Background: an optimization exercise with open tools, aiming at small area. Do not read the settings as production practice.
Where RTL was checked, it was by simulation tests only, not by an equivalence proof against the original.
Not every run is shown, and edits may drop behaviour that the tests do not exercise.
Function not checked in run 5: the RTL went through the layout flow alone.

--- design/flow/config.mk ---
export PLATFORM = sky130hd
export DESIGN_NAME = eptAV
export DESIGN_NICKNAME = eptAV
export VERILOG_FILES = /design/flow/design.v
export SDC_FILE = /design/flow/constraint.sdc
export NUM_CORES = 4
export LEC_CHECK = 0
export CAP_MARGIN = 20
export CORE_MARGIN = 2
export CORE_UTILIZATION = 40
export SLEW_MARGIN = 20
--- design/flow/constraint.sdc ---
create_clock -name core_clock -period 8.0 [get_ports {ept_clock}]
set_input_delay 1.6000 -clock core_clock [delete_from_list [all_inputs] [get_ports {ept_clock}]]
set_output_delay 1.6000 -clock core_clock [all_outputs]
set_load 0.01 [all_outputs]
--- design/flow/design.v ---
module counter
#(
	parameter 
		COUNTER_SIZE	= 40,
		DATA_WIDTH		= 32
)
(
	input wire 								clock_i,
	input wire 								reset_i,
	input wire 								enable_i,
	input wire 								clear_i,				 
	input wire 								loadLo_i,				 
	input wire 								loadHi_i,				 
	input wire [DATA_WIDTH-1:0]		loadData_i,
	output wire	[COUNTER_SIZE-1:0]	counterOut_o		 
);
	reg [COUNTER_SIZE-1:0] counterReg;
	always @ (posedge clock_i, posedge reset_i) begin
		if (reset_i) begin
			counterReg <= 0;
		end
		else if (clear_i) begin
			counterReg <= 0;
		end
		else if (loadLo_i | loadHi_i) begin
			if (loadLo_i) begin
				counterReg[DATA_WIDTH-1:0] <= loadData_i;
			end
			if (loadHi_i) begin
				counterReg[COUNTER_SIZE-1:DATA_WIDTH] <= loadData_i[COUNTER_SIZE-DATA_WIDTH-1:0];
			end
		end
		else if (enable_i) begin
			counterReg <= counterReg + 1;
		end
	end
	assign counterOut_o = counterReg;				 
endmodule
module ept
#(
	parameter
		COUNTER_SIZE 		= 40,
		DATA_WIDTH 			= 32,
		RAM_SIZE				= 7,									
		TASK_ID_SIZE		= RAM_SIZE + 1,
		OFFSET_SIZE			= 8
)
(
	input wire 								clock_i,
	input wire 								reset_i,
	input wire 								softReset_i,			 
	input wire 								counterLoadLo_i,
	input wire 								counterLoadHi_i,
	input wire [DATA_WIDTH-1:0]		counterLoadData_i,
	output wire [RAM_SIZE-1:0] 		ramAddress_o,
	output wire [DATA_WIDTH-1:0] 		ramWriteData_o,
	input wire [DATA_WIDTH-1:0] 		ramReadData_i,
	output wire								ramWrite_o,
	output wire								ramRead_o,
	input wire 								start_i,
	input wire 								stop_i,
	input wire [TASK_ID_SIZE-1:0]		taskID_i,				 
	input wire [OFFSET_SIZE-1:0]		offset_i,				 
	input wire 								irqAssert_i,			 
	input wire 								isrHandling_i,			 
	input wire 								contextSave_i,  		 
	input wire 								contextRestore_i,		 
	output wire [COUNTER_SIZE-1:0]	counterData_o,
	output reg 								ready_o,
	output reg								doneTick_o
);
	localparam COUNTER_ZEROS = {(COUNTER_SIZE-DATA_WIDTH){1'b0}};
	localparam RESERVED_PARAMETER_SIZE = 4;												
	localparam [RAM_SIZE-1:0] 
		RAM_ADDRESS_MAX 			= ~('b0),															 
		RAM_ADDRESS_RESERVED		= RAM_ADDRESS_MAX - RESERVED_PARAMETER_SIZE + 1;		 
	localparam FSM_SIZE = 3;
	localparam [FSM_SIZE-1:0]
		STATE_IDLE 							= 3'b000,
		STATE_WATCH							= 3'b001,
		STATE_EXCEPTION 					= 3'b010,
		STATE_SUMMARIZE					= 3'b011,
		STATE_DONE							= 3'b100,
		STATE_STORE							= 3'b101;
	reg [FSM_SIZE-1:0] stateReg, stateNextReg;
	reg [TASK_ID_SIZE-1:0] taskIDReg, taskIDNextReg;
	reg [RAM_SIZE-1:0] ramAddressReg, ramAddressNextReg, taskAddressReg;
	wire counterEnable, counterReset;
	reg counterResetReg;
	reg [COUNTER_SIZE-1:0] startTimestampReg, startTimestampNextReg, taskPartTimeReg, taskPartTimeNextReg, elapsedReg, elapsedNextReg, elapsedSumReg, elapsedSumNextReg;
	reg irqReg, irqNextReg, isrReg, isrNextReg, contextSaveReg, contextSaveNextReg, contextRestoreReg, contextRestoreNextReg, exceptionFlagReg, exceptionFlagNextReg;
	reg taskStartCCR, taskStartNextCCR, taskStopCCR, taskStopNextCCR;
	reg irqStartCCR, irqStartNextCCR, isrStartCCR, isrStartNextCCR, isrStopCCR, isrStopNextCCR, contextSaveStartCCR, contextSaveStartNextCCR,
		 contextSaveStopCCR, contextSaveStopNextCCR, contextRestoreStartCCR, contextRestoreStartNextCCR, contextRestoreStopCCR, contextRestoreStopNextCCR;
	wire taskStartTick, taskStopTick;
	wire irqStartTick, isrStartTick, isrStopTick, contextSaveStartTick, contextSaveStopTick, contextRestoreStartTick, contextRestoreStopTick;
	wire taskEnableRamAddress;
	always @ (posedge clock_i, posedge reset_i) begin
		if (reset_i) begin
			stateReg 									<= STATE_IDLE;
			taskIDReg 									<= 0;
			ramAddressReg								<= 0;
			taskAddressReg								<= 0;
			taskStartCCR								<= 0;
			taskStopCCR									<= 0;
			irqStartCCR									<= 0;
			isrStartCCR									<= 0;
			isrStopCCR									<= 0;
			contextSaveStartCCR						<= 0;
			contextSaveStopCCR						<= 0;
			contextRestoreStartCCR					<= 0;
			contextRestoreStopCCR					<= 0;
			irqReg										<= 0;
			isrReg										<= 0;
			contextSaveReg								<= 0;
			contextRestoreReg							<= 0;
			startTimestampReg							<= 0;
			taskPartTimeReg							<= 0;
			elapsedReg									<= 0;
			elapsedSumReg								<= 0;
			exceptionFlagReg							<= 0;
		end
		else if (softReset_i) begin
			stateReg 									<= STATE_IDLE;
			taskIDReg 									<= 0;
			ramAddressReg								<= 0;
			taskAddressReg								<= 0;
			taskStartCCR								<= 0;
			taskStopCCR									<= 0;
			irqStartCCR									<= 0;
			isrStartCCR									<= 0;
			isrStopCCR									<= 0;
			contextSaveStartCCR						<= 0;
			contextSaveStopCCR						<= 0;
			contextRestoreStartCCR					<= 0;
			contextRestoreStopCCR					<= 0;
			irqReg										<= 0;
			isrReg										<= 0;
			contextSaveReg								<= 0;
			contextRestoreReg							<= 0;
			startTimestampReg							<= 0;
			taskPartTimeReg							<= 0;
			elapsedReg									<= 0;
			elapsedSumReg								<= 0;
			exceptionFlagReg							<= 0;
		end
		else begin
			stateReg 									<= stateNextReg;
			taskIDReg									<= taskIDNextReg;
			ramAddressReg								<= ramAddressNextReg;
			if (taskStartTick) begin
				taskStartCCR							<= 1'b1;
				taskAddressReg							<= taskID_i[TASK_ID_SIZE-2:0];	 
			end
			else begin
				taskStartCCR							<= taskStartNextCCR;
			end
			if (taskStopTick) begin
				taskStopCCR								<= 1'b1;
			end
			else begin
				taskStopCCR								<= taskStopNextCCR;
			end
			if (irqStartTick) begin
				irqStartCCR								<= 1'b1;
			end
			else begin
				irqStartCCR								<= irqStartNextCCR;
			end
			if (isrStartTick) begin
				isrStartCCR								<= 1'b1;
			end
			else begin
				isrStartCCR								<= isrStartNextCCR;
			end
			if (isrStopTick) begin
				isrStopCCR								<= 1'b1;
			end
			else begin
				isrStopCCR								<= isrStopNextCCR;
			end
			if (contextSaveStartTick) begin
				contextSaveStartCCR					<= 1'b1;
			end
			else begin
				contextSaveStartCCR					<= contextSaveStartNextCCR;
			end
			if (contextSaveStopTick) begin
				contextSaveStopCCR					<= 1'b1;
			end
			else begin
				contextSaveStopCCR					<= contextSaveStopNextCCR;
			end
			if (contextRestoreStartTick) begin
				contextRestoreStartCCR				<= 1'b1;
			end
			else begin
				contextRestoreStartCCR				<= contextRestoreStartNextCCR;
			end
			if (contextRestoreStopTick) begin
				contextRestoreStopCCR				<= 1'b1;
			end
			else begin
				contextRestoreStopCCR				<= contextRestoreStopNextCCR;
			end
			irqReg										<= irqNextReg;
			isrReg										<= isrNextReg;
			contextSaveReg								<= contextSaveNextReg;
			contextRestoreReg							<= contextRestoreNextReg;
			startTimestampReg							<= startTimestampNextReg;
			taskPartTimeReg							<= taskPartTimeNextReg;
			elapsedReg									<= elapsedNextReg;
			elapsedSumReg								<= elapsedSumNextReg;
			exceptionFlagReg							<= exceptionFlagNextReg;
		end
	end
	always @* begin
		stateNextReg 								= stateReg;
		taskIDNextReg								= taskID_i;
		ramAddressNextReg							= ramAddressReg;
		taskStartNextCCR							= taskStopCCR;
		taskStopNextCCR							= taskStopCCR;
		irqStartNextCCR							= irqStartCCR;
		isrStartNextCCR							= isrStartCCR;
		isrStopNextCCR								= isrStopCCR;
		contextSaveStartNextCCR					= contextSaveStartCCR;
		contextSaveStopNextCCR					= contextSaveStopCCR;
		contextRestoreStartNextCCR				= contextRestoreStartCCR;
		contextRestoreStopNextCCR				= contextRestoreStopCCR;
		irqNextReg									= irqAssert_i;
		isrNextReg									= isrHandling_i;
		contextSaveNextReg						= contextSave_i;
		contextRestoreNextReg					= contextRestore_i;
		exceptionFlagNextReg						= exceptionFlagReg;
		startTimestampNextReg					= startTimestampReg;
		taskPartTimeNextReg						= taskPartTimeReg;
		elapsedNextReg								= elapsedReg;
		elapsedSumNextReg							= elapsedSumReg;
		counterResetReg								= 1'b0;
		ready_o 										= 1'b0;
		doneTick_o 									= 1'b0;
		case (stateReg)
			STATE_IDLE: begin
				ready_o 								= 1'b1;
				if (start_i) begin
					counterResetReg					= 1'b1;
					stateNextReg					= STATE_WATCH;
				end
			end
			STATE_WATCH: begin
				if (stop_i) begin
					stateNextReg		 		= STATE_DONE;					 
				end
				else begin
					if (irqStartCCR) begin
						irqStartNextCCR				= 0;																			 
						startTimestampNextReg		= counterData_o;															 
						exceptionFlagNextReg			= 1'b1;																		 
						taskPartTimeNextReg			= taskPartTimeReg + (counterData_o - startTimestampReg);		 
						stateNextReg					= STATE_EXCEPTION;														 
					end
					else begin					
						if (taskStartCCR) begin
							taskStartNextCCR			= 0;												 
							startTimestampNextReg 	= counterData_o;								 
							taskPartTimeNextReg		= 0;											 
						end
						if (taskStopCCR) begin
							taskStopNextCCR				= 0;																												 
							elapsedNextReg 				= (counterData_o - startTimestampReg) + taskPartTimeReg - {COUNTER_ZEROS, offset_i};	 
							if (taskEnableRamAddress) begin
								ramAddressNextReg 	= taskAddressReg;											
							end
							else begin
								ramAddressNextReg		= RAM_ADDRESS_RESERVED - 1;			 
							end
							stateNextReg = STATE_SUMMARIZE;
						end
					end
				end
			end
			STATE_EXCEPTION: begin
				if (contextSaveStartCCR) begin
					contextSaveStartNextCCR				= 0;																						 
					elapsedNextReg							= (counterData_o - startTimestampReg) - {COUNTER_ZEROS, offset_i};	 
					startTimestampNextReg				= counterData_o;																		 
					ramAddressNextReg						= RAM_ADDRESS_RESERVED;																 
					stateNextReg							= STATE_SUMMARIZE;
				end
				if (contextSaveStopCCR) begin
					contextSaveStopNextCCR				= 0;																						 
					taskPartTimeNextReg					= taskPartTimeReg + elapsedReg;													 
					elapsedNextReg							= (counterData_o - startTimestampReg) - {COUNTER_ZEROS, offset_i};	 
					ramAddressNextReg						= RAM_ADDRESS_RESERVED + 1;														 
					stateNextReg							= STATE_SUMMARIZE;
				end
				if (isrStartCCR) begin
					isrStartNextCCR						= 0;																						 
					startTimestampNextReg				= counterData_o;
				end
				if (isrStopCCR) begin
					isrStopNextCCR							= 0;																						 
					elapsedNextReg							= (counterData_o - startTimestampReg) - {COUNTER_ZEROS, offset_i};	 
					ramAddressNextReg						= RAM_ADDRESS_RESERVED + 2;														 
					stateNextReg							= STATE_SUMMARIZE;
				end
				if (contextRestoreStartCCR) begin
					contextRestoreStartNextCCR			= 0;																						 
					startTimestampNextReg				= counterData_o;
				end
				if (contextRestoreStopCCR) begin
					contextRestoreStopNextCCR			= 0;																						 
					elapsedNextReg							= (counterData_o - startTimestampReg) - {COUNTER_ZEROS, offset_i};	 
					ramAddressNextReg						= RAM_ADDRESS_RESERVED + 3;														 
					exceptionFlagNextReg					= 1'b0;																					 
					startTimestampNextReg				= counterData_o;																		 
					stateNextReg							= STATE_SUMMARIZE;
				end
			end
			STATE_SUMMARIZE: begin
				elapsedSumNextReg 		= elapsedReg + ramReadData_i;				 
				stateNextReg				= STATE_STORE;
			end
			STATE_STORE: begin
				if (exceptionFlagReg) begin
					stateNextReg		= STATE_EXCEPTION;
				end
				else begin
					stateNextReg		= STATE_WATCH;
				end
			end
			STATE_DONE: begin
				doneTick_o				= 1'b1;
				stateNextReg			= STATE_IDLE;
			end
			default: begin
				stateNextReg 			= STATE_IDLE;
			end
		endcase
	end
	counter #(.COUNTER_SIZE(COUNTER_SIZE), .DATA_WIDTH(DATA_WIDTH)) counter1
	(
		.clock_i(clock_i),
		.reset_i(reset_i),
		.clear_i(counterReset),
		.loadLo_i(counterLoadLo_i),
		.loadHi_i(counterLoadHi_i),
		.loadData_i(counterLoadData_i),
		.enable_i(counterEnable),
		.counterOut_o(counterData_o)		 
	);
	assign counterReset	= softReset_i | counterResetReg;
	assign counterEnable = (stateReg != STATE_IDLE);
	assign taskStartTick 				= (taskIDNextReg[TASK_ID_SIZE-1:TASK_ID_SIZE-1] > taskIDReg[TASK_ID_SIZE-1:TASK_ID_SIZE-1]);
	assign taskStopTick 					= (taskIDNextReg[TASK_ID_SIZE-1:TASK_ID_SIZE-1] < taskIDReg[TASK_ID_SIZE-1:TASK_ID_SIZE-1]);
	assign irqStartTick 					= (irqNextReg > irqReg) ? 1'b1 : 0;																		 
	assign isrStartTick 					= (isrNextReg > isrReg) ? 1'b1 : 0;																		 
	assign isrStopTick 					= (isrNextReg < isrReg) ? 1'b1 : 0;																		 
	assign contextSaveStartTick		= (contextSaveNextReg > contextSaveReg) ? 1'b1 : 0;												 
	assign contextSaveStopTick			= (contextSaveNextReg < contextSaveReg) ? 1'b1 : 0;												 
	assign contextRestoreStartTick	= (contextRestoreNextReg > contextRestoreReg) ? 1'b1 : 0;										 
	assign contextRestoreStopTick		= (contextRestoreNextReg < contextRestoreReg) ? 1'b1 : 0;										 
	assign taskEnableRamAddress		= (stateReg == STATE_WATCH) & (taskIDReg[TASK_ID_SIZE-2:0] < RAM_ADDRESS_RESERVED);		 
	assign ramRead_o					= (stateReg == STATE_SUMMARIZE);
	assign ramWrite_o 				= (stateReg == STATE_STORE);																				 
	assign ramAddress_o				= (stateReg == STATE_IDLE) ? 0 : ramAddressNextReg;														
	assign ramWriteData_o			= (stateReg == STATE_STORE) ? elapsedSumReg[DATA_WIDTH-1:0] : 0;								 
endmodule
module eptAV
#( 
	parameter
		ADDRESS_WIDTH		= 8,									
		DATA_WIDTH			= 32,
		COUNTER_SIZE		= 40
)
(
	input wire 													ept_clock,
	input wire 													ept_reset,
	input wire	[ADDRESS_WIDTH-1:0]						ept_address,
	input wire 	[DATA_WIDTH-1:0]							ept_writedata,
	output wire	[DATA_WIDTH-1:0]							ept_readdata,
	input wire 													ept_chipselect,
	input wire 													ept_write,
	input wire 													ept_irc,
	output wire 												ept_status,
	output wire	[ADDRESS_WIDTH-2:0]		 				ept_ramaddress_exp,
	output wire	[DATA_WIDTH-1:0]  						ept_ramwritedata_exp,
	input wire  [DATA_WIDTH-1:0] 							ept_ramreaddata_exp,
	output wire													ept_ramwrite_exp
);
	localparam
		RAM_ADDRESS_WIDTH 	= ADDRESS_WIDTH - 1,
		TASK_ID_SIZE			= RAM_ADDRESS_WIDTH + 1,
		OFFSET_SIZE				= 8;
	localparam [ADDRESS_WIDTH-1:0]
		MM_COUNTER_LO	= 8'h80,
		MM_COUNTER_HI	= 8'h81,
		MM_READY			= 8'h82,
		MM_START			= 8'h83,
		MM_STOP			= 8'h84,
		MM_TASK_ID		= 8'h85,
		MM_OFFSET		= 8'h86,
		MM_ISR			= 8'h87,
		MM_CTX_SAVE		= 8'h88,
		MM_CTX_RESTORE	= 8'h89,
		MM_EXECUTED		= 8'h8a,
		MM_RESET			= 8'h8b;
	wire [COUNTER_SIZE-1:0] counterData;
	wire [DATA_WIDTH-1:0] 
		counterLow = counterData[DATA_WIDTH-1:0],
		counterHigh = counterData[COUNTER_SIZE-1:DATA_WIDTH];
	wire write, ramWrite, start, stop, ready, ramDirectAccess;
	wire [RAM_ADDRESS_WIDTH-1:0] ramAddress;
	wire [DATA_WIDTH-1:0] ramWriteData;
	reg  [TASK_ID_SIZE-1:0] taskIDReg;
	reg  [OFFSET_SIZE-1:0] offsetReg;
	reg startReg, stopReg, isrHandlingReg, contextSavingReg, contextRestoringReg;
	reg executedReg;
	wire doneTick, reset, setReset, softReset, loadCounterLo, loadCounterHi;
	wire setTaskID, setOffset, isrHandling, contextSaving, contextRestoring;
	always @ (posedge ept_clock, posedge reset) begin
		if (reset) begin
			startReg						<= 0;
			stopReg						<= 0;
			taskIDReg					<= 0;
			offsetReg					<= 0;
			isrHandlingReg				<= 0;
			contextSavingReg			<= 0;
			contextRestoringReg		<= 0;
			executedReg					<= 0;
		end
		else if (softReset) begin
			startReg						<= 0;
			stopReg						<= 0;
			taskIDReg					<= 0;
			offsetReg					<= 0;
			isrHandlingReg				<= 0;
			contextSavingReg			<= 0;
			contextRestoringReg		<= 0;
			executedReg					<= 0;
		end
		else begin
			if (write) begin
				if (start) begin
					startReg					<= ept_writedata[0];							 
				end
				if (stop) begin
					stopReg					<= ept_writedata[0];							 
				end
				if (setTaskID) begin
					taskIDReg				<= ept_writedata[TASK_ID_SIZE-1:0];		 
				end
				if (setOffset) begin
					offsetReg				<= ept_writedata[OFFSET_SIZE-1:0];		 
				end
				if (isrHandling) begin
					isrHandlingReg			<= ept_writedata[0];							 
				end
				if (contextSaving) begin
					contextSavingReg		<= ept_writedata[0];							 
				end	
				if (contextRestoring) begin
					contextRestoringReg	<= ept_writedata[0];							 
				end
			end
			if (doneTick) begin
				executedReg <= executedReg + 1;
			end
		end
	end
	assign write 				= ept_write & ept_chipselect;
	assign start 				= (ept_address == MM_START);										 
	assign stop 				= (ept_address == MM_STOP);										 
	assign isrHandling		= (ept_address == MM_ISR) & write;
	assign contextSaving		= (ept_address == MM_CTX_SAVE) & write;
	assign contextRestoring	= (ept_address == MM_CTX_RESTORE) & write;					
	assign setTaskID			= (ept_address == MM_TASK_ID) & write;
	assign setOffset			= (ept_address == MM_OFFSET) & write;
	assign setReset			= (ept_address == MM_RESET) & write;
	assign loadCounterLo		= (ept_address == MM_COUNTER_LO) & write;					 
	assign loadCounterHi		= (ept_address == MM_COUNTER_HI) & write;					 
	assign reset				= ept_reset;															 
	assign softReset			= setReset & ept_writedata[0];									 
	assign ramDirectAccess				= ready & ~start & ~ept_address[ADDRESS_WIDTH-1];												 
	assign ept_ramaddress_exp			= (ramDirectAccess) ? ept_address[RAM_ADDRESS_WIDTH-1:0] : ramAddress;
	assign ept_ramwritedata_exp		= (ramDirectAccess) ? ept_writedata : ramWriteData;
	assign ept_ramwrite_exp				= (ramDirectAccess) ? write : ramWrite;
	assign ept_status						= ready;
	assign ept_readdata 					= (ramDirectAccess) ? ept_ramreaddata_exp :
												  (ept_address == MM_COUNTER_LO) ? counterLow :
												  (ept_address == MM_COUNTER_HI) ? counterHigh :
												  (ept_address == MM_READY) ? {{(DATA_WIDTH-1){1'b0}}, ready} :
												  (ept_address == MM_START) ? {{(DATA_WIDTH-1){1'b0}}, startReg} :
												  (ept_address == MM_STOP) ? {{(DATA_WIDTH-1){1'b0}}, stopReg} :
												  (ept_address == MM_TASK_ID) ? {{(DATA_WIDTH-TASK_ID_SIZE){1'b0}}, taskIDReg} :
												  (ept_address == MM_OFFSET) ? {{(DATA_WIDTH-OFFSET_SIZE){1'b0}}, offsetReg} :
												  (ept_address == MM_ISR) ? {{(DATA_WIDTH-1){1'b0}}, isrHandlingReg} :
												  (ept_address == MM_CTX_SAVE) ? {{(DATA_WIDTH-1){1'b0}}, contextSavingReg} :
												  (ept_address == MM_CTX_RESTORE) ? {{(DATA_WIDTH-TASK_ID_SIZE){1'b0}}, contextRestoringReg} :
												  (ept_address == MM_EXECUTED) ? {{(DATA_WIDTH-1){1'b0}}, executedReg} :
												  (ept_address == MM_RESET) ? {DATA_WIDTH{1'b0}} : 0;
	ept
	#(
		.COUNTER_SIZE(COUNTER_SIZE),
		.DATA_WIDTH(DATA_WIDTH),
		.RAM_SIZE(RAM_ADDRESS_WIDTH),									
		.TASK_ID_SIZE(TASK_ID_SIZE),
		.OFFSET_SIZE(OFFSET_SIZE)
	)
	ept1
	(
		.clock_i(ept_clock),
		.reset_i(reset),
		.softReset_i(softReset),
		.counterLoadLo_i(loadCounterLo),
		.counterLoadHi_i(loadCounterHi),
		.counterLoadData_i(ept_writedata),
		.ramAddress_o(ramAddress),
		.ramWriteData_o(ramWriteData),
		.ramReadData_i(ept_ramreaddata_exp),
		.ramRead_o(),
		.ramWrite_o(ramWrite),
		.start_i(startReg),
		.stop_i(stopReg),
		.taskID_i(taskIDReg),									 
		.offset_i(offsetReg),									 
		.irqAssert_i(ept_irc),							 
		.isrHandling_i(isrHandlingReg),						 
		.contextSave_i(contextSavingReg),  					 
		.contextRestore_i(contextRestoringReg),				 
		.counterData_o(counterData),
		.ready_o(ready),
		.doneTick_o(doneTick)
	);
endmodule
--- design/flow/run.sh ---
#!/bin/bash
# synth_recipe.tcl (not shown) runs the flow's synth.tcl, then flattens the netlist and writes it again
# the make line also repeats each setting of config.mk as NAME=value (left out here)
make -C /OpenROAD-flow-scripts/flow DESIGN_CONFIG=/design/flow/config.mk WORK_HOME=/design/flow/orfs CLKGATE_MAP_FILE= SYNTH_SCRIPT=/design/flow/synth_recipe.tcl finish
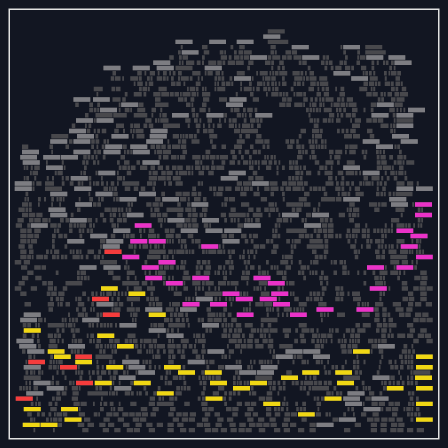
**Above:** run 1 (register map, names as in the netlist).
Other sequential cells in the stronger grey, the rest of the logic in the fainter grey.
| colour | signal | flops |
|---|---|---|
| red | `offsetReg` | 8 |
| yellow | `ept1.counter1.counterReg` | 40 |
| magenta | `ept1.startTimestampReg` | 32 |
sequential share of cell area: 25.76%
Seq. cell area: 0.005680 mm^2
Final Core Density: 47.26%

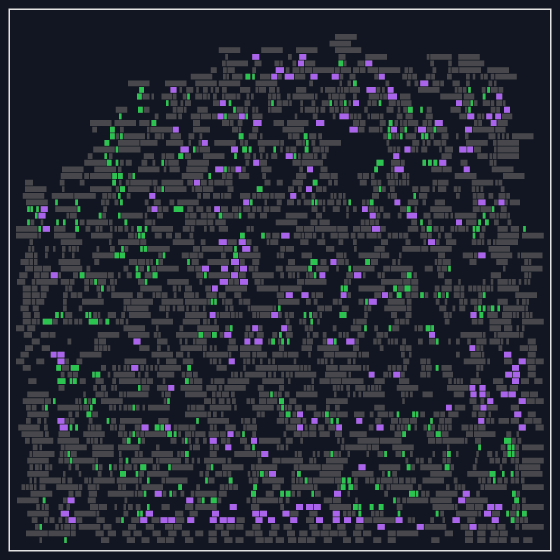
**Above:** run 1 (gate-type map).
| colour | family | cells | where |
|---|---|---|---|
| green | NOR gates | 302 | widely spread |
| purple | AND-OR and OR-AND gates | 189 | widely spread |

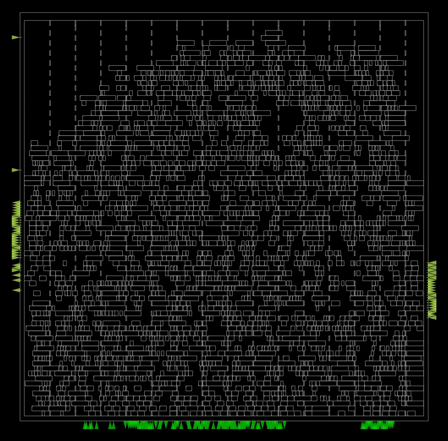
**Above:** run 1 (placed standard cells).
Layout Cells excl Fill: 3130
standard-cell rows: 79
Fill cells: 4650
seq_cells: 227
tap cells: 607

==> run 1: flip-flops by register name, indices dropped and copies added, names as in the netlist, 3 cells and up <==
name	cells
ept1.elapsedReg	32
ept1.taskIDReg	6
ept1.startTimestampReg	32
ept1.taskAddressReg	7
offsetReg	8
taskIDReg	8
ept1.taskPartTimeReg	32
ept1.stateReg	3
ept1.ramAddressReg	7
ept1.counter1.counterReg	40
ept1.elapsedSumReg	32
==> run 1: routing by layer <==
metal	track usage (%)	vias to the layer above	share of wire, %
li1	-	8979	-
met4	13.64	0	5.5
met5	0	-	0
met1	36.62	9106	43
met3	3.419	137	5.8
met2	44.41	608	45
==> run 1: cell type report <==
cell class              instances  area share [%]
multi-input cells            1976           56.71
clock inverters                13          0.8625
clock buffers                  44           4.057
flip-flops and latches        227           25.76
well taps                     607           3.444
inverters                      92           1.600
repair buffers                171           7.569
==> qor.csv, run 1 <==
stage,metric,value,unit
sta,fin_hold_ws,0.5145,ns
critical_path,required,8.49,ns
cells_and_area,final_cell_area,0.02205,mm^2
clock_network,clockRootBuffer,clkbuf_16,
clock_network,clkTransAtPathRegs,0.06,ns
sta,maxSlewViolCount,0,
sta,finalCriticalPeriod,6.821,ns
logic_synthesis,ys.flop_type,dfrtp_1,
placed_design,dp.cells,3073,
clock_network,clock_latency,0.61,ns
run_status,status,finished clean,
clock_network,cts.path.max_buffers,3,
logic_synthesis,yosys.area.top_type,dfrtp_1,
detailed_routing,drc_errors,0,
cells_and_area,areaGrowthSynthToFinish,16.13,%
clock_network,cts.repair.resized,0,
logic_synthesis,ys_seq_area_share,29.92,%
critical_path,max_stage_delay,0.76,ns
grt,grt.total_usage,27.58,%
cells_and_area,drive_gt1_share,4.954,%
logic_synthesis,synthTopCellsByArea,"dfrtp_1 30%, ha_1 8.9%, nand2_1 6.4%",
floorplan,ios,150,
sta,final.period_utilization,85.27,%
sta,worstMarginPinSlew,1.283,ns
cells_and_area,multi_input_area,0.01250,mm^2
critical_path,crit_path_cell_trace,"inv_1, ha_1, fa_1, nor2b_1, o21ai_0, a2111oi_0, or3_1, xnor2_1, inv_1, ha_1, inv_1, nor3_1, a2111oi_0, a21oi_1, a2111oi_0, o211ai_1, a211oi_1, nor3_1, nor4_1, a311oi_1, a221o_1",
critical_path,r2r-start,ept1.counter1.counterReg[0]$_DFFE_PP0P_,
placed_design,dpl_cell_area,0.02097,mm^2
logic_synthesis,synth_mux_area_share,1.456,%
critical_path,startpoint,ept1.counter1.counterReg[0]$_DFFE_PP0P_,
clock_network,clkSinkCount,227,
cells_and_area,fin_nets,2716,
logic_synthesis,ys_top_cells_by_count,"326 x nand2_1, 235 x a21oi_1, 229 x o21ai_0",
critical_path,cp.depth,21,
min_path,min_path_type,reg -> reg,
detailed_routing,routed_wl,69.30,mm
critical_path,cp.buffers_inverters,3,
detailed_routing,num_vias,18830,
clock_network,cts_hold_buf,0,
grt,antenna_found_initial,0,
sta,hold_viol,0,
cells_and_area,layout_common_cells,"326 x nand2_1, 235 x a21oi_1, 229 x o21ai_0, 227 x dfrtp_1, 182 x nor2_1",
critical_path,critical-path-top-delay-family,compound AO/OA/AOI/OAI gates,
logic_synthesis,synth_edf_count,0,
sta,slew_headroom,13.67,%
floorplan,die_width,221.9,um
critical_path,crit_path_end,ept1.elapsedReg[30]$_DFFE_PP0P_,
logic_synthesis,syn_area_per_cell,7.869,um^2
placed_design,gp_congestion,0.9603,
placed_design,post-place-ws,1.320,ns
**Run 1: floorplan with the power grid**

Bar = 50 um. Pins as bars on the die edge. Tap cells in grey.
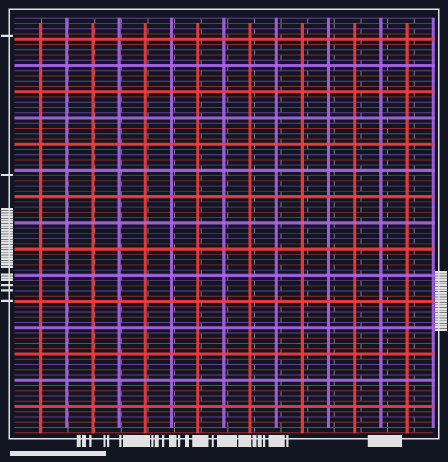

--- run 2 (changed files replaced; the others as in run 1) ---
==> design/flow/design.v <==
module eptAV (
	input  wire        ept_clock,
	input  wire        ept_reset,
	input  wire [7:0]  ept_address,
	input  wire [31:0] ept_writedata,
	output wire [31:0] ept_readdata,
	input  wire        ept_chipselect,
	input  wire        ept_write,
	input  wire        ept_irc,
	output wire        ept_status,
	output wire [6:0]  ept_ramaddress_exp,
	output wire [31:0] ept_ramwritedata_exp,
	input  wire [31:0] ept_ramreaddata_exp,
	output wire        ept_ramwrite_exp
);
	localparam [2:0] S_IDLE = 3'd0, S_WATCH = 3'd1, S_EXC = 3'd2, S_SUM = 3'd3,
	                 S_DONE = 3'd4, S_STR = 3'd5, S_SUMX = 3'd6, S_STRX = 3'd7;
	wire write = ept_chipselect & ept_write;
	wire hi    = ept_address[7];
	wire [3:0] lo = ept_address[3:0];
	wire regsel = hi & (ept_address[6:4] == 3'b000);
	wire wr_clo   = write & regsel & (lo == 4'h0);
	wire wr_chi   = write & regsel & (lo == 4'h1);
	wire wr_start = write & regsel & (lo == 4'h3);
	wire wr_stop  = write & regsel & (lo == 4'h4);
	wire wr_task  = write & regsel & (lo == 4'h5);
	wire wr_ofs   = write & regsel & (lo == 4'h6);
	wire wr_isr   = write & regsel & (lo == 4'h7);
	wire wr_csave = write & regsel & (lo == 4'h8);
	wire wr_crest = write & regsel & (lo == 4'h9);
	wire softReset = write & regsel & (lo == 4'hb) & ept_writedata[0];
	reg        startReg, stopReg, isrHReg, csaveHReg, crestHReg, executedReg;
	reg [7:0]  taskIDReg, offsetReg;
	reg [2:0]  state;
	reg        taskActD, taskSlotOkD;                  
	reg [6:0]  ramAddressReg, taskAddressReg;
	reg        taskStartC, taskStopC, irqStartC, isrStartC, isrStopC,
	           csaveStartC, csaveStopC, crestStartC, crestStopC;
	reg        irqD, isrD, csaveD, crestD;
	reg [31:0] startTs, partTime, elapsed;
	reg [39:0] counter;
	wire idle  = (state == S_IDLE);
	wire watch = (state == S_WATCH);
	wire exc   = (state == S_EXC);
	wire store = (state == S_STR) | (state == S_STRX);
	wire done  = (state == S_DONE);
	wire taskStartTick  = taskIDReg[7] & ~taskActD;
	wire taskStopTick   = ~taskIDReg[7] & taskActD;
	wire irqStartTick   = ept_irc & ~irqD;
	wire isrStartTick   = isrHReg & ~isrD;
	wire isrStopTick    = ~isrHReg & isrD;
	wire csaveStartTick = csaveHReg & ~csaveD;
	wire csaveStopTick  = ~csaveHReg & csaveD;
	wire crestStartTick = crestHReg & ~crestD;
	wire crestStopTick  = ~crestHReg & crestD;
	wire wAct     = watch & ~stopReg;
	wire evIrq    = wAct & irqStartC;
	wire wTask    = wAct & ~irqStartC;
	wire evTStart = wTask & taskStartC;
	wire evTStop  = wTask & taskStopC;
	wire evCsS    = exc & csaveStartC;
	wire evCsE    = exc & csaveStopC;
	wire evIsS    = exc & isrStartC;
	wire evIsE    = exc & isrStopC;
	wire evCrS    = exc & crestStartC;
	wire evCrE    = exc & crestStopC;
	wire excMeas  = evCsS | evCsE | evIsE | evCrE;
	wire [31:0] since, sumP, elapsedNext, partNext, ramSum;
	wire [32:0] cSince, cSumP, cOfs;
	wire [16:0] cRam;
	wire [31:0] addend = evCsE ? elapsed : since;
	wire [31:0] beforeOfs;
	wire [31:0] ofsN = {24'hFFFFFF, ~offsetReg};
	reg         ramCarry16;                                    
	assign cSince[0] = 1'b1;
	assign cSumP[0]  = 1'b0;
	assign cOfs[0]   = 1'b1;
	assign cRam[0]   = 1'b0;
	genvar i;
	generate for (i = 0; i < 32; i = i + 1) begin : g_add
		assign since[i]    = counter[i] ^ ~startTs[i] ^ cSince[i];
		assign cSince[i+1] = (counter[i] & ~startTs[i]) | (cSince[i] & (counter[i] | ~startTs[i]));
		assign sumP[i]     = partTime[i] ^ addend[i] ^ cSumP[i];
		assign cSumP[i+1]  = (partTime[i] & addend[i]) | (cSumP[i] & (partTime[i] | addend[i]));
		assign beforeOfs[i]   = evTStop ? sumP[i] : since[i];
		assign elapsedNext[i] = beforeOfs[i] ^ ofsN[i] ^ cOfs[i];
		assign cOfs[i+1]      = (beforeOfs[i] & ofsN[i]) | (cOfs[i] & (beforeOfs[i] | ofsN[i]));
	end
	for (i = 0; i < 16; i = i + 1) begin : g_ramlo
		assign ramSum[i]  = elapsed[i] ^ ept_ramreaddata_exp[i] ^ cRam[i];
		assign cRam[i+1]  = (elapsed[i] & ept_ramreaddata_exp[i]) | (cRam[i] & (elapsed[i] | ept_ramreaddata_exp[i]));
	end
	endgenerate
	wire [16:0] cRamHi;
	assign cRamHi[0] = ramCarry16;
	generate for (i = 16; i < 32; i = i + 1) begin : g_ramhi
		assign ramSum[i]       = elapsed[i] ^ ept_ramreaddata_exp[i] ^ cRamHi[i-16];
		assign cRamHi[i-15]    = (elapsed[i] & ept_ramreaddata_exp[i]) | (cRamHi[i-16] & (elapsed[i] | ept_ramreaddata_exp[i]));
	end
	endgenerate
	assign partNext = sumP;
	always @(posedge ept_clock) ramCarry16 <= cRam[16];
	wire [40:0] cInc;
	wire [39:0] counterInc;
	assign cInc[0] = 1'b1;
	generate for (i = 0; i < 40; i = i + 1) begin : g_inc
		assign counterInc[i] = counter[i] ^ cInc[i];
		assign cInc[i+1]     = counter[i] & cInc[i];
	end
	endgenerate
	reg [6:0] ramAddressNext;
	always @* begin
		ramAddressNext = ramAddressReg;
		if (evTStop) ramAddressNext = taskSlotOkD ? taskAddressReg : 7'h7B;
		if (evCsS) ramAddressNext = 7'h7C;
		if (evCsE) ramAddressNext = 7'h7D;
		if (evIsE) ramAddressNext = 7'h7E;
		if (evCrE) ramAddressNext = 7'h7F;
	end
	reg [2:0] stateNext;
	always @* begin
		case (state)
			S_IDLE:  stateNext = startReg ? S_WATCH : S_IDLE;
			S_WATCH: stateNext = stopReg ? S_DONE : irqStartC ? S_EXC : taskStopC ? S_SUM : S_WATCH;
			S_EXC:   stateNext = evCrE ? S_SUM : excMeas ? S_SUMX : S_EXC;
			S_SUM:   stateNext = S_STR;
			S_SUMX:  stateNext = S_STRX;
			S_STR:   stateNext = S_WATCH;
			S_STRX:  stateNext = S_EXC;
			default: stateNext = S_IDLE;    
		endcase
	end
	always @(posedge ept_clock, posedge ept_reset) begin
		if (ept_reset) begin
			startReg <= 0; stopReg <= 0; isrHReg <= 0; csaveHReg <= 0; crestHReg <= 0; executedReg <= 0;
			taskIDReg <= 0; offsetReg <= 0;
			state <= S_IDLE; taskActD <= 0; taskSlotOkD <= 1'b1;
			ramAddressReg <= 0; taskAddressReg <= 0;
			taskStartC <= 0; taskStopC <= 0; irqStartC <= 0; isrStartC <= 0; isrStopC <= 0;
			csaveStartC <= 0; csaveStopC <= 0; crestStartC <= 0; crestStopC <= 0;
			irqD <= 0; isrD <= 0; csaveD <= 0; crestD <= 0;
			startTs <= 0; partTime <= 0; elapsed <= 0; counter <= 0;
		end else if (softReset) begin
			startReg <= 0; stopReg <= 0; isrHReg <= 0; csaveHReg <= 0; crestHReg <= 0; executedReg <= 0;
			taskIDReg <= 0; offsetReg <= 0;
			state <= S_IDLE; taskActD <= 0; taskSlotOkD <= 1'b1;
			ramAddressReg <= 0; taskAddressReg <= 0;
			taskStartC <= 0; taskStopC <= 0; irqStartC <= 0; isrStartC <= 0; isrStopC <= 0;
			csaveStartC <= 0; csaveStopC <= 0; crestStartC <= 0; crestStopC <= 0;
			irqD <= 0; isrD <= 0; csaveD <= 0; crestD <= 0;
			startTs <= 0; partTime <= 0; elapsed <= 0; counter <= 0;
		end else begin
			if (wr_start) startReg  <= ept_writedata[0];
			if (wr_stop)  stopReg   <= ept_writedata[0];
			if (wr_task)  taskIDReg <= ept_writedata[7:0];
			if (wr_ofs)   offsetReg <= ept_writedata[7:0];
			if (wr_isr)   isrHReg   <= ept_writedata[0];
			if (wr_csave) csaveHReg <= ept_writedata[0];
			if (wr_crest) crestHReg <= ept_writedata[0];
			if (done) executedReg <= ~executedReg;
			state <= stateNext;
			taskActD    <= taskIDReg[7];
			taskSlotOkD <= ~(&taskIDReg[6:2]);
			ramAddressReg <= ramAddressNext;
			if (taskStartTick) taskAddressReg <= taskIDReg[6:0];
			taskStartC  <= taskStartTick  | (taskStopC & ~evTStart);
			taskStopC   <= taskStopTick   | (taskStopC & ~evTStop);
			irqStartC   <= irqStartTick   | (irqStartC & ~evIrq);
			isrStartC   <= isrStartTick   | (isrStartC & ~evIsS);
			isrStopC    <= isrStopTick    | (isrStopC & ~evIsE);
			csaveStartC <= csaveStartTick | (csaveStartC & ~evCsS);
			csaveStopC  <= csaveStopTick  | (csaveStopC & ~evCsE);
			crestStartC <= crestStartTick | (crestStartC & ~evCrS);
			crestStopC  <= crestStopTick  | (crestStopC & ~evCrE);
			irqD <= ept_irc; isrD <= isrHReg; csaveD <= csaveHReg; crestD <= crestHReg;
			if (evIrq | evTStart | evCsS | evIsS | evCrS | evCrE) startTs <= counter[31:0];
			if (evTStart) partTime <= 0;
			else if (evIrq | evCsE) partTime <= partNext;
			if (evTStop | excMeas) elapsed <= elapsedNext;
			if (idle & startReg) counter <= 0;
			else if (wr_clo | wr_chi) begin
				if (wr_clo) counter[31:0]  <= ept_writedata;
				if (wr_chi) counter[39:32] <= ept_writedata[7:0];
			end else if (~idle) counter <= counterInc;
		end
	end
	wire ready = idle;
	wire direct = ready & ~hi;
	assign ept_status = ready;
	assign ept_ramaddress_exp   = direct ? ept_address[6:0] : (idle ? 7'h00 : ramAddressNext);
	assign ept_ramwrite_exp     = direct ? write : store;
	assign ept_ramwritedata_exp = ready ? ept_writedata : ramSum;
	reg [31:0] regData;
	always @* begin
		regData = 32'h0;
		if (regsel) case (lo)
			4'h0: regData = counter[31:0];
			4'h1: regData = {24'h0, counter[39:32]};
			4'h2: regData = {31'h0, ready};
			4'h3: regData = {31'h0, startReg};
			4'h4: regData = {31'h0, stopReg};
			4'h5: regData = {24'h0, taskIDReg};
			4'h6: regData = {24'h0, offsetReg};
			4'h7: regData = {31'h0, isrHReg};
			4'h8: regData = {31'h0, csaveHReg};
			4'h9: regData = {31'h0, crestHReg};
			4'ha: regData = {31'h0, executedReg};
			default: regData = 32'h0;
		endcase
	end
	assign ept_readdata = hi ? regData : (ready ? ept_ramreaddata_exp : 32'h0);
endmodule
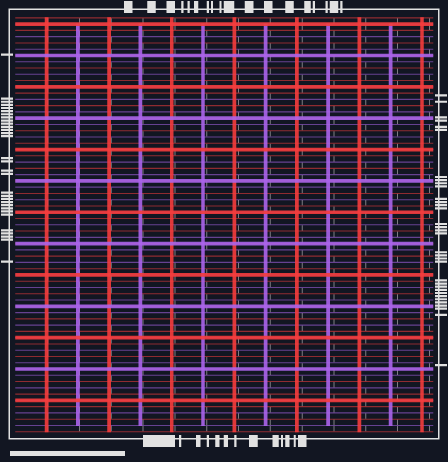
**Above:** run 2 (floorplan with the power grid).
Bar = 50 um. Pins as bars on the die edge. Tap cells in grey.
| colour | net |
|---|---|
| red | VSS |
| purple | VDD |
tap cells: 442
met4 straps: 13
met5 straps: 13
Die W: 185.7 um
area of the core: 0.03254 mm^2
die height: 185.7 um

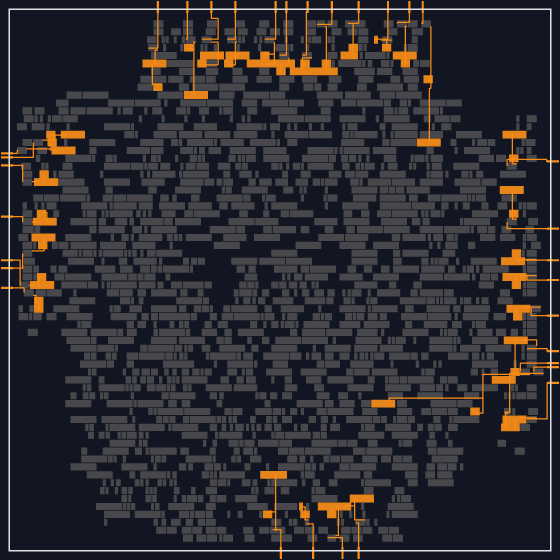
**Above:** run 2 (I/O nets highlighted).
| colour | port | bits | direction | end cells | buffers | wire |
|---|---|---|---|---|---|---|
| orange | `ept_ramreaddata_exp` | 32 | input | 64 | 33 | 822 um |

==> run 2 against run 1 <==
Against the previous run: the layout now fails its checks (negative setup slack); clock skew down 0.0071 ns; final cell count down 39%; cell area down 24%; synthesized cell count down 48%; die area down 30%; critical path depth up 23; via count down 47%.
==> qor.csv, run 2 <==
stage,metric,value,unit,change
run_status,status,"complete, but fails checks",,
run_status,violations,negative setup slack,,
sta,setup_viol,37,,
grt,grt.total_usage,21.20,%,-6.4 points
clock_network,clkTransAtPathRegs,0.07,ns,about the same
sta,fin_hold_ws,0.5225,ns,+0.008030 ns
sta,slew_headroom,30.00,%,+16 points
logic_synthesis,ys_top_cells_by_count,"189 x dfrtp_1, 186 x nand2_1, 130 x nor2_1",,
detailed_routing,route.met2.wl,17.05,mm,-46%
clock_network,cts.repair.resized,112,,+112
grt,met2_usage,35.04,%,-9.4 points
logic_synthesis,syn_area_per_cell,10.44,um^2,+33%
critical_path,max_stage_delay,0.55,ns,-0.21 ns
detailed_routing,drc_errors,0,,unchanged
clock_network,clockRootBuffer,clkbuf_16,,
grt,gr-usage-met1,29.31,%,-7.3 points
critical_path,startpoint,counter[0]$_DFFE_PP0P_,,
cells_and_area,areaGrowthSynthToFinish,26.76,%,
logic_synthesis,yosys.area.top_type,dfrtp_1,,
sta,finalCriticalPeriod,12.68,ns,+5.856 ns
detailed_routing,wl_met1,15.86,mm,-47%
critical_path,crit_path_end,elapsed[31]$_DFFE_PP0P_,,
critical_path,required,8.33,ns,-0.16 ns
cells_and_area,layout_common_cells,"189 x dfrtp_1, 167 x nand2_1, 133 x clkdlybuf4s50_1, 127 x nor2_1, 123 x mux2i_1",,
placed_design,post-place-ws,-4.763,ns,-6.083 ns
placed_design,dp.cells,1859,,-40%
clock_network,clock_latency,0.43,ns,-0.18 ns
logic_synthesis,synth_edf_count,0,,unchanged
sta,finalWorstSetupSlack,-4.677,ns,
placed_design,gp_congestion,0.8189,,-15%
cells_and_area,drive_gt1_share,23.80,%,+19 points
logic_synthesis,ys_seq_area_share,36.18,%,+6.3 points
detailed_routing,routed_wl,34.90,mm,-50%
logic_synthesis,synthTopCellsByArea,"dfrtp_1 36%, fa_1 15%, mux2i_1 9.4%",,
logic_synthesis,synth_mux_area_share,9.745,%,+8.3 points
grt,antenna_found_initial,1,,+1
logic_synthesis,ys.flop_type,dfrtp_1,,
clock_network,cts_hold_buf,0,,unchanged
min_path,min_path_type,reg -> reg,,
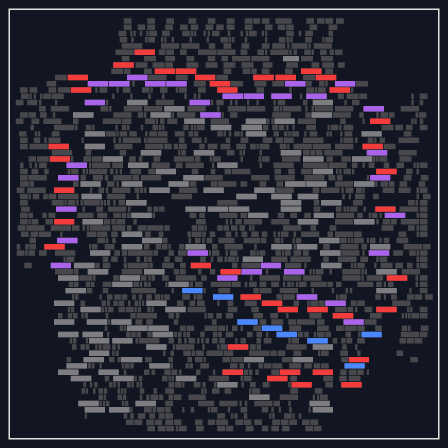
**Above:** run 2 (register map, names as in the netlist).
Other sequential cells in the stronger grey, the rest of the logic in the fainter grey.
| colour | signal | flops |
|---|---|---|
| blue | `offsetReg` | 8 |
| red | `counter` | 40 |
| purple | `startTs` | 32 |
not coloured: 111
Seq. cell area: 0.004776 mm^2
sequential share of cell area: 28.54%

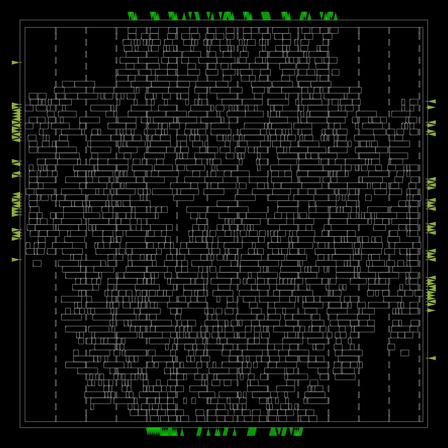
**Above:** run 2 (placed standard cells).
seq_cells: 191
standard-cell rows: 66
Final Core Density: 51.42%
Layout Cells excl Fill: 1896
Fill cells: 3039

-- run 2: cell types whose count changed in the layout (fill, tap and decap cells not counted), sizes merged, moves of 74 or more --
| cell | change |
|---|---|
| fa | +92 |
| buf | +76 |
| nand2 | -139 |
| xnor2 | -74 |
| a21oi | -197 |
| o21ai | -204 |
| mux2i | +102 |
-- run 2: layout make-up --
type | count | area share [%]
Clock buffer | 19 | 2.647
Clock inverter | 12 | 0.9497
Inverter | 69 | 1.653
Multi-Input combinational cell | 927 | 50.07
Sequential cell | 191 | 28.54
Tap cell | 442 | 3.305
Timing Repair Buffer | 236 | 12.83
-- run 2: worst max-delay path: cells and delay by family (launching register included) --
| family | cells | cell delay, ns |
|---|---|---|
| AO/OA/AOI/OAI | 3 | 0.39 |
| buffers and inverters | 5 | 0.25 |
| multiplexers | 2 | 0.17 |
| AND/OR/NAND/NOR | 1 | 0.04 |
| adder cells (fa/ha/maj) | 33 | 11.35 |
| flip-flops | 1 | 0.39 |
-- run 2: logic make-up after synthesis --
| logic type | count (synthesis) |
|---|---|
| flops | 191 |
| simple gates | 387 |
| buf+inv | 146 |
| xor+xnor | 8 |
| fa+ha+maj | 162 |
| compound gates | 244 |
| mux | 126 |
**Run 2: gate-type map**

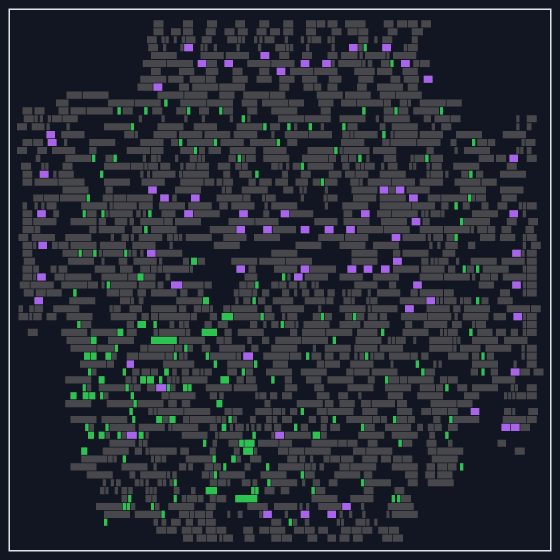

==> run 2 -> run 3 <==
--- a/design/flow/design.v
+++ b/design/flow/design.v
@@ -65,47 +65,49 @@
 	wire evCrS    = exc & crestStartC;
 	wire evCrE    = exc & crestStopC;
 	wire excMeas  = evCsS | evCsE | evIsE | evCrE;
-	wire [31:0] since, sumP, elapsedNext, partNext, ramSum;
-	wire [32:0] cSince, cSumP, cOfs;
-	wire [16:0] cRam;
-	wire [31:0] addend = evCsE ? elapsed : since;
-	wire [31:0] beforeOfs;
-	wire [31:0] ofsN = {24'hFFFFFF, ~offsetReg};
-	reg         ramCarry16;                                    
-	assign cSince[0] = 1'b1;
-	assign cSumP[0]  = 1'b0;
-	assign cOfs[0]   = 1'b1;
-	assign cRam[0]   = 1'b0;
+	wire        usesP = evTStop | evIrq;
+	wire [31:0] pg    = partTime & {32{usesP}};
+	wire [7:0]  ofsN  = ~(offsetReg & {8{~evIrq}});     
+	wire [31:0] s1, c1, s2, c2;
 	genvar i;
-	generate for (i = 0; i < 32; i = i + 1) begin : g_add
-		assign since[i]    = counter[i] ^ ~startTs[i] ^ cSince[i];
-		assign cSince[i+1] = (counter[i] & ~startTs[i]) | (cSince[i] & (counter[i] | ~startTs[i]));
-		assign sumP[i]     = partTime[i] ^ addend[i] ^ cSumP[i];
-		assign cSumP[i+1]  = (partTime[i] & addend[i]) | (cSumP[i] & (partTime[i] | addend[i]));
-		assign beforeOfs[i]   = evTStop ? sumP[i] : since[i];
-		assign elapsedNext[i] = beforeOfs[i] ^ ofsN[i] ^ cOfs[i];
-		assign cOfs[i+1]      = (beforeOfs[i] & ofsN[i]) | (cOfs[i] & (beforeOfs[i] | ofsN[i]));
-	end
-	for (i = 0; i < 16; i = i + 1) begin : g_ramlo
-		assign ramSum[i]  = elapsed[i] ^ ept_ramreaddata_exp[i] ^ cRam[i];
-		assign cRam[i+1]  = (elapsed[i] & ept_ramreaddata_exp[i]) | (cRam[i] & (elapsed[i] | ept_ramreaddata_exp[i]));
+	generate for (i = 0; i < 32; i = i + 1) begin : g_csa
+		assign s1[i] = counter[i] ^ ~startTs[i] ^ pg[i];
+		assign c1[i] = (counter[i] & ~startTs[i]) | (pg[i] & (counter[i] | ~startTs[i]));
 	end
 	endgenerate
-	wire [16:0] cRamHi;
-	assign cRamHi[0] = ramCarry16;
-	generate for (i = 16; i < 32; i = i + 1) begin : g_ramhi
-		assign ramSum[i]       = elapsed[i] ^ ept_ramreaddata_exp[i] ^ cRamHi[i-16];
-		assign cRamHi[i-15]    = (elapsed[i] & ept_ramreaddata_exp[i]) | (cRamHi[i-16] & (elapsed[i] | ept_ramreaddata_exp[i]));
+	wire [31:0] a2 = s1;
+	wire [31:0] b2 = {c1[30:0], 1'b1};
+	generate for (i = 0; i < 32; i = i + 1) begin : g_csa2
+		if (i < 8) begin : f
+			assign s2[i] = a2[i] ^ b2[i] ^ ofsN[i];
+			assign c2[i] = (a2[i] & b2[i]) | (ofsN[i] & (a2[i] | b2[i]));
+		end else begin : h
+			assign s2[i] = ~(a2[i] ^ b2[i]);                
+			assign c2[i] = a2[i] | b2[i];
+		end
 	end
 	endgenerate
-	assign partNext = sumP;
-	always @(posedge ept_clock) ramCarry16 <= cRam[16];
-	wire [40:0] cInc;
+	wire [31:0] sumE, sumP;
+	bkadd32 addE (.a(s2), .b({c2[30:0], 1'b0}), .ci(1'b1), .s(sumE));
+	wire [31:0] opA = store ? ept_ramreaddata_exp : partTime;
+	bkadd32 addP (.a(opA), .b(elapsed), .ci(1'b0), .s(sumP));
+	wire [31:0] elapsedNext = sumE;
+	wire [31:0] partNext    = evIrq ? sumE : sumP;
+	wire [31:0] ramSum      = sumP;
 	wire [39:0] counterInc;
-	assign cInc[0] = 1'b1;
-	generate for (i = 0; i < 40; i = i + 1) begin : g_inc
-		assign counterInc[i] = counter[i] ^ cInc[i];
-		assign cInc[i+1]     = counter[i] & cInc[i];
+	wire [4:0]  byteOnes;
+	wire [5:0]  byteCarry;
+	assign byteCarry[0] = 1'b1;
+	generate for (i = 0; i < 5; i = i + 1) begin : g_inc
+		wire [8:0] c;
+		assign c[0] = byteCarry[i];
+		genvar k;
+		for (k = 0; k < 8; k = k + 1) begin : b
+			assign counterInc[8*i+k] = counter[8*i+k] ^ c[k];
+			assign c[k+1] = counter[8*i+k] & c[k];
+		end
+		assign byteOnes[i] = &counter[8*i+7:8*i];
+		assign byteCarry[i+1] = byteCarry[i] & byteOnes[i];
 	end
 	endgenerate
 	reg [6:0] ramAddressNext;
@@ -210,3 +212,29 @@
 	end
 	assign ept_readdata = hi ? regData : (ready ? ept_ramreaddata_exp : 32'h0);
 endmodule
+module bkadd32 (
+	input  wire [31:0] a,
+	input  wire [31:0] b,
+	input  wire        ci,
+	output wire [31:0] s
+);
+	wire [31:0] p = a ^ b;
+	reg  [31:0] gg, pp;
+	integer i, d;
+	always @* begin
+		gg = a & b;
+		pp = p;
+		gg[0] = gg[0] | (pp[0] & ci);
+		for (d = 1; d < 32; d = d * 2)
+			for (i = 2 * d - 1; i < 32; i = i + 2 * d) begin
+				gg[i] = gg[i] | (pp[i] & gg[i-d]);
+				pp[i] = pp[i] & pp[i-d];
+			end
+		for (d = 8; d >= 1; d = d / 2)
+			for (i = 3 * d - 1; i < 32; i = i + 2 * d) begin
+				gg[i] = gg[i] | (pp[i] & gg[i-d]);
+				pp[i] = pp[i] & pp[i-d];
+			end
+	end
+	assign s = p ^ {gg[30:0], ci};
+endmodule
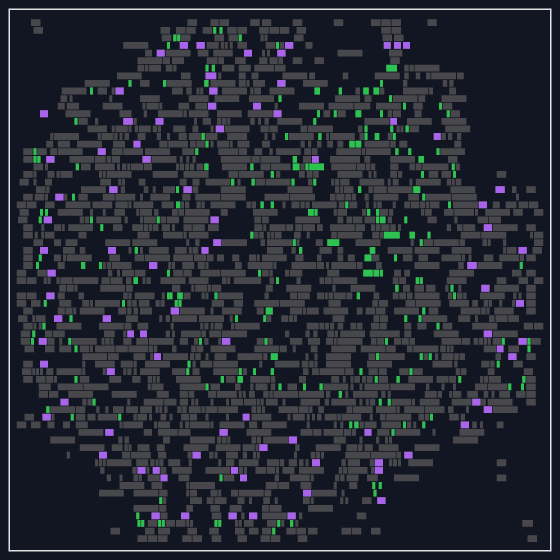
**Above:** run 3 (gate-type map).
| colour | family | cells |
|---|---|---|
| purple | AND-OR and OR-AND gates | 89 |
| green | NOR gates | 197 |

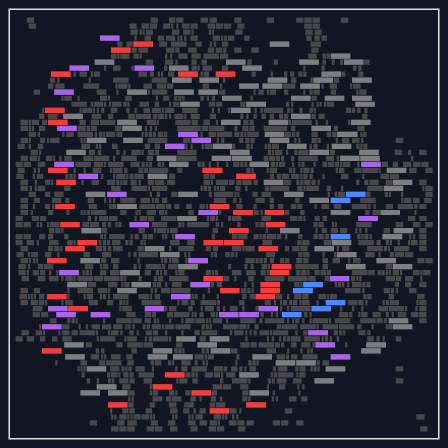
**Above:** run 3 (register map, names as in the netlist).
Other sequential cells in the stronger grey, the rest of the logic in the fainter grey.
| colour | signal | flops |
|---|---|---|
| blue | `offsetReg` | 8 |
| purple | `startTs` | 32 |
| red | `counter` | 40 |
not coloured: 110

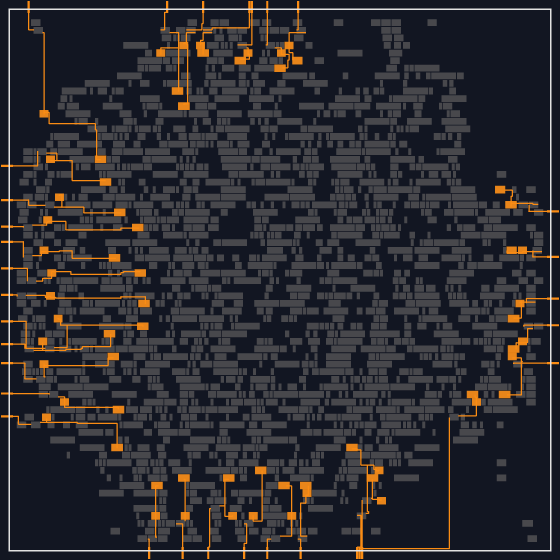
**Above:** run 3 (I/O nets highlighted).
| colour | port | bits | direction | end cells | buffers | wire |
|---|---|---|---|---|---|---|
| orange | `ept_ramreaddata_exp` | 32 | input | 64 | 32 | 1290 um |
I/O pins: 150
Port Buffers: 149

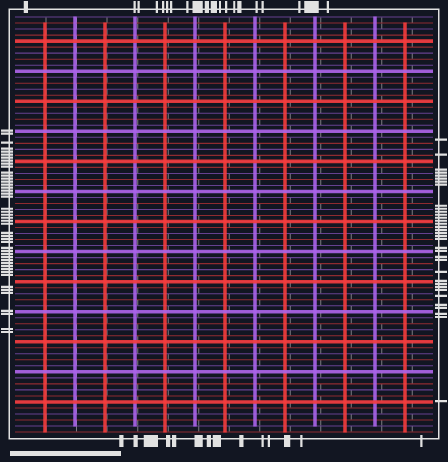
**Above:** run 3 (floorplan with the power grid).
Bar = 50 um. Pins as bars on the die edge. Tap cells in grey.
| colour | net |
|---|---|
| purple | VDD |
| red | VSS |
met1 rails: 70
tap cells: 461
met5 straps: 13

==> run 3 against run 2 <==
Against the previous run: core utilization is 3.7 points lower; count of clock-buffer cells in the layout grew 1; non-clock buffer count is 65 lower; worst hold slack got worse by 0.032 ns; die area up 8.7%; global-route usage rose by 3.1 points; clock skew is 0.0095 ns higher; highest routed layer unchanged; wire length increased by 30%; register-to-register slack gained 5.6 ns; the run now finishes clean.
==> qor.csv, run 3 <==
stage,metric,value,unit,change
run_status,status,finished clean,,
critical_path,required,6.40,ns,-1.93 ns
floorplan,die_width,193.6,um,+4.3%
sta,fin_hold_ws,0.4901,ns,-0.03243 ns
clock_network,clockRootBuffer,clkbuf_16,,
logic_synthesis,ys.flop_type,dfrtp_1,,
cells_and_area,nFillCells,3385,,+11%
clock_network,cts_hold_buf,0,,unchanged
floorplan,die_h,193.6,um,+4.3%
sta,setup_viol,0,,-100%
cells_and_area,layout_common_cells,"202 x nand2_1, 189 x dfrtp_1, 164 x nor2_1, 149 x clkdlybuf4s50_1, 115 x ha_1",,
detailed_routing,drc_errors,0,,unchanged
placed_design,post-place-ws,0.2693,ns,+5.032 ns
clock_network,clkTransAtPathRegs,0.07,ns,about the same
sta,finalCriticalPeriod,7.774,ns,-4.903 ns
detailed_routing,routed_wl,45.24,mm,+30%
grt,grt.total_usage,24.29,%,+3.1 points
placed_design,dp.cells,2114,,+14%
critical_path,critical-path-top-delay-family,compound AO/OA/AOI/OAI gates,,
cells_and_area,areaGrowthSynthToFinish,17.87,%,
critical_path,cp.buffers_inverters,3,,-2
logic_synthesis,synth_edf_count,0,,unchanged
clock_network,clock_latency,0.45,ns,+0.02 ns
placed_design,gp_congestion,0.8802,,+7.5%
logic_synthesis,synthTopCellsByArea,"dfrtp_1 33%, ha_1 10%, fa_1 9.7%",,
logic_synthesis,yosys.area.top_type,dfrtp_1,,
sta,finalWorstSetupSlack,0.2258,ns,+4.903 ns
floorplan,core_area,0.03548,mm^2,+9.1%
logic_synthesis,synth_mux_area_share,6.639,%,-3.1 points
grt,antenna_found_initial,0,,-1
cells_and_area,drive_gt1_share,7.058,%,-17 points
cells_and_area,utilization,47.77,%,-3.7 points
clock_network,cts.repair.resized,0,,-100%
min_path,min_path_type,reg -> reg,,
sta,slew_headroom,33.85,%,+3.9 points
cells_and_area,finalNonFillerCells,2147,,+13%
logic_synthesis,ys_top_cells_by_count,"204 x nand2_1, 189 x dfrtp_1, 167 x nor2_1",,
[run 3: final timing paths]
path	start	end	slack (ns)
max in group asynchronous	ept_reset	startReg$_DFFE_PP0P_	4.84
max	ept_ramreaddata_exp[14]	ept_ramwritedata_exp[31]	0.23
min in group asynchronous	ept_reset	startTs[5]$_DFFE_PP0P_	1.76
min reg2reg	elapsed[1]$_DFFE_PP0P_	elapsed[1]$_DFFE_PP0P_	0.49
max reg2reg	state[2]$_DFF_PP0_	partTime[31]$_DFFE_PP0P_	0.96
min	elapsed[1]$_DFFE_PP0P_	elapsed[1]$_DFFE_PP0P_	0.49
[run 3: per-layer routing]
metal / share of wire (%) / global-route usage [%] / up-vias
met3: 5.1 / 3.661 / 40
li1: - / - / 5660
met4: 1.6 / 6.277 / 0
met5: 0 / 0 / -
met1: 47 / 34.36 / 6113
met2: 47 / 38.97 / 389
[run 3: cell type report]
class                   instances  area (um^2)  share of cell area [%]
clock buffers                  20        456.7                   2.695
clock inverters                12        160.2                  0.9449
inverters                     108        412.9                   2.436
multi-input cells            1185         8917                   52.61
flip-flops and latches        190         4756                   28.06
well taps                     461        576.8                   3.403
repair buffers                171         1669                   9.848
**Run 3: placed standard cells**

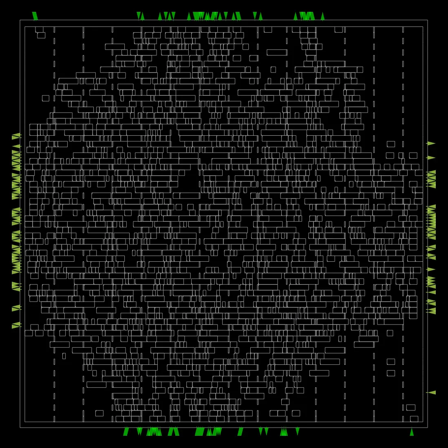

==> run 3 -> run 4 <==
--- a/design/flow/design.v
+++ b/design/flow/design.v
@@ -97,7 +97,7 @@
 	wire [39:0] counterInc;
 	wire [4:0]  byteOnes;
 	wire [5:0]  byteCarry;
-	assign byteCarry[0] = 1'b1;
+	assign byteCarry[0] = ~idle & ~(wr_clo | wr_chi);       
 	generate for (i = 0; i < 5; i = i + 1) begin : g_inc
 		wire [8:0] c;
 		assign c[0] = byteCarry[i];
@@ -141,7 +141,6 @@
 			taskStartC <= 0; taskStopC <= 0; irqStartC <= 0; isrStartC <= 0; isrStopC <= 0;
 			csaveStartC <= 0; csaveStopC <= 0; crestStartC <= 0; crestStopC <= 0;
 			irqD <= 0; isrD <= 0; csaveD <= 0; crestD <= 0;
-			startTs <= 0; partTime <= 0; elapsed <= 0; counter <= 0;
 		end else if (softReset) begin
 			startReg <= 0; stopReg <= 0; isrHReg <= 0; csaveHReg <= 0; crestHReg <= 0; executedReg <= 0;
 			taskIDReg <= 0; offsetReg <= 0;
@@ -150,7 +149,6 @@
 			taskStartC <= 0; taskStopC <= 0; irqStartC <= 0; isrStartC <= 0; isrStopC <= 0;
 			csaveStartC <= 0; csaveStopC <= 0; crestStartC <= 0; crestStopC <= 0;
 			irqD <= 0; isrD <= 0; csaveD <= 0; crestD <= 0;
-			startTs <= 0; partTime <= 0; elapsed <= 0; counter <= 0;
 		end else begin
 			if (wr_start) startReg  <= ept_writedata[0];
 			if (wr_stop)  stopReg   <= ept_writedata[0];
@@ -175,15 +173,29 @@
 			crestStartC <= crestStartTick | (crestStartC & ~evCrS);
 			crestStopC  <= crestStopTick  | (crestStopC & ~evCrE);
 			irqD <= ept_irc; isrD <= isrHReg; csaveD <= csaveHReg; crestD <= crestHReg;
-			if (evIrq | evTStart | evCsS | evIsS | evCrS | evCrE) startTs <= counter[31:0];
-			if (evTStart) partTime <= 0;
-			else if (evIrq | evCsE) partTime <= partNext;
-			if (evTStop | excMeas) elapsed <= elapsedNext;
-			if (idle & startReg) counter <= 0;
-			else if (wr_clo | wr_chi) begin
-				if (wr_clo) counter[31:0]  <= ept_writedata;
-				if (wr_chi) counter[39:32] <= ept_writedata[7:0];
-			end else if (~idle) counter <= counterInc;
+		end
+	end
+	wire capS   = ~softReset & (evIrq | evTStart | evCsS | evIsS | evCrS | evCrE);
+	wire holdS  = ~softReset & ~(evIrq | evTStart | evCsS | evIsS | evCrS | evCrE);
+	wire ldE    = ~softReset & (evTStop | excMeas);
+	wire holdE  = ~softReset & ~(evTStop | excMeas);
+	wire ldPE   = ~softReset & evIrq;
+	wire ldPP   = ~softReset & evCsE;
+	wire holdP  = ~softReset & ~(evTStart | evIrq | evCsE);
+	wire clr    = softReset | (idle & startReg);
+	wire ldLo   = ~clr & wr_clo;
+	wire keepLo = ~clr & ~wr_clo;
+	wire ldHi   = ~clr & wr_chi;
+	wire keepHi = ~clr & ~wr_chi;
+	always @(posedge ept_clock, posedge ept_reset) begin
+		if (ept_reset) begin
+			startTs <= 0; partTime <= 0; elapsed <= 0; counter <= 0;
+		end else begin
+			startTs  <= (counter[31:0] & {32{capS}}) | (startTs & {32{holdS}});
+			elapsed  <= (sumE & {32{ldE}}) | (elapsed & {32{holdE}});
+			partTime <= (sumE & {32{ldPE}}) | (sumP & {32{ldPP}}) | (partTime & {32{holdP}});
+			counter[31:0]  <= (ept_writedata & {32{ldLo}}) | (counterInc[31:0] & {32{keepLo}});
+			counter[39:32] <= (ept_writedata[7:0] & {8{ldHi}}) | (counterInc[39:32] & {8{keepHi}});
 		end
 	end
 	wire ready = idle;
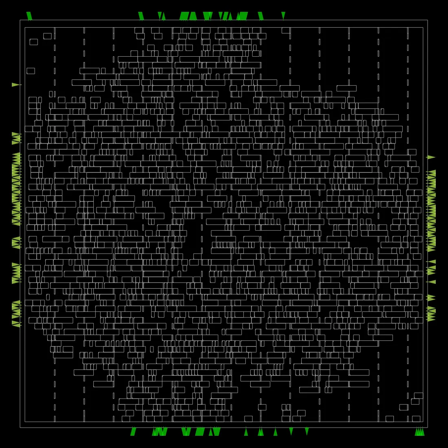
**Above:** run 4 (placed standard cells).
standard-cell rows: 68
Layout Cells excl Fill: 2099
tap cells: 455
Final Core Density: 47.87%
sequential share of cell area: 28.76%

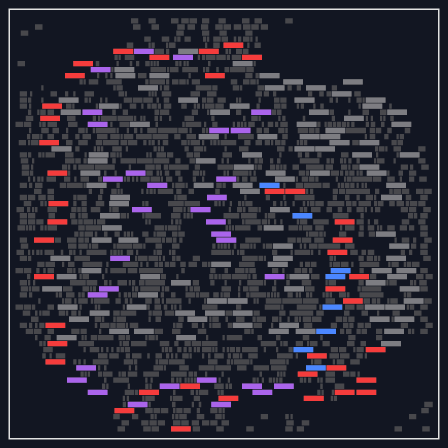
**Above:** run 4 (register map, names as in the netlist).
Other sequential cells in the stronger grey, the rest of the logic in the fainter grey.
| colour | signal | flops |
|---|---|---|
| red | `counter` | 40 |
| blue | `offsetReg` | 8 |
| purple | `startTs` | 32 |
not coloured: 110
Seq. cell area: 0.004756 mm^2

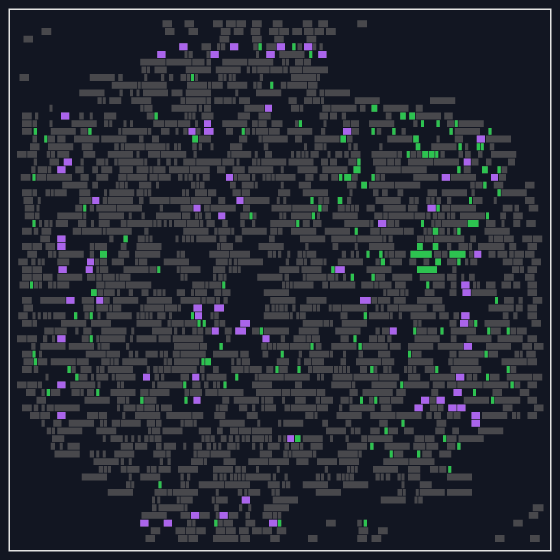
**Above:** run 4 (gate-type map).
| colour | family | cells |
|---|---|---|
| green | NOR gates | 139 |
| purple | AND-OR and OR-AND gates | 72 |

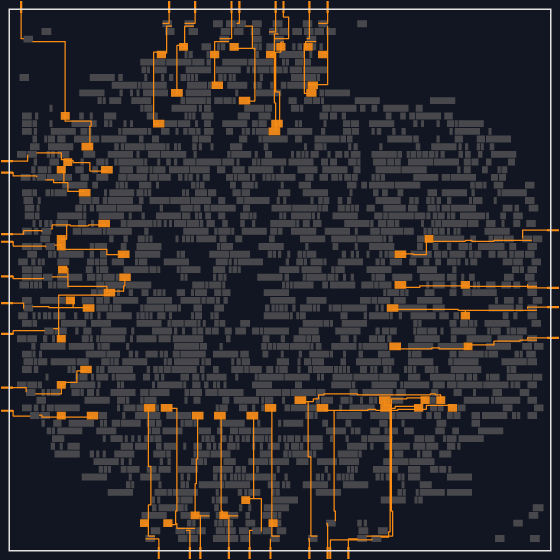
**Above:** run 4 (I/O nets highlighted).
| colour | port | bits | direction | end cells | buffers | wire |
|---|---|---|---|---|---|---|
| orange | `ept_ramreaddata_exp` | 32 | input | 64 | 32 | 1710 um |

==> run 4 against run 3 <==
Against the previous run: count of clock-buffer cells in the layout is 1 higher; critical path type unchanged; area after synthesis is 2.5% lower; final cell count is 2.2% lower; largest cell class unchanged; first-iteration DRC count down 17%; global-route usage rose by 0.18 points; critical endpoint unchanged.
==> qor.csv, run 4 <==
stage,metric,value,unit,change
run_status,status,finished clean,,
cells_and_area,nFillCells,3362,,-0.68%
grt,grt_busiest_layer,met2,,
clock_network,cts_hold_buf,0,,unchanged
detailed_routing,route.met2.wl,20.33,mm,-3.7%
critical_path,required,6.40,ns,about the same
detailed_routing,top_layer_used,met4,,
critical_path,rr_worst_depth,20,,
clock_network,cts_buffers,17,,
sta,rsz0062_at_grt,false,,
cells_and_area,largest_reg_flops,40,,
placed_design,port_buffers,149,,unchanged
clock_network,cts.repair.resized,0,,unchanged
placed_design,post-place-ws,0.3837,ns,+0.1143 ns
critical_path,crit_path_end,ept_ramwritedata_exp[31],,
critical_path,r2r-start,state[2]$_DFF_PP0_,,
floorplan,dieArea,0.03656,mm^2,
detailed_routing,wl_per_cell,20.62,um,
logic_synthesis,yosys_warnings,2,,
critical_path,cp.depth,16,,
clock_network,cts_tree,done,,
sta,maxSlewViolCount,0,,
grt,gr-usage-met3,4.167,%,+0.51 points
grt,antenna_found_initial,0,,unchanged
logic_synthesis,synthTopCellsByArea,"dfrtp_1 34%, ha_1 10%, fa_1 10%",,
cells_and_area,fin_nets,1894,,
min_path,min-delay-start,partTime[6]$_DFF_PP0_,,
logic_synthesis,ys_top_cells_by_count,"242 x nand2_1, 189 x dfrtp_1, 131 x a21oi_1",,
cells_and_area,largest-register,counter,,
cells_and_area,drive_gt1_share,6.387,%,-0.67 points
floorplan,die_h,191.2,um,-1.2%
critical_path,critPathArrivalTime,6.01,ns,
logic_synthesis,ys_ff_latch,190,,
floorplan,ios,150,,unchanged
logic_synthesis,ys_seq_area_share,33.93,%,
cells_and_area,areaGrowthSynthToFinish,17.97,%,about the same
floorplan,core_area,0.03454,mm^2,-2.6%
critical_path,r2r-end,partTime[31]$_DFF_PP0_,,
sta,hold_viol,0,,
floorplan,die_width,191.2,um,-1.2%
placed_design,dp.cells,2066,,-2.3%
cells_and_area,layout_common_cells,"241 x nand2_1, 189 x dfrtp_1, 149 x clkdlybuf4s50_1, 131 x a21oi_1, 127 x inv_1",,
logic_synthesis,asyncSetResetFlopFracSynth,100.0,%,
sta,setup_viol,0,,unchanged
clock_network,htreeDepth,4,,
critical_path,rrSetupSlack,1.48,ns,+0.52 ns
critical_path,cp.buffers_inverters,2,,-1
grt,grt_max_degree,116,,
logic_synthesis,syn_area,0.01402,mm^2,
sta,timing.fmax,131.4,MHz,
logic_synthesis,synth_edf_count,0,,unchanged
detailed_routing,vias_per_cell,5.616,,
critical_path,max_stage_delay,0.54,ns,
detailed_routing,num_vias,11790,,
detailed_routing,routed_wl,43.27,mm,-4.3%
detailed_routing,drc_errors,0,,unchanged
grt,grt.total_usage,24.46,%,+0.18 points
logic_synthesis,ys_types,72,,
grt,grt_pass1_vias,12070,,
clock_network,post_cts_buffers,0,,
placed_design,hpwlAfterDp,30.31,mm,
sta,worstMarginPinSlew,1.089,ns,
clock_network,clkTransAtPathRegs,0.07,ns,about the same
grt,gr-usage-met1,33.29,%,-1.1 points
detailed_routing,dr_wl_met3,2.440,mm,+5.9%
flow_run,cap_violations,0,,
cells_and_area,multi_input_area,0.008418,mm^2,-5.6%
sta,finClkSkew,0.01291,ns,
critical_path,crit_path_cell_trace,"clkdlybuf4s50_1, mux2_2, ha_1, fa_1, a211oi_1, o21ai_0, o2111a_1, a211o_1, a41o_1, a221oi_1, fa_1, xnor2_1, xnor2_1, nand2_1, nand2_1, clkdlybuf4s50_1",,
sta,finalCriticalPeriod,7.611,ns,-0.1633 ns
floorplan,initial_utilization,40.58,%,
grt,grt_pass1_wl,68.25,mm,
detailed_routing,postRouteAntennaNets,0,,
critical_path,critical-path-top-delay-family,compound AO/OA/AOI/OAI gates,,
sta,slew_headroom,27.23,%,-6.6 points
sta,final.period_utilization,95.14,%,
logic_synthesis,yosysMostFrequentCell,nand2_1,,
min_path,hold_depth,2,,
clock_network,clock_latency,0.46,ns,about the same
placed_design,gp_congestion,0.8807,,about the same
detailed_routing,wl_met1,19.45,mm,-7.8%
detailed_routing,first_iter_violations,763,,
critical_path,crit_type,in -> out,,
detailed_routing,drtPass1Iterations,5,,
sta,finalWorstSetupSlack,0.3891,ns,+0.1633 ns
cells_and_area,antenna_cells,0,,
sta,fin_hold_ws,0.5099,ns,+0.01976 ns
logic_synthesis,yosys.area.top_type,dfrtp_1,,
logic_synthesis,ys.flop_type,dfrtp_1,,
critical_path,startpoint,ept_ramreaddata_exp[0],,
grt,met2_usage,39.77,%,+0.80 points
sta,tns,0,ns,
grt,overflow,0,,
clock_network,clockRootBuffer,clkbuf_16,,
placed_design,dpl_cell_area,0.01586,mm^2,
clock_network,clkSinkCount,190,,
min_path,whs_endpoint,partTime[6]$_DFF_PP0_,,
min_path,min_path_type,reg -> reg,,
==> run 4: cell types whose count changed in the layout (fill, tap and decap cells not counted), moves of 9 or more <==
cell / previous run / this run
a211oi_1: 3 / 26
a21oi_1: 68 / 131
a22o_1: 67 / 38
a22oi_1: 33 / 17
inv_1: 106 / 127
mux2i_1: 56 / 33
nand2_1: 202 / 241
nand3_1: 22 / 9
nor2_1: 164 / 111
o21ai_1: 26 / 1
o221ai_1: 1 / 22
o31ai_1: 39 / 6
xnor2_1: 11 / 20
==> run 4: logic make-up (layout without fill, tap and decap cells) <==
group	count (synthesis)	count (layout)	share of synthesized area [%]
and+or+nand+nor	465	465	14.83
AOI/OAI and AO/OA	367	367	16.96
adders and majority gates	186	186	20.35
muxes	65	65	5.088
xor gates and xnor gates	42	42	2.624
buffers and inverters	212	329	6.222
DFF	190	190	33.93
==> run 4: cell type report <==
class                   count  share of cell area (%)
clock buffers              21                   2.845
repair buffers            168                   10.00
well taps                 455                   3.443
multi-input cells        1125                   50.91
inverters                 129                   2.974
clock inverters            11                   1.067
flip-flops and latches    190                   28.76
==> run 4: worst min-delay path, stage by stage (launching register included) <==
cell and delay [ns]:
dfrtp_1 0.36, nand2_1 0.05, o221ai_1 0.06
**Run 4: floorplan with the power grid**

Bar = 50 um. Pins as bars on the die edge. Tap cells in grey.
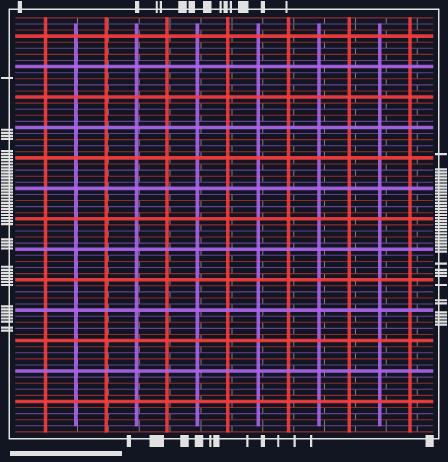

==> run 4 -> run 5 <==
--- a/design/flow/design.v
+++ b/design/flow/design.v
@@ -65,35 +65,26 @@
 	wire evCrS    = exc & crestStartC;
 	wire evCrE    = exc & crestStopC;
 	wire excMeas  = evCsS | evCsE | evIsE | evCrE;
-	wire        usesP = evTStop | evIrq;
-	wire [31:0] pg    = partTime & {32{usesP}};
-	wire [7:0]  ofsN  = ~(offsetReg & {8{~evIrq}});     
-	wire [31:0] s1, c1, s2, c2;
+	wire [7:0]  ofsN = ~(offsetReg & {8{~evIrq}});      
+	wire [31:0] rs, rc;
 	genvar i;
-	generate for (i = 0; i < 32; i = i + 1) begin : g_csa
-		assign s1[i] = counter[i] ^ ~startTs[i] ^ pg[i];
-		assign c1[i] = (counter[i] & ~startTs[i]) | (pg[i] & (counter[i] | ~startTs[i]));
-	end
-	endgenerate
-	wire [31:0] a2 = s1;
-	wire [31:0] b2 = {c1[30:0], 1'b1};
-	generate for (i = 0; i < 32; i = i + 1) begin : g_csa2
+	generate for (i = 0; i < 32; i = i + 1) begin : g_row
 		if (i < 8) begin : f
-			assign s2[i] = a2[i] ^ b2[i] ^ ofsN[i];
-			assign c2[i] = (a2[i] & b2[i]) | (ofsN[i] & (a2[i] | b2[i]));
+			assign rs[i] = counter[i] ^ ~startTs[i] ^ ofsN[i];
+			assign rc[i] = (counter[i] & ~startTs[i]) | (ofsN[i] & (counter[i] | ~startTs[i]));
 		end else begin : h
-			assign s2[i] = ~(a2[i] ^ b2[i]);                
-			assign c2[i] = a2[i] | b2[i];
+			assign rs[i] = counter[i] ^ startTs[i];        
+			assign rc[i] = counter[i] | ~startTs[i];
 		end
 	end
 	endgenerate
 	wire [31:0] sumE, sumP;
-	bkadd32 addE (.a(s2), .b({c2[30:0], 1'b0}), .ci(1'b1), .s(sumE));
+	bkadd32 addE (.a(rs), .b({rc[30:0], 1'b1}), .ci(1'b1), .s(sumE));
+	reg         convS;                                    
 	wire [31:0] opA = store ? ept_ramreaddata_exp : partTime;
-	bkadd32 addP (.a(opA), .b(elapsed), .ci(1'b0), .s(sumP));
-	wire [31:0] elapsedNext = sumE;
-	wire [31:0] partNext    = evIrq ? sumE : sumP;
-	wire [31:0] ramSum      = sumP;
+	wire [31:0] opB = convS ? ~startTs : elapsed;
+	bkadd32 addP (.a(opA), .b(opB), .ci(1'b0), .s(sumP));
+	wire [31:0] ramSum = sumP;
 	wire [39:0] counterInc;
 	wire [4:0]  byteOnes;
 	wire [5:0]  byteCarry;
@@ -136,16 +127,16 @@
 		if (ept_reset) begin
 			startReg <= 0; stopReg <= 0; isrHReg <= 0; csaveHReg <= 0; crestHReg <= 0; executedReg <= 0;
 			taskIDReg <= 0; offsetReg <= 0;
-			state <= S_IDLE; taskActD <= 0; taskSlotOkD <= 1'b1;
-			ramAddressReg <= 0; taskAddressReg <= 0;
+			state <= S_IDLE; taskActD <= 0;
+			ramAddressReg <= 0;
 			taskStartC <= 0; taskStopC <= 0; irqStartC <= 0; isrStartC <= 0; isrStopC <= 0;
 			csaveStartC <= 0; csaveStopC <= 0; crestStartC <= 0; crestStopC <= 0;
 			irqD <= 0; isrD <= 0; csaveD <= 0; crestD <= 0;
 		end else if (softReset) begin
 			startReg <= 0; stopReg <= 0; isrHReg <= 0; csaveHReg <= 0; crestHReg <= 0; executedReg <= 0;
 			taskIDReg <= 0; offsetReg <= 0;
-			state <= S_IDLE; taskActD <= 0; taskSlotOkD <= 1'b1;
-			ramAddressReg <= 0; taskAddressReg <= 0;
+			state <= S_IDLE; taskActD <= 0;
+			ramAddressReg <= 0;
 			taskStartC <= 0; taskStopC <= 0; irqStartC <= 0; isrStartC <= 0; isrStopC <= 0;
 			csaveStartC <= 0; csaveStopC <= 0; crestStartC <= 0; crestStopC <= 0;
 			irqD <= 0; isrD <= 0; csaveD <= 0; crestD <= 0;
@@ -160,9 +151,7 @@
 			if (done) executedReg <= ~executedReg;
 			state <= stateNext;
 			taskActD    <= taskIDReg[7];
-			taskSlotOkD <= ~(&taskIDReg[6:2]);
 			ramAddressReg <= ramAddressNext;
-			if (taskStartTick) taskAddressReg <= taskIDReg[6:0];
 			taskStartC  <= taskStartTick  | (taskStopC & ~evTStart);
 			taskStopC   <= taskStopTick   | (taskStopC & ~evTStop);
 			irqStartC   <= irqStartTick   | (irqStartC & ~evIrq);
@@ -175,13 +164,12 @@
 			irqD <= ept_irc; isrD <= isrHReg; csaveD <= csaveHReg; crestD <= crestHReg;
 		end
 	end
-	wire capS   = ~softReset & (evIrq | evTStart | evCsS | evIsS | evCrS | evCrE);
-	wire holdS  = ~softReset & ~(evIrq | evTStart | evCsS | evIsS | evCrS | evCrE);
+	wire capSev = evIrq | evTStart | evCsS | evIsS | evCrS | evCrE;
+	wire capS   = ~softReset & capSev;
+	wire cnvS   = ~softReset & convS;
+	wire holdS  = ~softReset & ~capSev & ~convS;
 	wire ldE    = ~softReset & (evTStop | excMeas);
 	wire holdE  = ~softReset & ~(evTStop | excMeas);
-	wire ldPE   = ~softReset & evIrq;
-	wire ldPP   = ~softReset & evCsE;
-	wire holdP  = ~softReset & ~(evTStart | evIrq | evCsE);
 	wire clr    = softReset | (idle & startReg);
 	wire ldLo   = ~clr & wr_clo;
 	wire keepLo = ~clr & ~wr_clo;
@@ -189,14 +177,20 @@
 	wire keepHi = ~clr & ~wr_chi;
 	always @(posedge ept_clock, posedge ept_reset) begin
 		if (ept_reset) begin
-			startTs <= 0; partTime <= 0; elapsed <= 0; counter <= 0;
+			startTs <= 0; elapsed <= 0; counter <= 0; convS <= 0;
 		end else begin
-			startTs  <= (counter[31:0] & {32{capS}}) | (startTs & {32{holdS}});
+			convS    <= evCrE & ~softReset;
+			startTs  <= (counter[31:0] & {32{capS}}) | (~sumP & {32{cnvS}}) | (startTs & {32{holdS}});
 			elapsed  <= (sumE & {32{ldE}}) | (elapsed & {32{holdE}});
-			partTime <= (sumE & {32{ldPE}}) | (sumP & {32{ldPP}}) | (partTime & {32{holdP}});
 			counter[31:0]  <= (ept_writedata & {32{ldLo}}) | (counterInc[31:0] & {32{keepLo}});
 			counter[39:32] <= (ept_writedata[7:0] & {8{ldHi}}) | (counterInc[39:32] & {8{keepHi}});
 		end
+	end
+	always @(posedge ept_clock) begin
+		taskSlotOkD <= ~(&taskIDReg[6:2]);
+		if (taskStartTick) taskAddressReg <= taskIDReg[6:0];
+		if (evIrq)      partTime <= sumE;
+		else if (evCsE) partTime <= sumP;
 	end
 	wire ready = idle;
 	wire direct = ready & ~hi;
==> design/flow/flow/run.sh (new file) <==
#!/bin/bash
# Layout flow: the standard flow (standard.sh) with port buffers of the smallest buffer
# cell (buf_1) and clock tree synthesis without dummy loads, with smaller clock buffers.
# standard.sh's output goes to standard.log, ORFS's per-step logs stay in orfs/logs.
exec > run.log 2>&1
set -x
export BUFFER_PORTS_ARGS="-buffer_cell sky130_fd_sc_hd__buf_1"
export CTS_ARGS="-sink_clustering_enable -repair_clock_nets -dont_use_dummy_load -buf_list sky130_fd_sc_hd__clkbuf_8 -root_buf sky130_fd_sc_hd__clkbuf_8 -sink_clustering_size 24"
bash standard.sh > standard.log 2>&1
echo "standard.sh exit $?"
==> design/flow/standard.sh (new file) <==
#!/bin/bash
# synth_recipe.tcl (not shown) runs the flow's synth.tcl, then flattens the netlist and writes it again
# the make line also repeats each setting of config.mk as NAME=value (left out here)
make -C /OpenROAD-flow-scripts/flow DESIGN_CONFIG=/design/flow/config.mk WORK_HOME=/design/flow/orfs CLKGATE_MAP_FILE= SYNTH_SCRIPT=/design/flow/synth_recipe.tcl "${@:-finish}"
removed: design/flow/run.sh
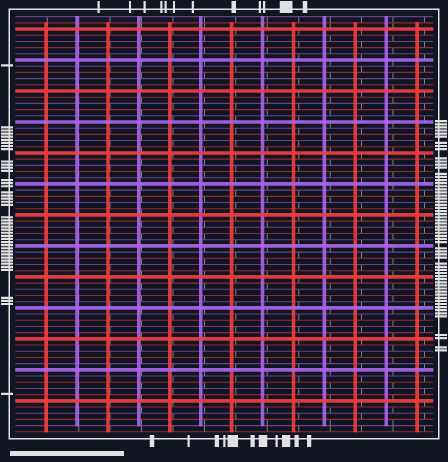
**Above:** run 5 (floorplan with the power grid).
Bar = 50 um. Pins as bars on the die edge. Tap cells in grey.
| colour | net |
|---|---|
| purple | VDD |
| red | VSS |
signal pins: 150
met1 rails: 68
rows: 67
tap cells: 448

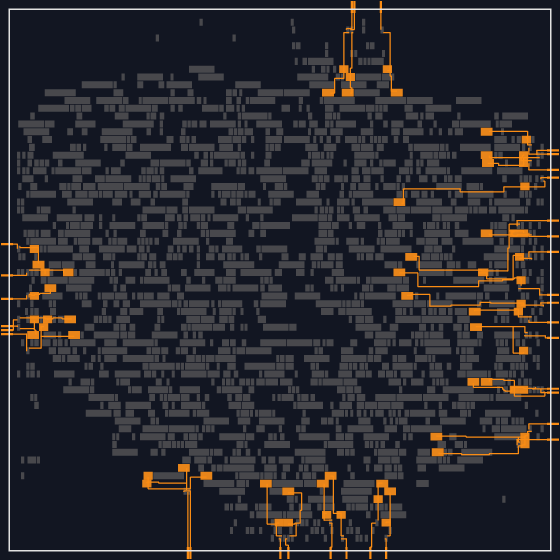
**Above:** run 5 (I/O nets highlighted).
| colour | port | bits | direction | end cells | buffers | wire |
|---|---|---|---|---|---|---|
| orange | `ept_ramreaddata_exp` | 32 | input | 64 | 32 | 1130 um |

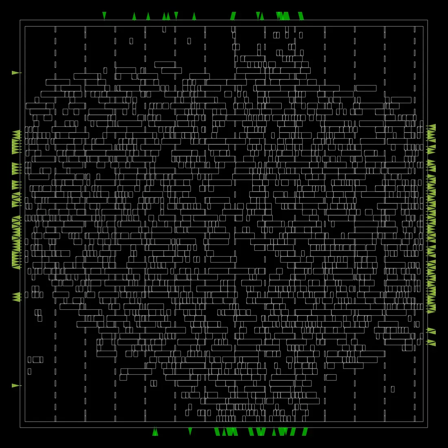
**Above:** run 5 (placed standard cells).
tap cells: 448
standard-cell rows: 67
Fill cells: 3318
Layout Cells excl Fill: 2017

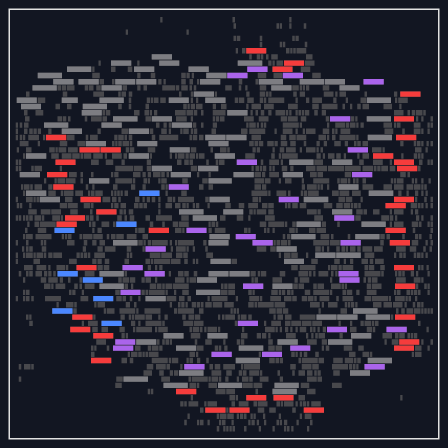
**Above:** run 5 (register map, names as in the netlist).
Other sequential cells in the stronger grey, the rest of the logic in the fainter grey.
| colour | signal | flops |
|---|---|---|
| purple | `startTs` | 32 |
| blue | `offsetReg` | 8 |
| red | `counter` | 40 |
not coloured: 111

==> run 5 against run 4 <==
Against the previous run: sequential cell count rose by 1; cell area fell by 11%; wire length fell by 5.7%; core utilization fell by 4.0 points; register-to-register slack improved by 1.2 ns; global-route usage fell by 0.90 points; final cell count fell by 3.9%; critical path depth rose by 1; critical path type unchanged.
==> qor.csv, run 5 <==
stage,metric,value,unit,change
clock_network,cts_buffers,17,,unchanged
floorplan,ios,150,,unchanged
cells_and_area,largest_reg_flops,40,,unchanged
cells_and_area,seq_cells,191,,+0.53%
logic_synthesis,synth_top_family_by_area,compound AO/OA/AOI/OAI gates,,
floorplan,die_h,187.9,um,-1.7%
run_status,status,finished clean,,
cells_and_area,clock_buffers,17,,-19%
grt,grt_pass1_vias,11140,,-7.7%
grt,grt_max_degree,84,,-28%
critical_path,rr_worst_depth,17,,-15%
logic_synthesis,ys_ff_latch,191,,+0.53%
cells_and_area,largestClassByArea,multi-input combinational cells,,
clock_network,cts_hold_buf,0,,unchanged
sta,rsz0062_at_grt,false,,
logic_synthesis,synthXorXnorAreaFrac,2.526,%,-0.099 points
placed_design,dp.cells,2000,,-3.2%
critical_path,critPathArrivalTime,5.70,ns,-0.31 ns
detailed_routing,postRouteAntennaNets,0,,unchanged
sta,finClkSkew,0.04968,ns,+0.03677 ns
logic_synthesis,synthTopCellsByArea,"dfrtp_1 28%, ha_1 11%, edfxtp_1 8.7%",,
logic_synthesis,yosys.area.top_type,dfrtp_1,,
placed_design,gp_congestion,0.8513,,-3.3%
cells_and_area,n_all_inverters,128,,-0.78%
cells_and_area,areaGrowthSynthToFinish,8.530,%,
critical_path,required,6.40,ns,about the same
placed_design,dpl_cell_area,0.01444,mm^2,-8.9%
logic_synthesis,yosysMostFrequentCell,a21oi_1,,
cells_and_area,multi_input_area,0.007730,mm^2,-8.2%
cells_and_area,utilization,43.88,%,-4.0 points
cells_and_area,layout_common_cells,"163 x a21oi_1, 150 x dfrtp_1, 149 x nor2_1, 149 x buf_1, 145 x nand2_1",,
sta,worstMarginPinSlew,1.053,ns,-0.03630 ns
clock_network,post_cts_buffers,0,,unchanged
sta,fin_hold_ws,0.4880,ns,-0.02184 ns
cells_and_area,buffer_area_share,4.731,%,-5.3 points
critical_path,max_stage_delay,0.48,ns,-0.06 ns
logic_synthesis,synth-simple-area-share,13.95,%,-0.88 points
floorplan,initial_utilization,40.43,%,-0.15 points
logic_synthesis,synth_compound_area_share,18.23,%,+1.3 points
floorplan,core_area,0.03345,mm^2,-3.2%
cells_and_area,fin_nets,1803,,-4.8%
logic_synthesis,synth_fa_ha_area_share,16.50,%,-3.8 points
detailed_routing,drc_errors,0,,unchanged
grt,antenna_found_initial,0,,unchanged
min_path,hold_depth,2,,unchanged
logic_synthesis,synth_mux_area_share,5.717,%,+0.63 points
clock_network,clkSinkCount,191,,+0.53%
placed_design,post-place-ws,0.7569,ns,+0.3732 ns
detailed_routing,drtPass1Iterations,5,,unchanged
cells_and_area,multi_input_cells,1066,,-5.2%
sta,setup_viol,0,,unchanged
sta,timing.fmax,137.0,MHz,+4.3%
-- run 5: changes by cell type in the layout (fill, tap and decap cells not counted), moves of 38 or more --
| cell | delta |
|---|---|
| nand2_1 | -96 |
| clkdlybuf4s50_1 | -149 |
| dfrtp_1 | -39 |
| edfxtp_1 | +39 |
| nor2_1 | +38 |
| buf_1 | +149 |
-- run 5: layer usage --
layer | GRT usage, % | routed length (um) | up-vias
met4 | 5.270 | 645 | 0
li1 | - | - | 5305
met3 | 5.521 | 2926 | 34
met5 | 0 | 0 | -
met2 | 37.04 | 18570 | 386
met1 | 33.07 | 18660 | 5526
-- run 5: final timing paths --
check                           slack, ns                   start                        to
worst max register to register       2.64      state[2]$_DFF_PP0_     startTs[31]$_DFF_PP0_
worst max-delay path                 0.70  ept_ramreaddata_exp[0]  ept_ramwritedata_exp[31]
worst min register to register       0.49    elapsed[1]$_DFF_PP0_      elapsed[1]$_DFF_PP0_
min in group asynchronous            1.25               ept_reset      counter[4]$_DFF_PP0_
max in group asynchronous            5.24               ept_reset     elapsed[30]$_DFF_PP0_
worst min-delay path                 0.49    elapsed[1]$_DFF_PP0_      elapsed[1]$_DFF_PP0_
**Run 5: gate-type map**

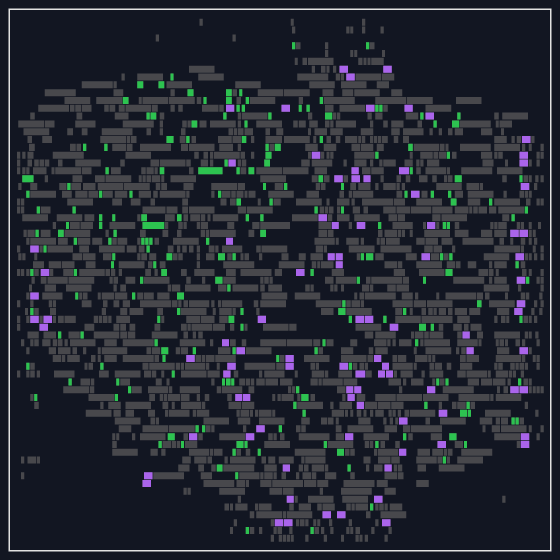

==> run 5 -> run 6 <==
--- a/design/flow/design.v
+++ b/design/flow/design.v
@@ -198,25 +198,17 @@
 	assign ept_ramaddress_exp   = direct ? ept_address[6:0] : (idle ? 7'h00 : ramAddressNext);
 	assign ept_ramwrite_exp     = direct ? write : store;
 	assign ept_ramwritedata_exp = ready ? ept_writedata : ramSum;
-	reg [31:0] regData;
-	always @* begin
-		regData = 32'h0;
-		if (regsel) case (lo)
-			4'h0: regData = counter[31:0];
-			4'h1: regData = {24'h0, counter[39:32]};
-			4'h2: regData = {31'h0, ready};
-			4'h3: regData = {31'h0, startReg};
-			4'h4: regData = {31'h0, stopReg};
-			4'h5: regData = {24'h0, taskIDReg};
-			4'h6: regData = {24'h0, offsetReg};
-			4'h7: regData = {31'h0, isrHReg};
-			4'h8: regData = {31'h0, csaveHReg};
-			4'h9: regData = {31'h0, crestHReg};
-			4'ha: regData = {31'h0, executedReg};
-			default: regData = 32'h0;
-		endcase
-	end
-	assign ept_readdata = hi ? regData : (ready ? ept_ramreaddata_exp : 32'h0);
+	wire selRam = ~hi & ready;
+	wire [10:0] sel;
+	generate for (i = 0; i < 11; i = i + 1) begin : g_sel
+		assign sel[i] = regsel & (lo == i);
+	end
+	endgenerate
+	wire [31:0] rdCounter = counter[31:0] & {32{sel[0]}};
+	wire [7:0]  rdByte    = (counter[39:32] & {8{sel[1]}}) | (taskIDReg & {8{sel[5]}}) | (offsetReg & {8{sel[6]}});
+	wire        rdFlag    = (ready & sel[2]) | (startReg & sel[3]) | (stopReg & sel[4]) | (isrHReg & sel[7]) |
+	                        (csaveHReg & sel[8]) | (crestHReg & sel[9]) | (executedReg & sel[10]);
+	assign ept_readdata = (ept_ramreaddata_exp & {32{selRam}}) | rdCounter | {24'h0, rdByte} | {31'h0, rdFlag};
 endmodule
 module bkadd32 (
 	input  wire [31:0] a,
--- a/design/flow/flow/run.sh
+++ b/design/flow/flow/run.sh
@@ -5,6 +5,6 @@
 exec > run.log 2>&1
 set -x
 export BUFFER_PORTS_ARGS="-buffer_cell sky130_fd_sc_hd__buf_1"
-export CTS_ARGS="-sink_clustering_enable -repair_clock_nets -dont_use_dummy_load -buf_list sky130_fd_sc_hd__clkbuf_8 -root_buf sky130_fd_sc_hd__clkbuf_8 -sink_clustering_size 24"
+export CTS_ARGS="-sink_clustering_enable -repair_clock_nets -dont_use_dummy_load -buf_list sky130_fd_sc_hd__clkbuf_8 -root_buf sky130_fd_sc_hd__clkbuf_16 -sink_clustering_size 16 -sink_clustering_max_diameter 60"
 bash standard.sh > standard.log 2>&1
 echo "standard.sh exit $?"
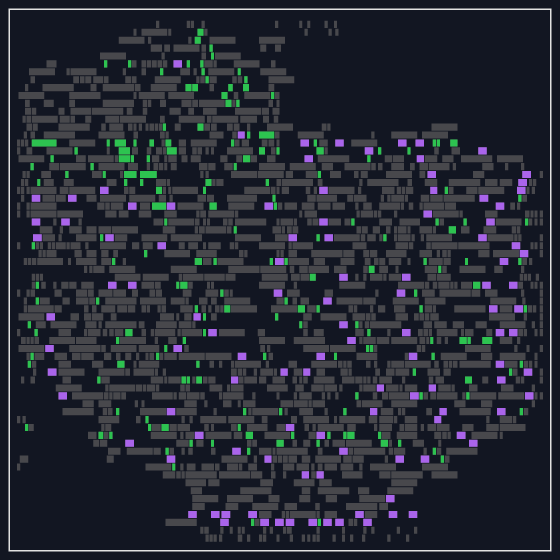
**Above:** run 6 (gate-type map).
| colour | family | cells | where |
|---|---|---|---|
| green | NOR gates | 177 | widely spread |
| purple | AND-OR and OR-AND gates | 110 | widely spread |

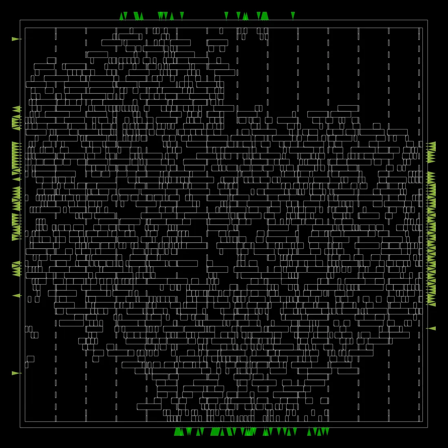
**Above:** run 6 (placed standard cells).
Fill cells: 3248
sequential share of cell area: 34.44%
Final Core Density: 44.39%

==> run 6 against run 5 <==
Against the previous run: worst hold slack improved by 0.0037 ns; wire length fell by 4.6%; count of clock-buffer cells in the layout did not move; critical endpoint unchanged; largest cell class unchanged; highest routed layer unchanged.
==> qor.csv, run 6 <==
stage,metric,value,unit,change
cells_and_area,areaGrowthSynthToFinish,9.216,%,
cells_and_area,final_cell_area,0.01444,mm^2,
clock_network,post_cts_buffers,0,,unchanged
sta,maxSlewViolCount,0,,
grt,grt_pass1_vias,10660,,-4.3%
clock_network,clkSinkCount,191,,unchanged
clock_network,clock_latency,0.40,ns,
critical_path,rrSetupSlack,2.45,ns,-0.19 ns
detailed_routing,drc_errors,0,,unchanged
logic_synthesis,asyncSetResetFlopFracSynth,79.06,%,
floorplan,die_h,185.8,um,-1.1%
logic_synthesis,syn_area,0.01322,mm^2,
clock_network,cts_buffers,17,,unchanged
detailed_routing,route.met2.wl,18.07,mm,-2.7%
sta,rsz0062_at_grt,false,,
sta,timing.fmax,140.1,MHz,+2.2%
critical_path,crit_fanout,4,,
min_path,whs_endpoint,elapsed[2]$_DFF_PP0_,,
min_path,hold_depth,2,,unchanged
placed_design,dpl_cell_area,0.01420,mm^2,-1.7%
placed_design,gp_congestion,0.8685,,+2.0%
floorplan,die_width,185.8,um,
placed_design,post-place-ws,0.8569,ns,+0.1001 ns
logic_synthesis,ys_ff_latch,191,,unchanged
run_status,status,finished clean,,
clock_network,cts_tree,done,,
critical_path,startpoint,ept_ramreaddata_exp[0],,
detailed_routing,top_layer_used,met4,,
sta,tns,0,ns,
critical_path,crit_path_end,ept_ramwritedata_exp[31],,
clock_network,cts_hold_buf,0,,unchanged
critical_path,end_kind,output port,,
flow_run,cap_violations,0,,
min_path,min_path_type,reg -> reg,,
clock_network,clkTransAtPathRegs,0.08,ns,
critical_path,max_stage_delay,0.47,ns,about the same
logic_synthesis,ys_types,61,,
detailed_routing,dr_wl_met3,2.026,mm,-31%
critical_path,critical-path-top-delay-family,compound AO/OA/AOI/OAI gates,,
logic_synthesis,synthTopCellsByArea,"dfrtp_1 29%, ha_1 11%, edfxtp_1 8.9%",,
clock_network,cts.repair.resized,0,,
clock_network,clockRootBuffer,clkbuf_16,,
sta,finClkSkew,0.03328,ns,-0.01640 ns
cells_and_area,antenna_cells,0,,
critical_path,critPathArrivalTime,5.54,ns,-0.16 ns
cells_and_area,layout_common_cells,"150 x dfrtp_1, 149 x buf_1, 129 x nor2_1, 126 x a21oi_1, 120 x inv_1",,
detailed_routing,first_iter_violations,822,,
grt,overflow,0,,
critical_path,rr_worst_depth,18,,+1
floorplan,core_area,0.03254,mm^2,-2.7%
critical_path,required,6.40,ns,about the same
grt,gr-usage-met1,32.00,%,-1.1 points
grt,grt_max_degree,97,,+15%
detailed_routing,vias_per_cell,5.647,,
cells_and_area,fin_nets,1713,,-5.0%
critical_path,worstSetupStartpointType,input pin,,
logic_synthesis,yosysMostFrequentCell,dfrtp_1,,
logic_synthesis,ys_seq_area_share,37.58,%,
sta,setup_viol,0,,unchanged
detailed_routing,postRouteAntennaNets,0,,unchanged
logic_synthesis,syn_nets,1603,,
grt,met2_usage,38.14,%,+1.1 points
detailed_routing,num_vias,10850,,
cells_and_area,largest_reg_flops,40,,unchanged
floorplan,fp-row-count,66,,-1.5%
sta,worstMarginPinSlew,1.082,ns,+0.02976 ns
logic_synthesis,yosys_warnings,2,,
grt,grt.total_usage,23.15,%,
grt,antenna_found_initial,0,,unchanged
min_path,min-delay-start,elapsed[2]$_DFF_PP0_,,
detailed_routing,routed_wl,38.94,mm,
grt,grt_busiest_layer,met2,,
detailed_routing,wl_met1,18.20,mm,-2.5%
cells_and_area,drive_gt1_share,6.829,%,
grt,gr-usage-met3,3.483,%,-2.0 points
logic_synthesis,yosys.area.top_type,dfrtp_1,,
floorplan,ios,150,,unchanged
sta,finalWorstSetupSlack,0.8622,ns,
critical_path,crit_type,in -> out,,
critical_path,r2r-end,partTime[31]$_DFFE_PP_,,
floorplan,initial_utilization,40.64,%,+0.21 points
critical_path,r2r-start,state[1]$_DFF_PP0_,,
detailed_routing,drtPass1Iterations,5,,unchanged
clock_network,htreeDepth,4,,
sta,final.period_utilization,89.22,%,
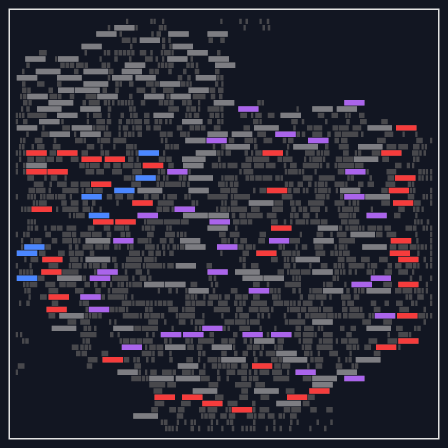
**Above:** run 6 (register map, names as in the netlist).
Other sequential cells in the stronger grey, the rest of the logic in the fainter grey.
| colour | signal | flops |
|---|---|---|
| red | `counter` | 40 |
| blue | `offsetReg` | 8 |
| purple | `startTs` | 32 |

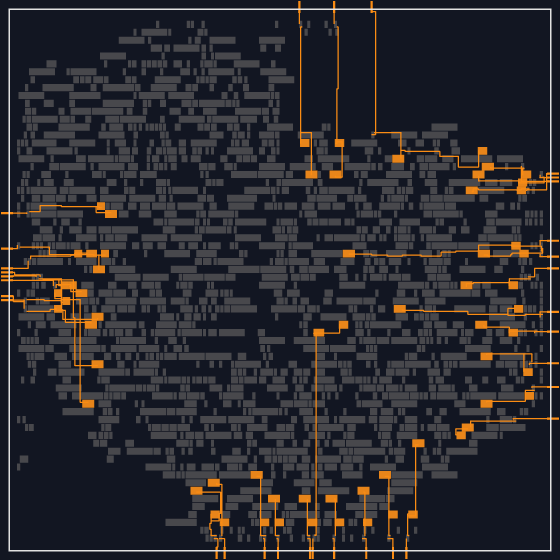
**Above:** run 6 (I/O nets highlighted).
| colour | port | bits | direction | end cells | buffers | wire |
|---|---|---|---|---|---|---|
| orange | `ept_ramreaddata_exp` | 32 | input | 64 | 32 | 1320 um |

-- run 6: cell families (layout without fill, tap and decap cells) --
logic type	after synthesis	in the layout	share of synthesized area (%)
fa+ha+maj	155	155	16.88
compound gates	358	358	18.25
simple gates	366	366	13.38
flops	191	191	37.58
mux	69	69	5.630
buf+inv	193	301	5.696
xor+xnor	39	39	2.583
-- run 6: cell type report --
type,count,area (um^2),share of cell area (%)
timing repair buffer,162,656.9,4.548
sequential,191,4974,34.44
multi-input combinational,987,7551,52.28
tap,442,553.0,3.829
inverter,122,462.9,3.205
clock buffer,17,245.2,1.698
-- run 6: through the flow --
| stage | hold WS [ns] | cells |
|---|---|---|
| floorplan | 0.4446 | 1371 |
| global placement | 0.4598 | 1904 |
| detailed placement | 0.4772 | 1904 |
| CTS | 0.4963 | 1921 |
| global route | 0.5192 | 1921 |
| finish | 0.4918 | 1921 |
**Run 6: floorplan with the power grid**

Bar = 50 um. Pins as bars on the die edge. Tap cells in grey.
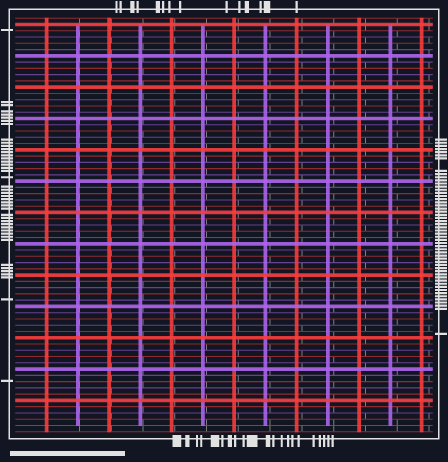

==> run 6 -> run 7 <==
==> design/flow/flow/run.sh (replaced) <==
#!/bin/bash
# Layout flow:
#  1. the standard synthesis (standard.sh synth), unchanged;
#  2. the combinational cells of that netlist re-mapped by Yosys/ABC for area (flow/remap.abc);
#     the flip-flops (and tie cells) are kept as they are, with their names and cell types;
#  3. the rest of the standard flow (standard.sh finish) on that netlist, with port buffers
#     of the smallest buffer cell (buf_1) and clock tree synthesis without dummy loads.
# Logs: run.log (this script), standard_synth.log, remap_yosys.log, standard.log, and ORFS's
# per-step logs under orfs/logs.
exec > run.log 2>&1
set -x
export BUFFER_PORTS_ARGS="-buffer_cell sky130_fd_sc_hd__buf_1"
export CTS_ARGS="-sink_clustering_enable -repair_clock_nets -dont_use_dummy_load"
bash standard.sh synth > standard_synth.log 2>&1 || exit 1
R=orfs/results/$FLOW_PLATFORM/eptAV/base
LIB=$FLOW_HOME/platforms/sky130hd/lib/sky130_fd_sc_hd__tt_025C_1v80.lib
cp $R/1_2_yosys.v std_1_2_yosys.v
KEEP=$(grep -o "sky130_fd_sc_hd__[a-z0-9_]*" std_1_2_yosys.v | sort -u | grep -E "__(df|edf|sdf|sedf|dl|conb)" | tr '\n' ' ')
DU=$(grep -o "\-dont_use [a-z0-9_*]*" orfs/logs/$FLOW_PLATFORM/eptAV/base/1_2_yosys.log | sort -u | tr '\n' ' ')
cat > remap.ys <<EOY
read_liberty -ignore_miss_func $LIB
read_verilog std_1_2_yosys.v
hierarchy -top $FLOW_TOP
blackbox $KEEP
flatten
opt_clean
abc -liberty $LIB $DU -script flow/remap.abc
opt_clean
setundef -zero
hilomap -singleton -hicell sky130_fd_sc_hd__conb_1 HI -locell sky130_fd_sc_hd__conb_1 LO
splitnets
opt_clean -purge
insbuf -buf sky130_fd_sc_hd__buf_4 A X
stat -liberty $LIB
write_verilog -noattr -nohex -nodec remapped.v
EOY
yosys -l remap_yosys.log -s remap.ys > /dev/null 2>&1 || exit 1
cp remapped.v $R/1_2_yosys.v
rm -f $R/1_synth.odb $R/1_synth.sdc
bash standard.sh finish > standard.log 2>&1
echo "standard.sh exit $?"
==> design/flow/flow/remap.abc (new file) <==
strash
&get -n
&fraig -x
&put
scorr
dc2
strash
&get -n
&dch -f
&nf -a
&put
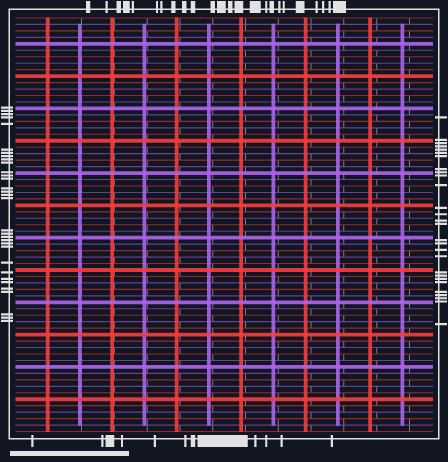
**Above:** run 7 (floorplan with the power grid).
Bar = 50 um. Pins as bars on the die edge. Tap cells in grey.
| colour | net |
|---|---|
| purple | VDD |
| red | VSS |
signal pins: 150
met5 straps: 12

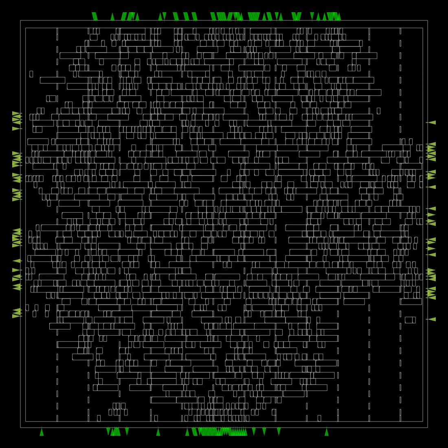
**Above:** run 7 (placed standard cells).
area of the core: 0.03059 mm^2
Final Core Density: 46.49%

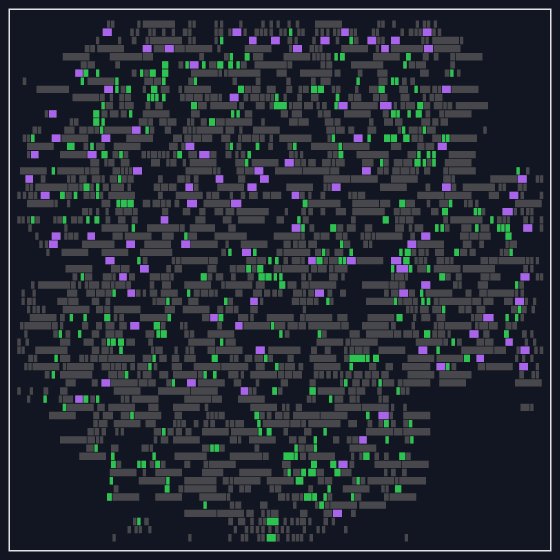
**Above:** run 7 (gate-type map).
| colour | family | cells |
|---|---|---|
| purple | AND-OR and OR-AND gates | 94 |
| green | NOR gates | 268 |
fraction of area in multi-input gates: 51.96%
commonest non-fill, non-tap cell in the layout: nand2_1
Layout Cells excl Fill: 2045

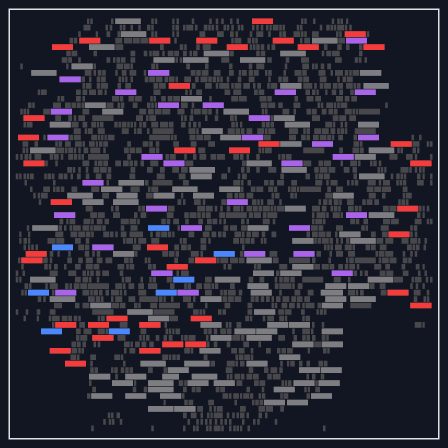
**Above:** run 7 (register map, names as in the netlist).
Other sequential cells in the stronger grey, the rest of the logic in the fainter grey.
| colour | signal | flops |
|---|---|---|
| red | `counter` | 40 |
| purple | `startTs` | 32 |
| blue | `offsetReg` | 8 |
not coloured: 111

==> run 7 against run 6 <==
Against the previous run: still clean on timing, DRC and antenna; register-to-register slack improved by 0.13 ns; critical path type unchanged; highest routed layer unchanged; global-route usage is 1.8 points higher; cell area is 1.5% lower.
==> qor.csv, run 7 <==
stage,metric,value,unit,change
run_status,status,finished clean,,
min_path,min-delay-start,irqD$_DFF_PP0_,,
critical_path,r2r-start,convS$_DFF_PP0_,,
placed_design,dp.cells,2027,,+6.5%
critical_path,max_stage_delay,0.41,ns,-0.06 ns
detailed_routing,drc_errors,0,,unchanged
grt,grt_pass1_vias,11380,,+6.7%
detailed_routing,top_layer_used,met4,,
critical_path,crit_fanout,3,,-1
floorplan,die_h,180.2,um,-3.0%
min_path,whs_endpoint,irqStartC$_DFF_PP0_,,
critical_path,crit_path_end,ept_ramwritedata_exp[30],,
floorplan,fp-row-count,64,,-3.0%
sta,final.period_utilization,97.28,%,+8.1 points
critical_path,worstSetupStartpointType,input pin,,
floorplan,die_width,180.2,um,-3.0%
detailed_routing,postRouteAntennaNets,0,,unchanged
grt,grt.total_usage,24.99,%,+1.8 points
sta,setup_viol,0,,unchanged
min_path,hold_depth,1,,-1
clock_network,cts_buffers,17,,unchanged
sta,finClkSkew,0.03415,ns,+0.0008737 ns
cells_and_area,antenna_cells,0,,unchanged
detailed_routing,drtPass1Iterations,6,,+1
grt,grt_busiest_layer,met2,,
detailed_routing,num_vias,11800,,+8.7%
cells_and_area,largest_reg_flops,40,,unchanged
detailed_routing,dr_wl_met3,2.236,mm,+10%
logic_synthesis,syn_nets,1526,,-4.8%
critical_path,critical-path-top-delay-family,compound AO/OA/AOI/OAI gates,,
clock_network,cts_tree,done,,
clock_network,clock_latency,0.45,ns,+0.05 ns
detailed_routing,vias_per_cell,5.769,,+2.2%
min_path,min_path_type,reg -> reg,,
critical_path,end_kind,output port,,
cells_and_area,drive_gt1_share,4.063,%,-2.8 points
placed_design,post-place-ws,-0.08472,ns,-0.9417 ns
critical_path,crit_path_cell_trace,"buf_1, and3b_1, a2111oi_1, buf_4, maj3_1, a211oi_1, o41ai_2, buf_4, o31ai_2, o31a_1, o41a_1, nor4_2, buf_4, o2111ai_1, a211oi_2, buf_4, or3_1, a21oi_1, o31ai_1, buf_4, buf_1",,
critical_path,r2r-end,partTime[31]$_DFFE_PP_,,
detailed_routing,routed_wl,40.74,mm,+4.6%
clock_network,clkTransAtPathRegs,0.06,ns,-0.02 ns
placed_design,gp_congestion,0.8770,,+0.98%
clock_network,htreeDepth,4,,unchanged
sta,maxSlewViolCount,0,,unchanged
flow_run,cap_violations,0,,unchanged
logic_synthesis,yosys_warnings,2,,unchanged
cells_and_area,layout_common_cells,"198 x nand2_1, 174 x nor2_1, 156 x a21oi_1, 150 x dfrtp_1, 149 x buf_1",,
sta,fin_hold_ws,0.4486,ns,-0.04323 ns
grt,antenna_found_initial,0,,unchanged
critical_path,required,6.40,ns,about the same
clock_network,clkSinkCount,191,,unchanged
critical_path,rr_worst_depth,17,,-1
sta,rsz0062_at_grt,false,,
sta,finalWorstSetupSlack,0.2173,ns,-0.6449 ns
cells_and_area,areaGrowthSynthToFinish,14.56,%,
critical_path,crit_type,in -> out,,
floorplan,initial_utilization,40.58,%,-0.064 points
detailed_routing,wl_met1,18.74,mm,+3.0%
detailed_routing,route.met2.wl,18.46,mm,+2.2%
grt,overflow,0,,unchanged
critical_path,rrSetupSlack,2.58,ns,+0.13 ns
cells_and_area,fin_nets,1728,,+0.88%
detailed_routing,first_iter_violations,1015,,+23%
## run 7: cell types whose count changed in the layout (fill, tap and decap cells not counted), sizes merged, moves of 33 or more
cell	before	now
mux2	43	5
nor2b	12	47
xnor2	19	70
inv	122	1
a22o	91	58
xor2	20	55
ha	116	0
o21ai	48	82
nand2	100	202
fa	39	0
nor2	135	176
## run 7: timing repair
item | in CTS | in global routing
endpoints found under the setup margin | 2 | 2
setup buffers | 0 | 1
gates cloned | 0 | 0
resized for setup | 3 | 2
pin swaps | 0 | 3
## run 7: through the flow
step	instance area, um^2	util (%)	setup TNS (ns)
6_report	14220	46.49	0
4_1_cts	14200	46.41	0
5_1_grt	14220	46.49	0
3_3_place_gp	13750	44.95	0
3_5_place_dp	13760	44.98	-0.08820
2_1_floorplan	12410	-	0
## run 7: area by class of cell
cell class	instances	area, um^2
repair buffers	183	814.5
multi-input cells	1226	7390
flip-flops and latches	191	4971
well taps	396	495.5
inverters	32	125.1
fillers	3048	16370
clock buffers	17	425.4

[what the ideal ports hide]
How much do the figures lean on ideal ports? The routed layouts below were timed once more, with nothing changed but the port constraints. Step 1 sets driving cells, clkbuf_16 on the clock port and buf_2 on the other inputs (assumed; they add their load-dependent delay and slew). Step 2 times the ports against the registers' clock, not the clock port: input delays grow and output delays shrink by t, the midpoint of the rising clock arrivals with the driver on. Slacks: no drivers / after step 1 / after step 2; pairs: no drivers / after step 1.
run | t, ns | setup WS [ns] | worst hold slack (ns) | latest minus earliest clock arrival (ns)
run 1 | 0.652 | 1.179 / 1.179 / 1.179 | 0.515 / 0.515 / 0.515 | 0.021 / 0.022
run 2 | 0.472 | -4.677 / -4.677 / -4.677 | 0.523 / 0.523 / 0.523 | 0.015 / 0.014
run 3 | 0.493 | 0.226 / 0.201 / 0.201 | 0.490 / 0.490 / 0.490 | 0.024 / 0.024
run 4 | 0.506 | 0.389 / 0.363 / 0.363 | 0.510 / 0.510 / 0.510 | 0.013 / 0.013
run 5 | 0.517 | 0.702 / 0.659 / 0.680 | 0.488 / 0.488 / 0.488 | 0.050 / 0.050
run 6 | 0.433 | 0.862 / 0.839 / 0.839 | 0.492 / 0.492 / 0.492 | 0.036 / 0.036
run 7 | 0.485 | 0.217 / 0.183 / 0.183 | 0.449 / 0.449 / 0.449 | 0.034 / 0.034
For run 7, which loses most, drivers alone change the setup slack by -0.034 ns; drivers and shift together by -0.034 ns.
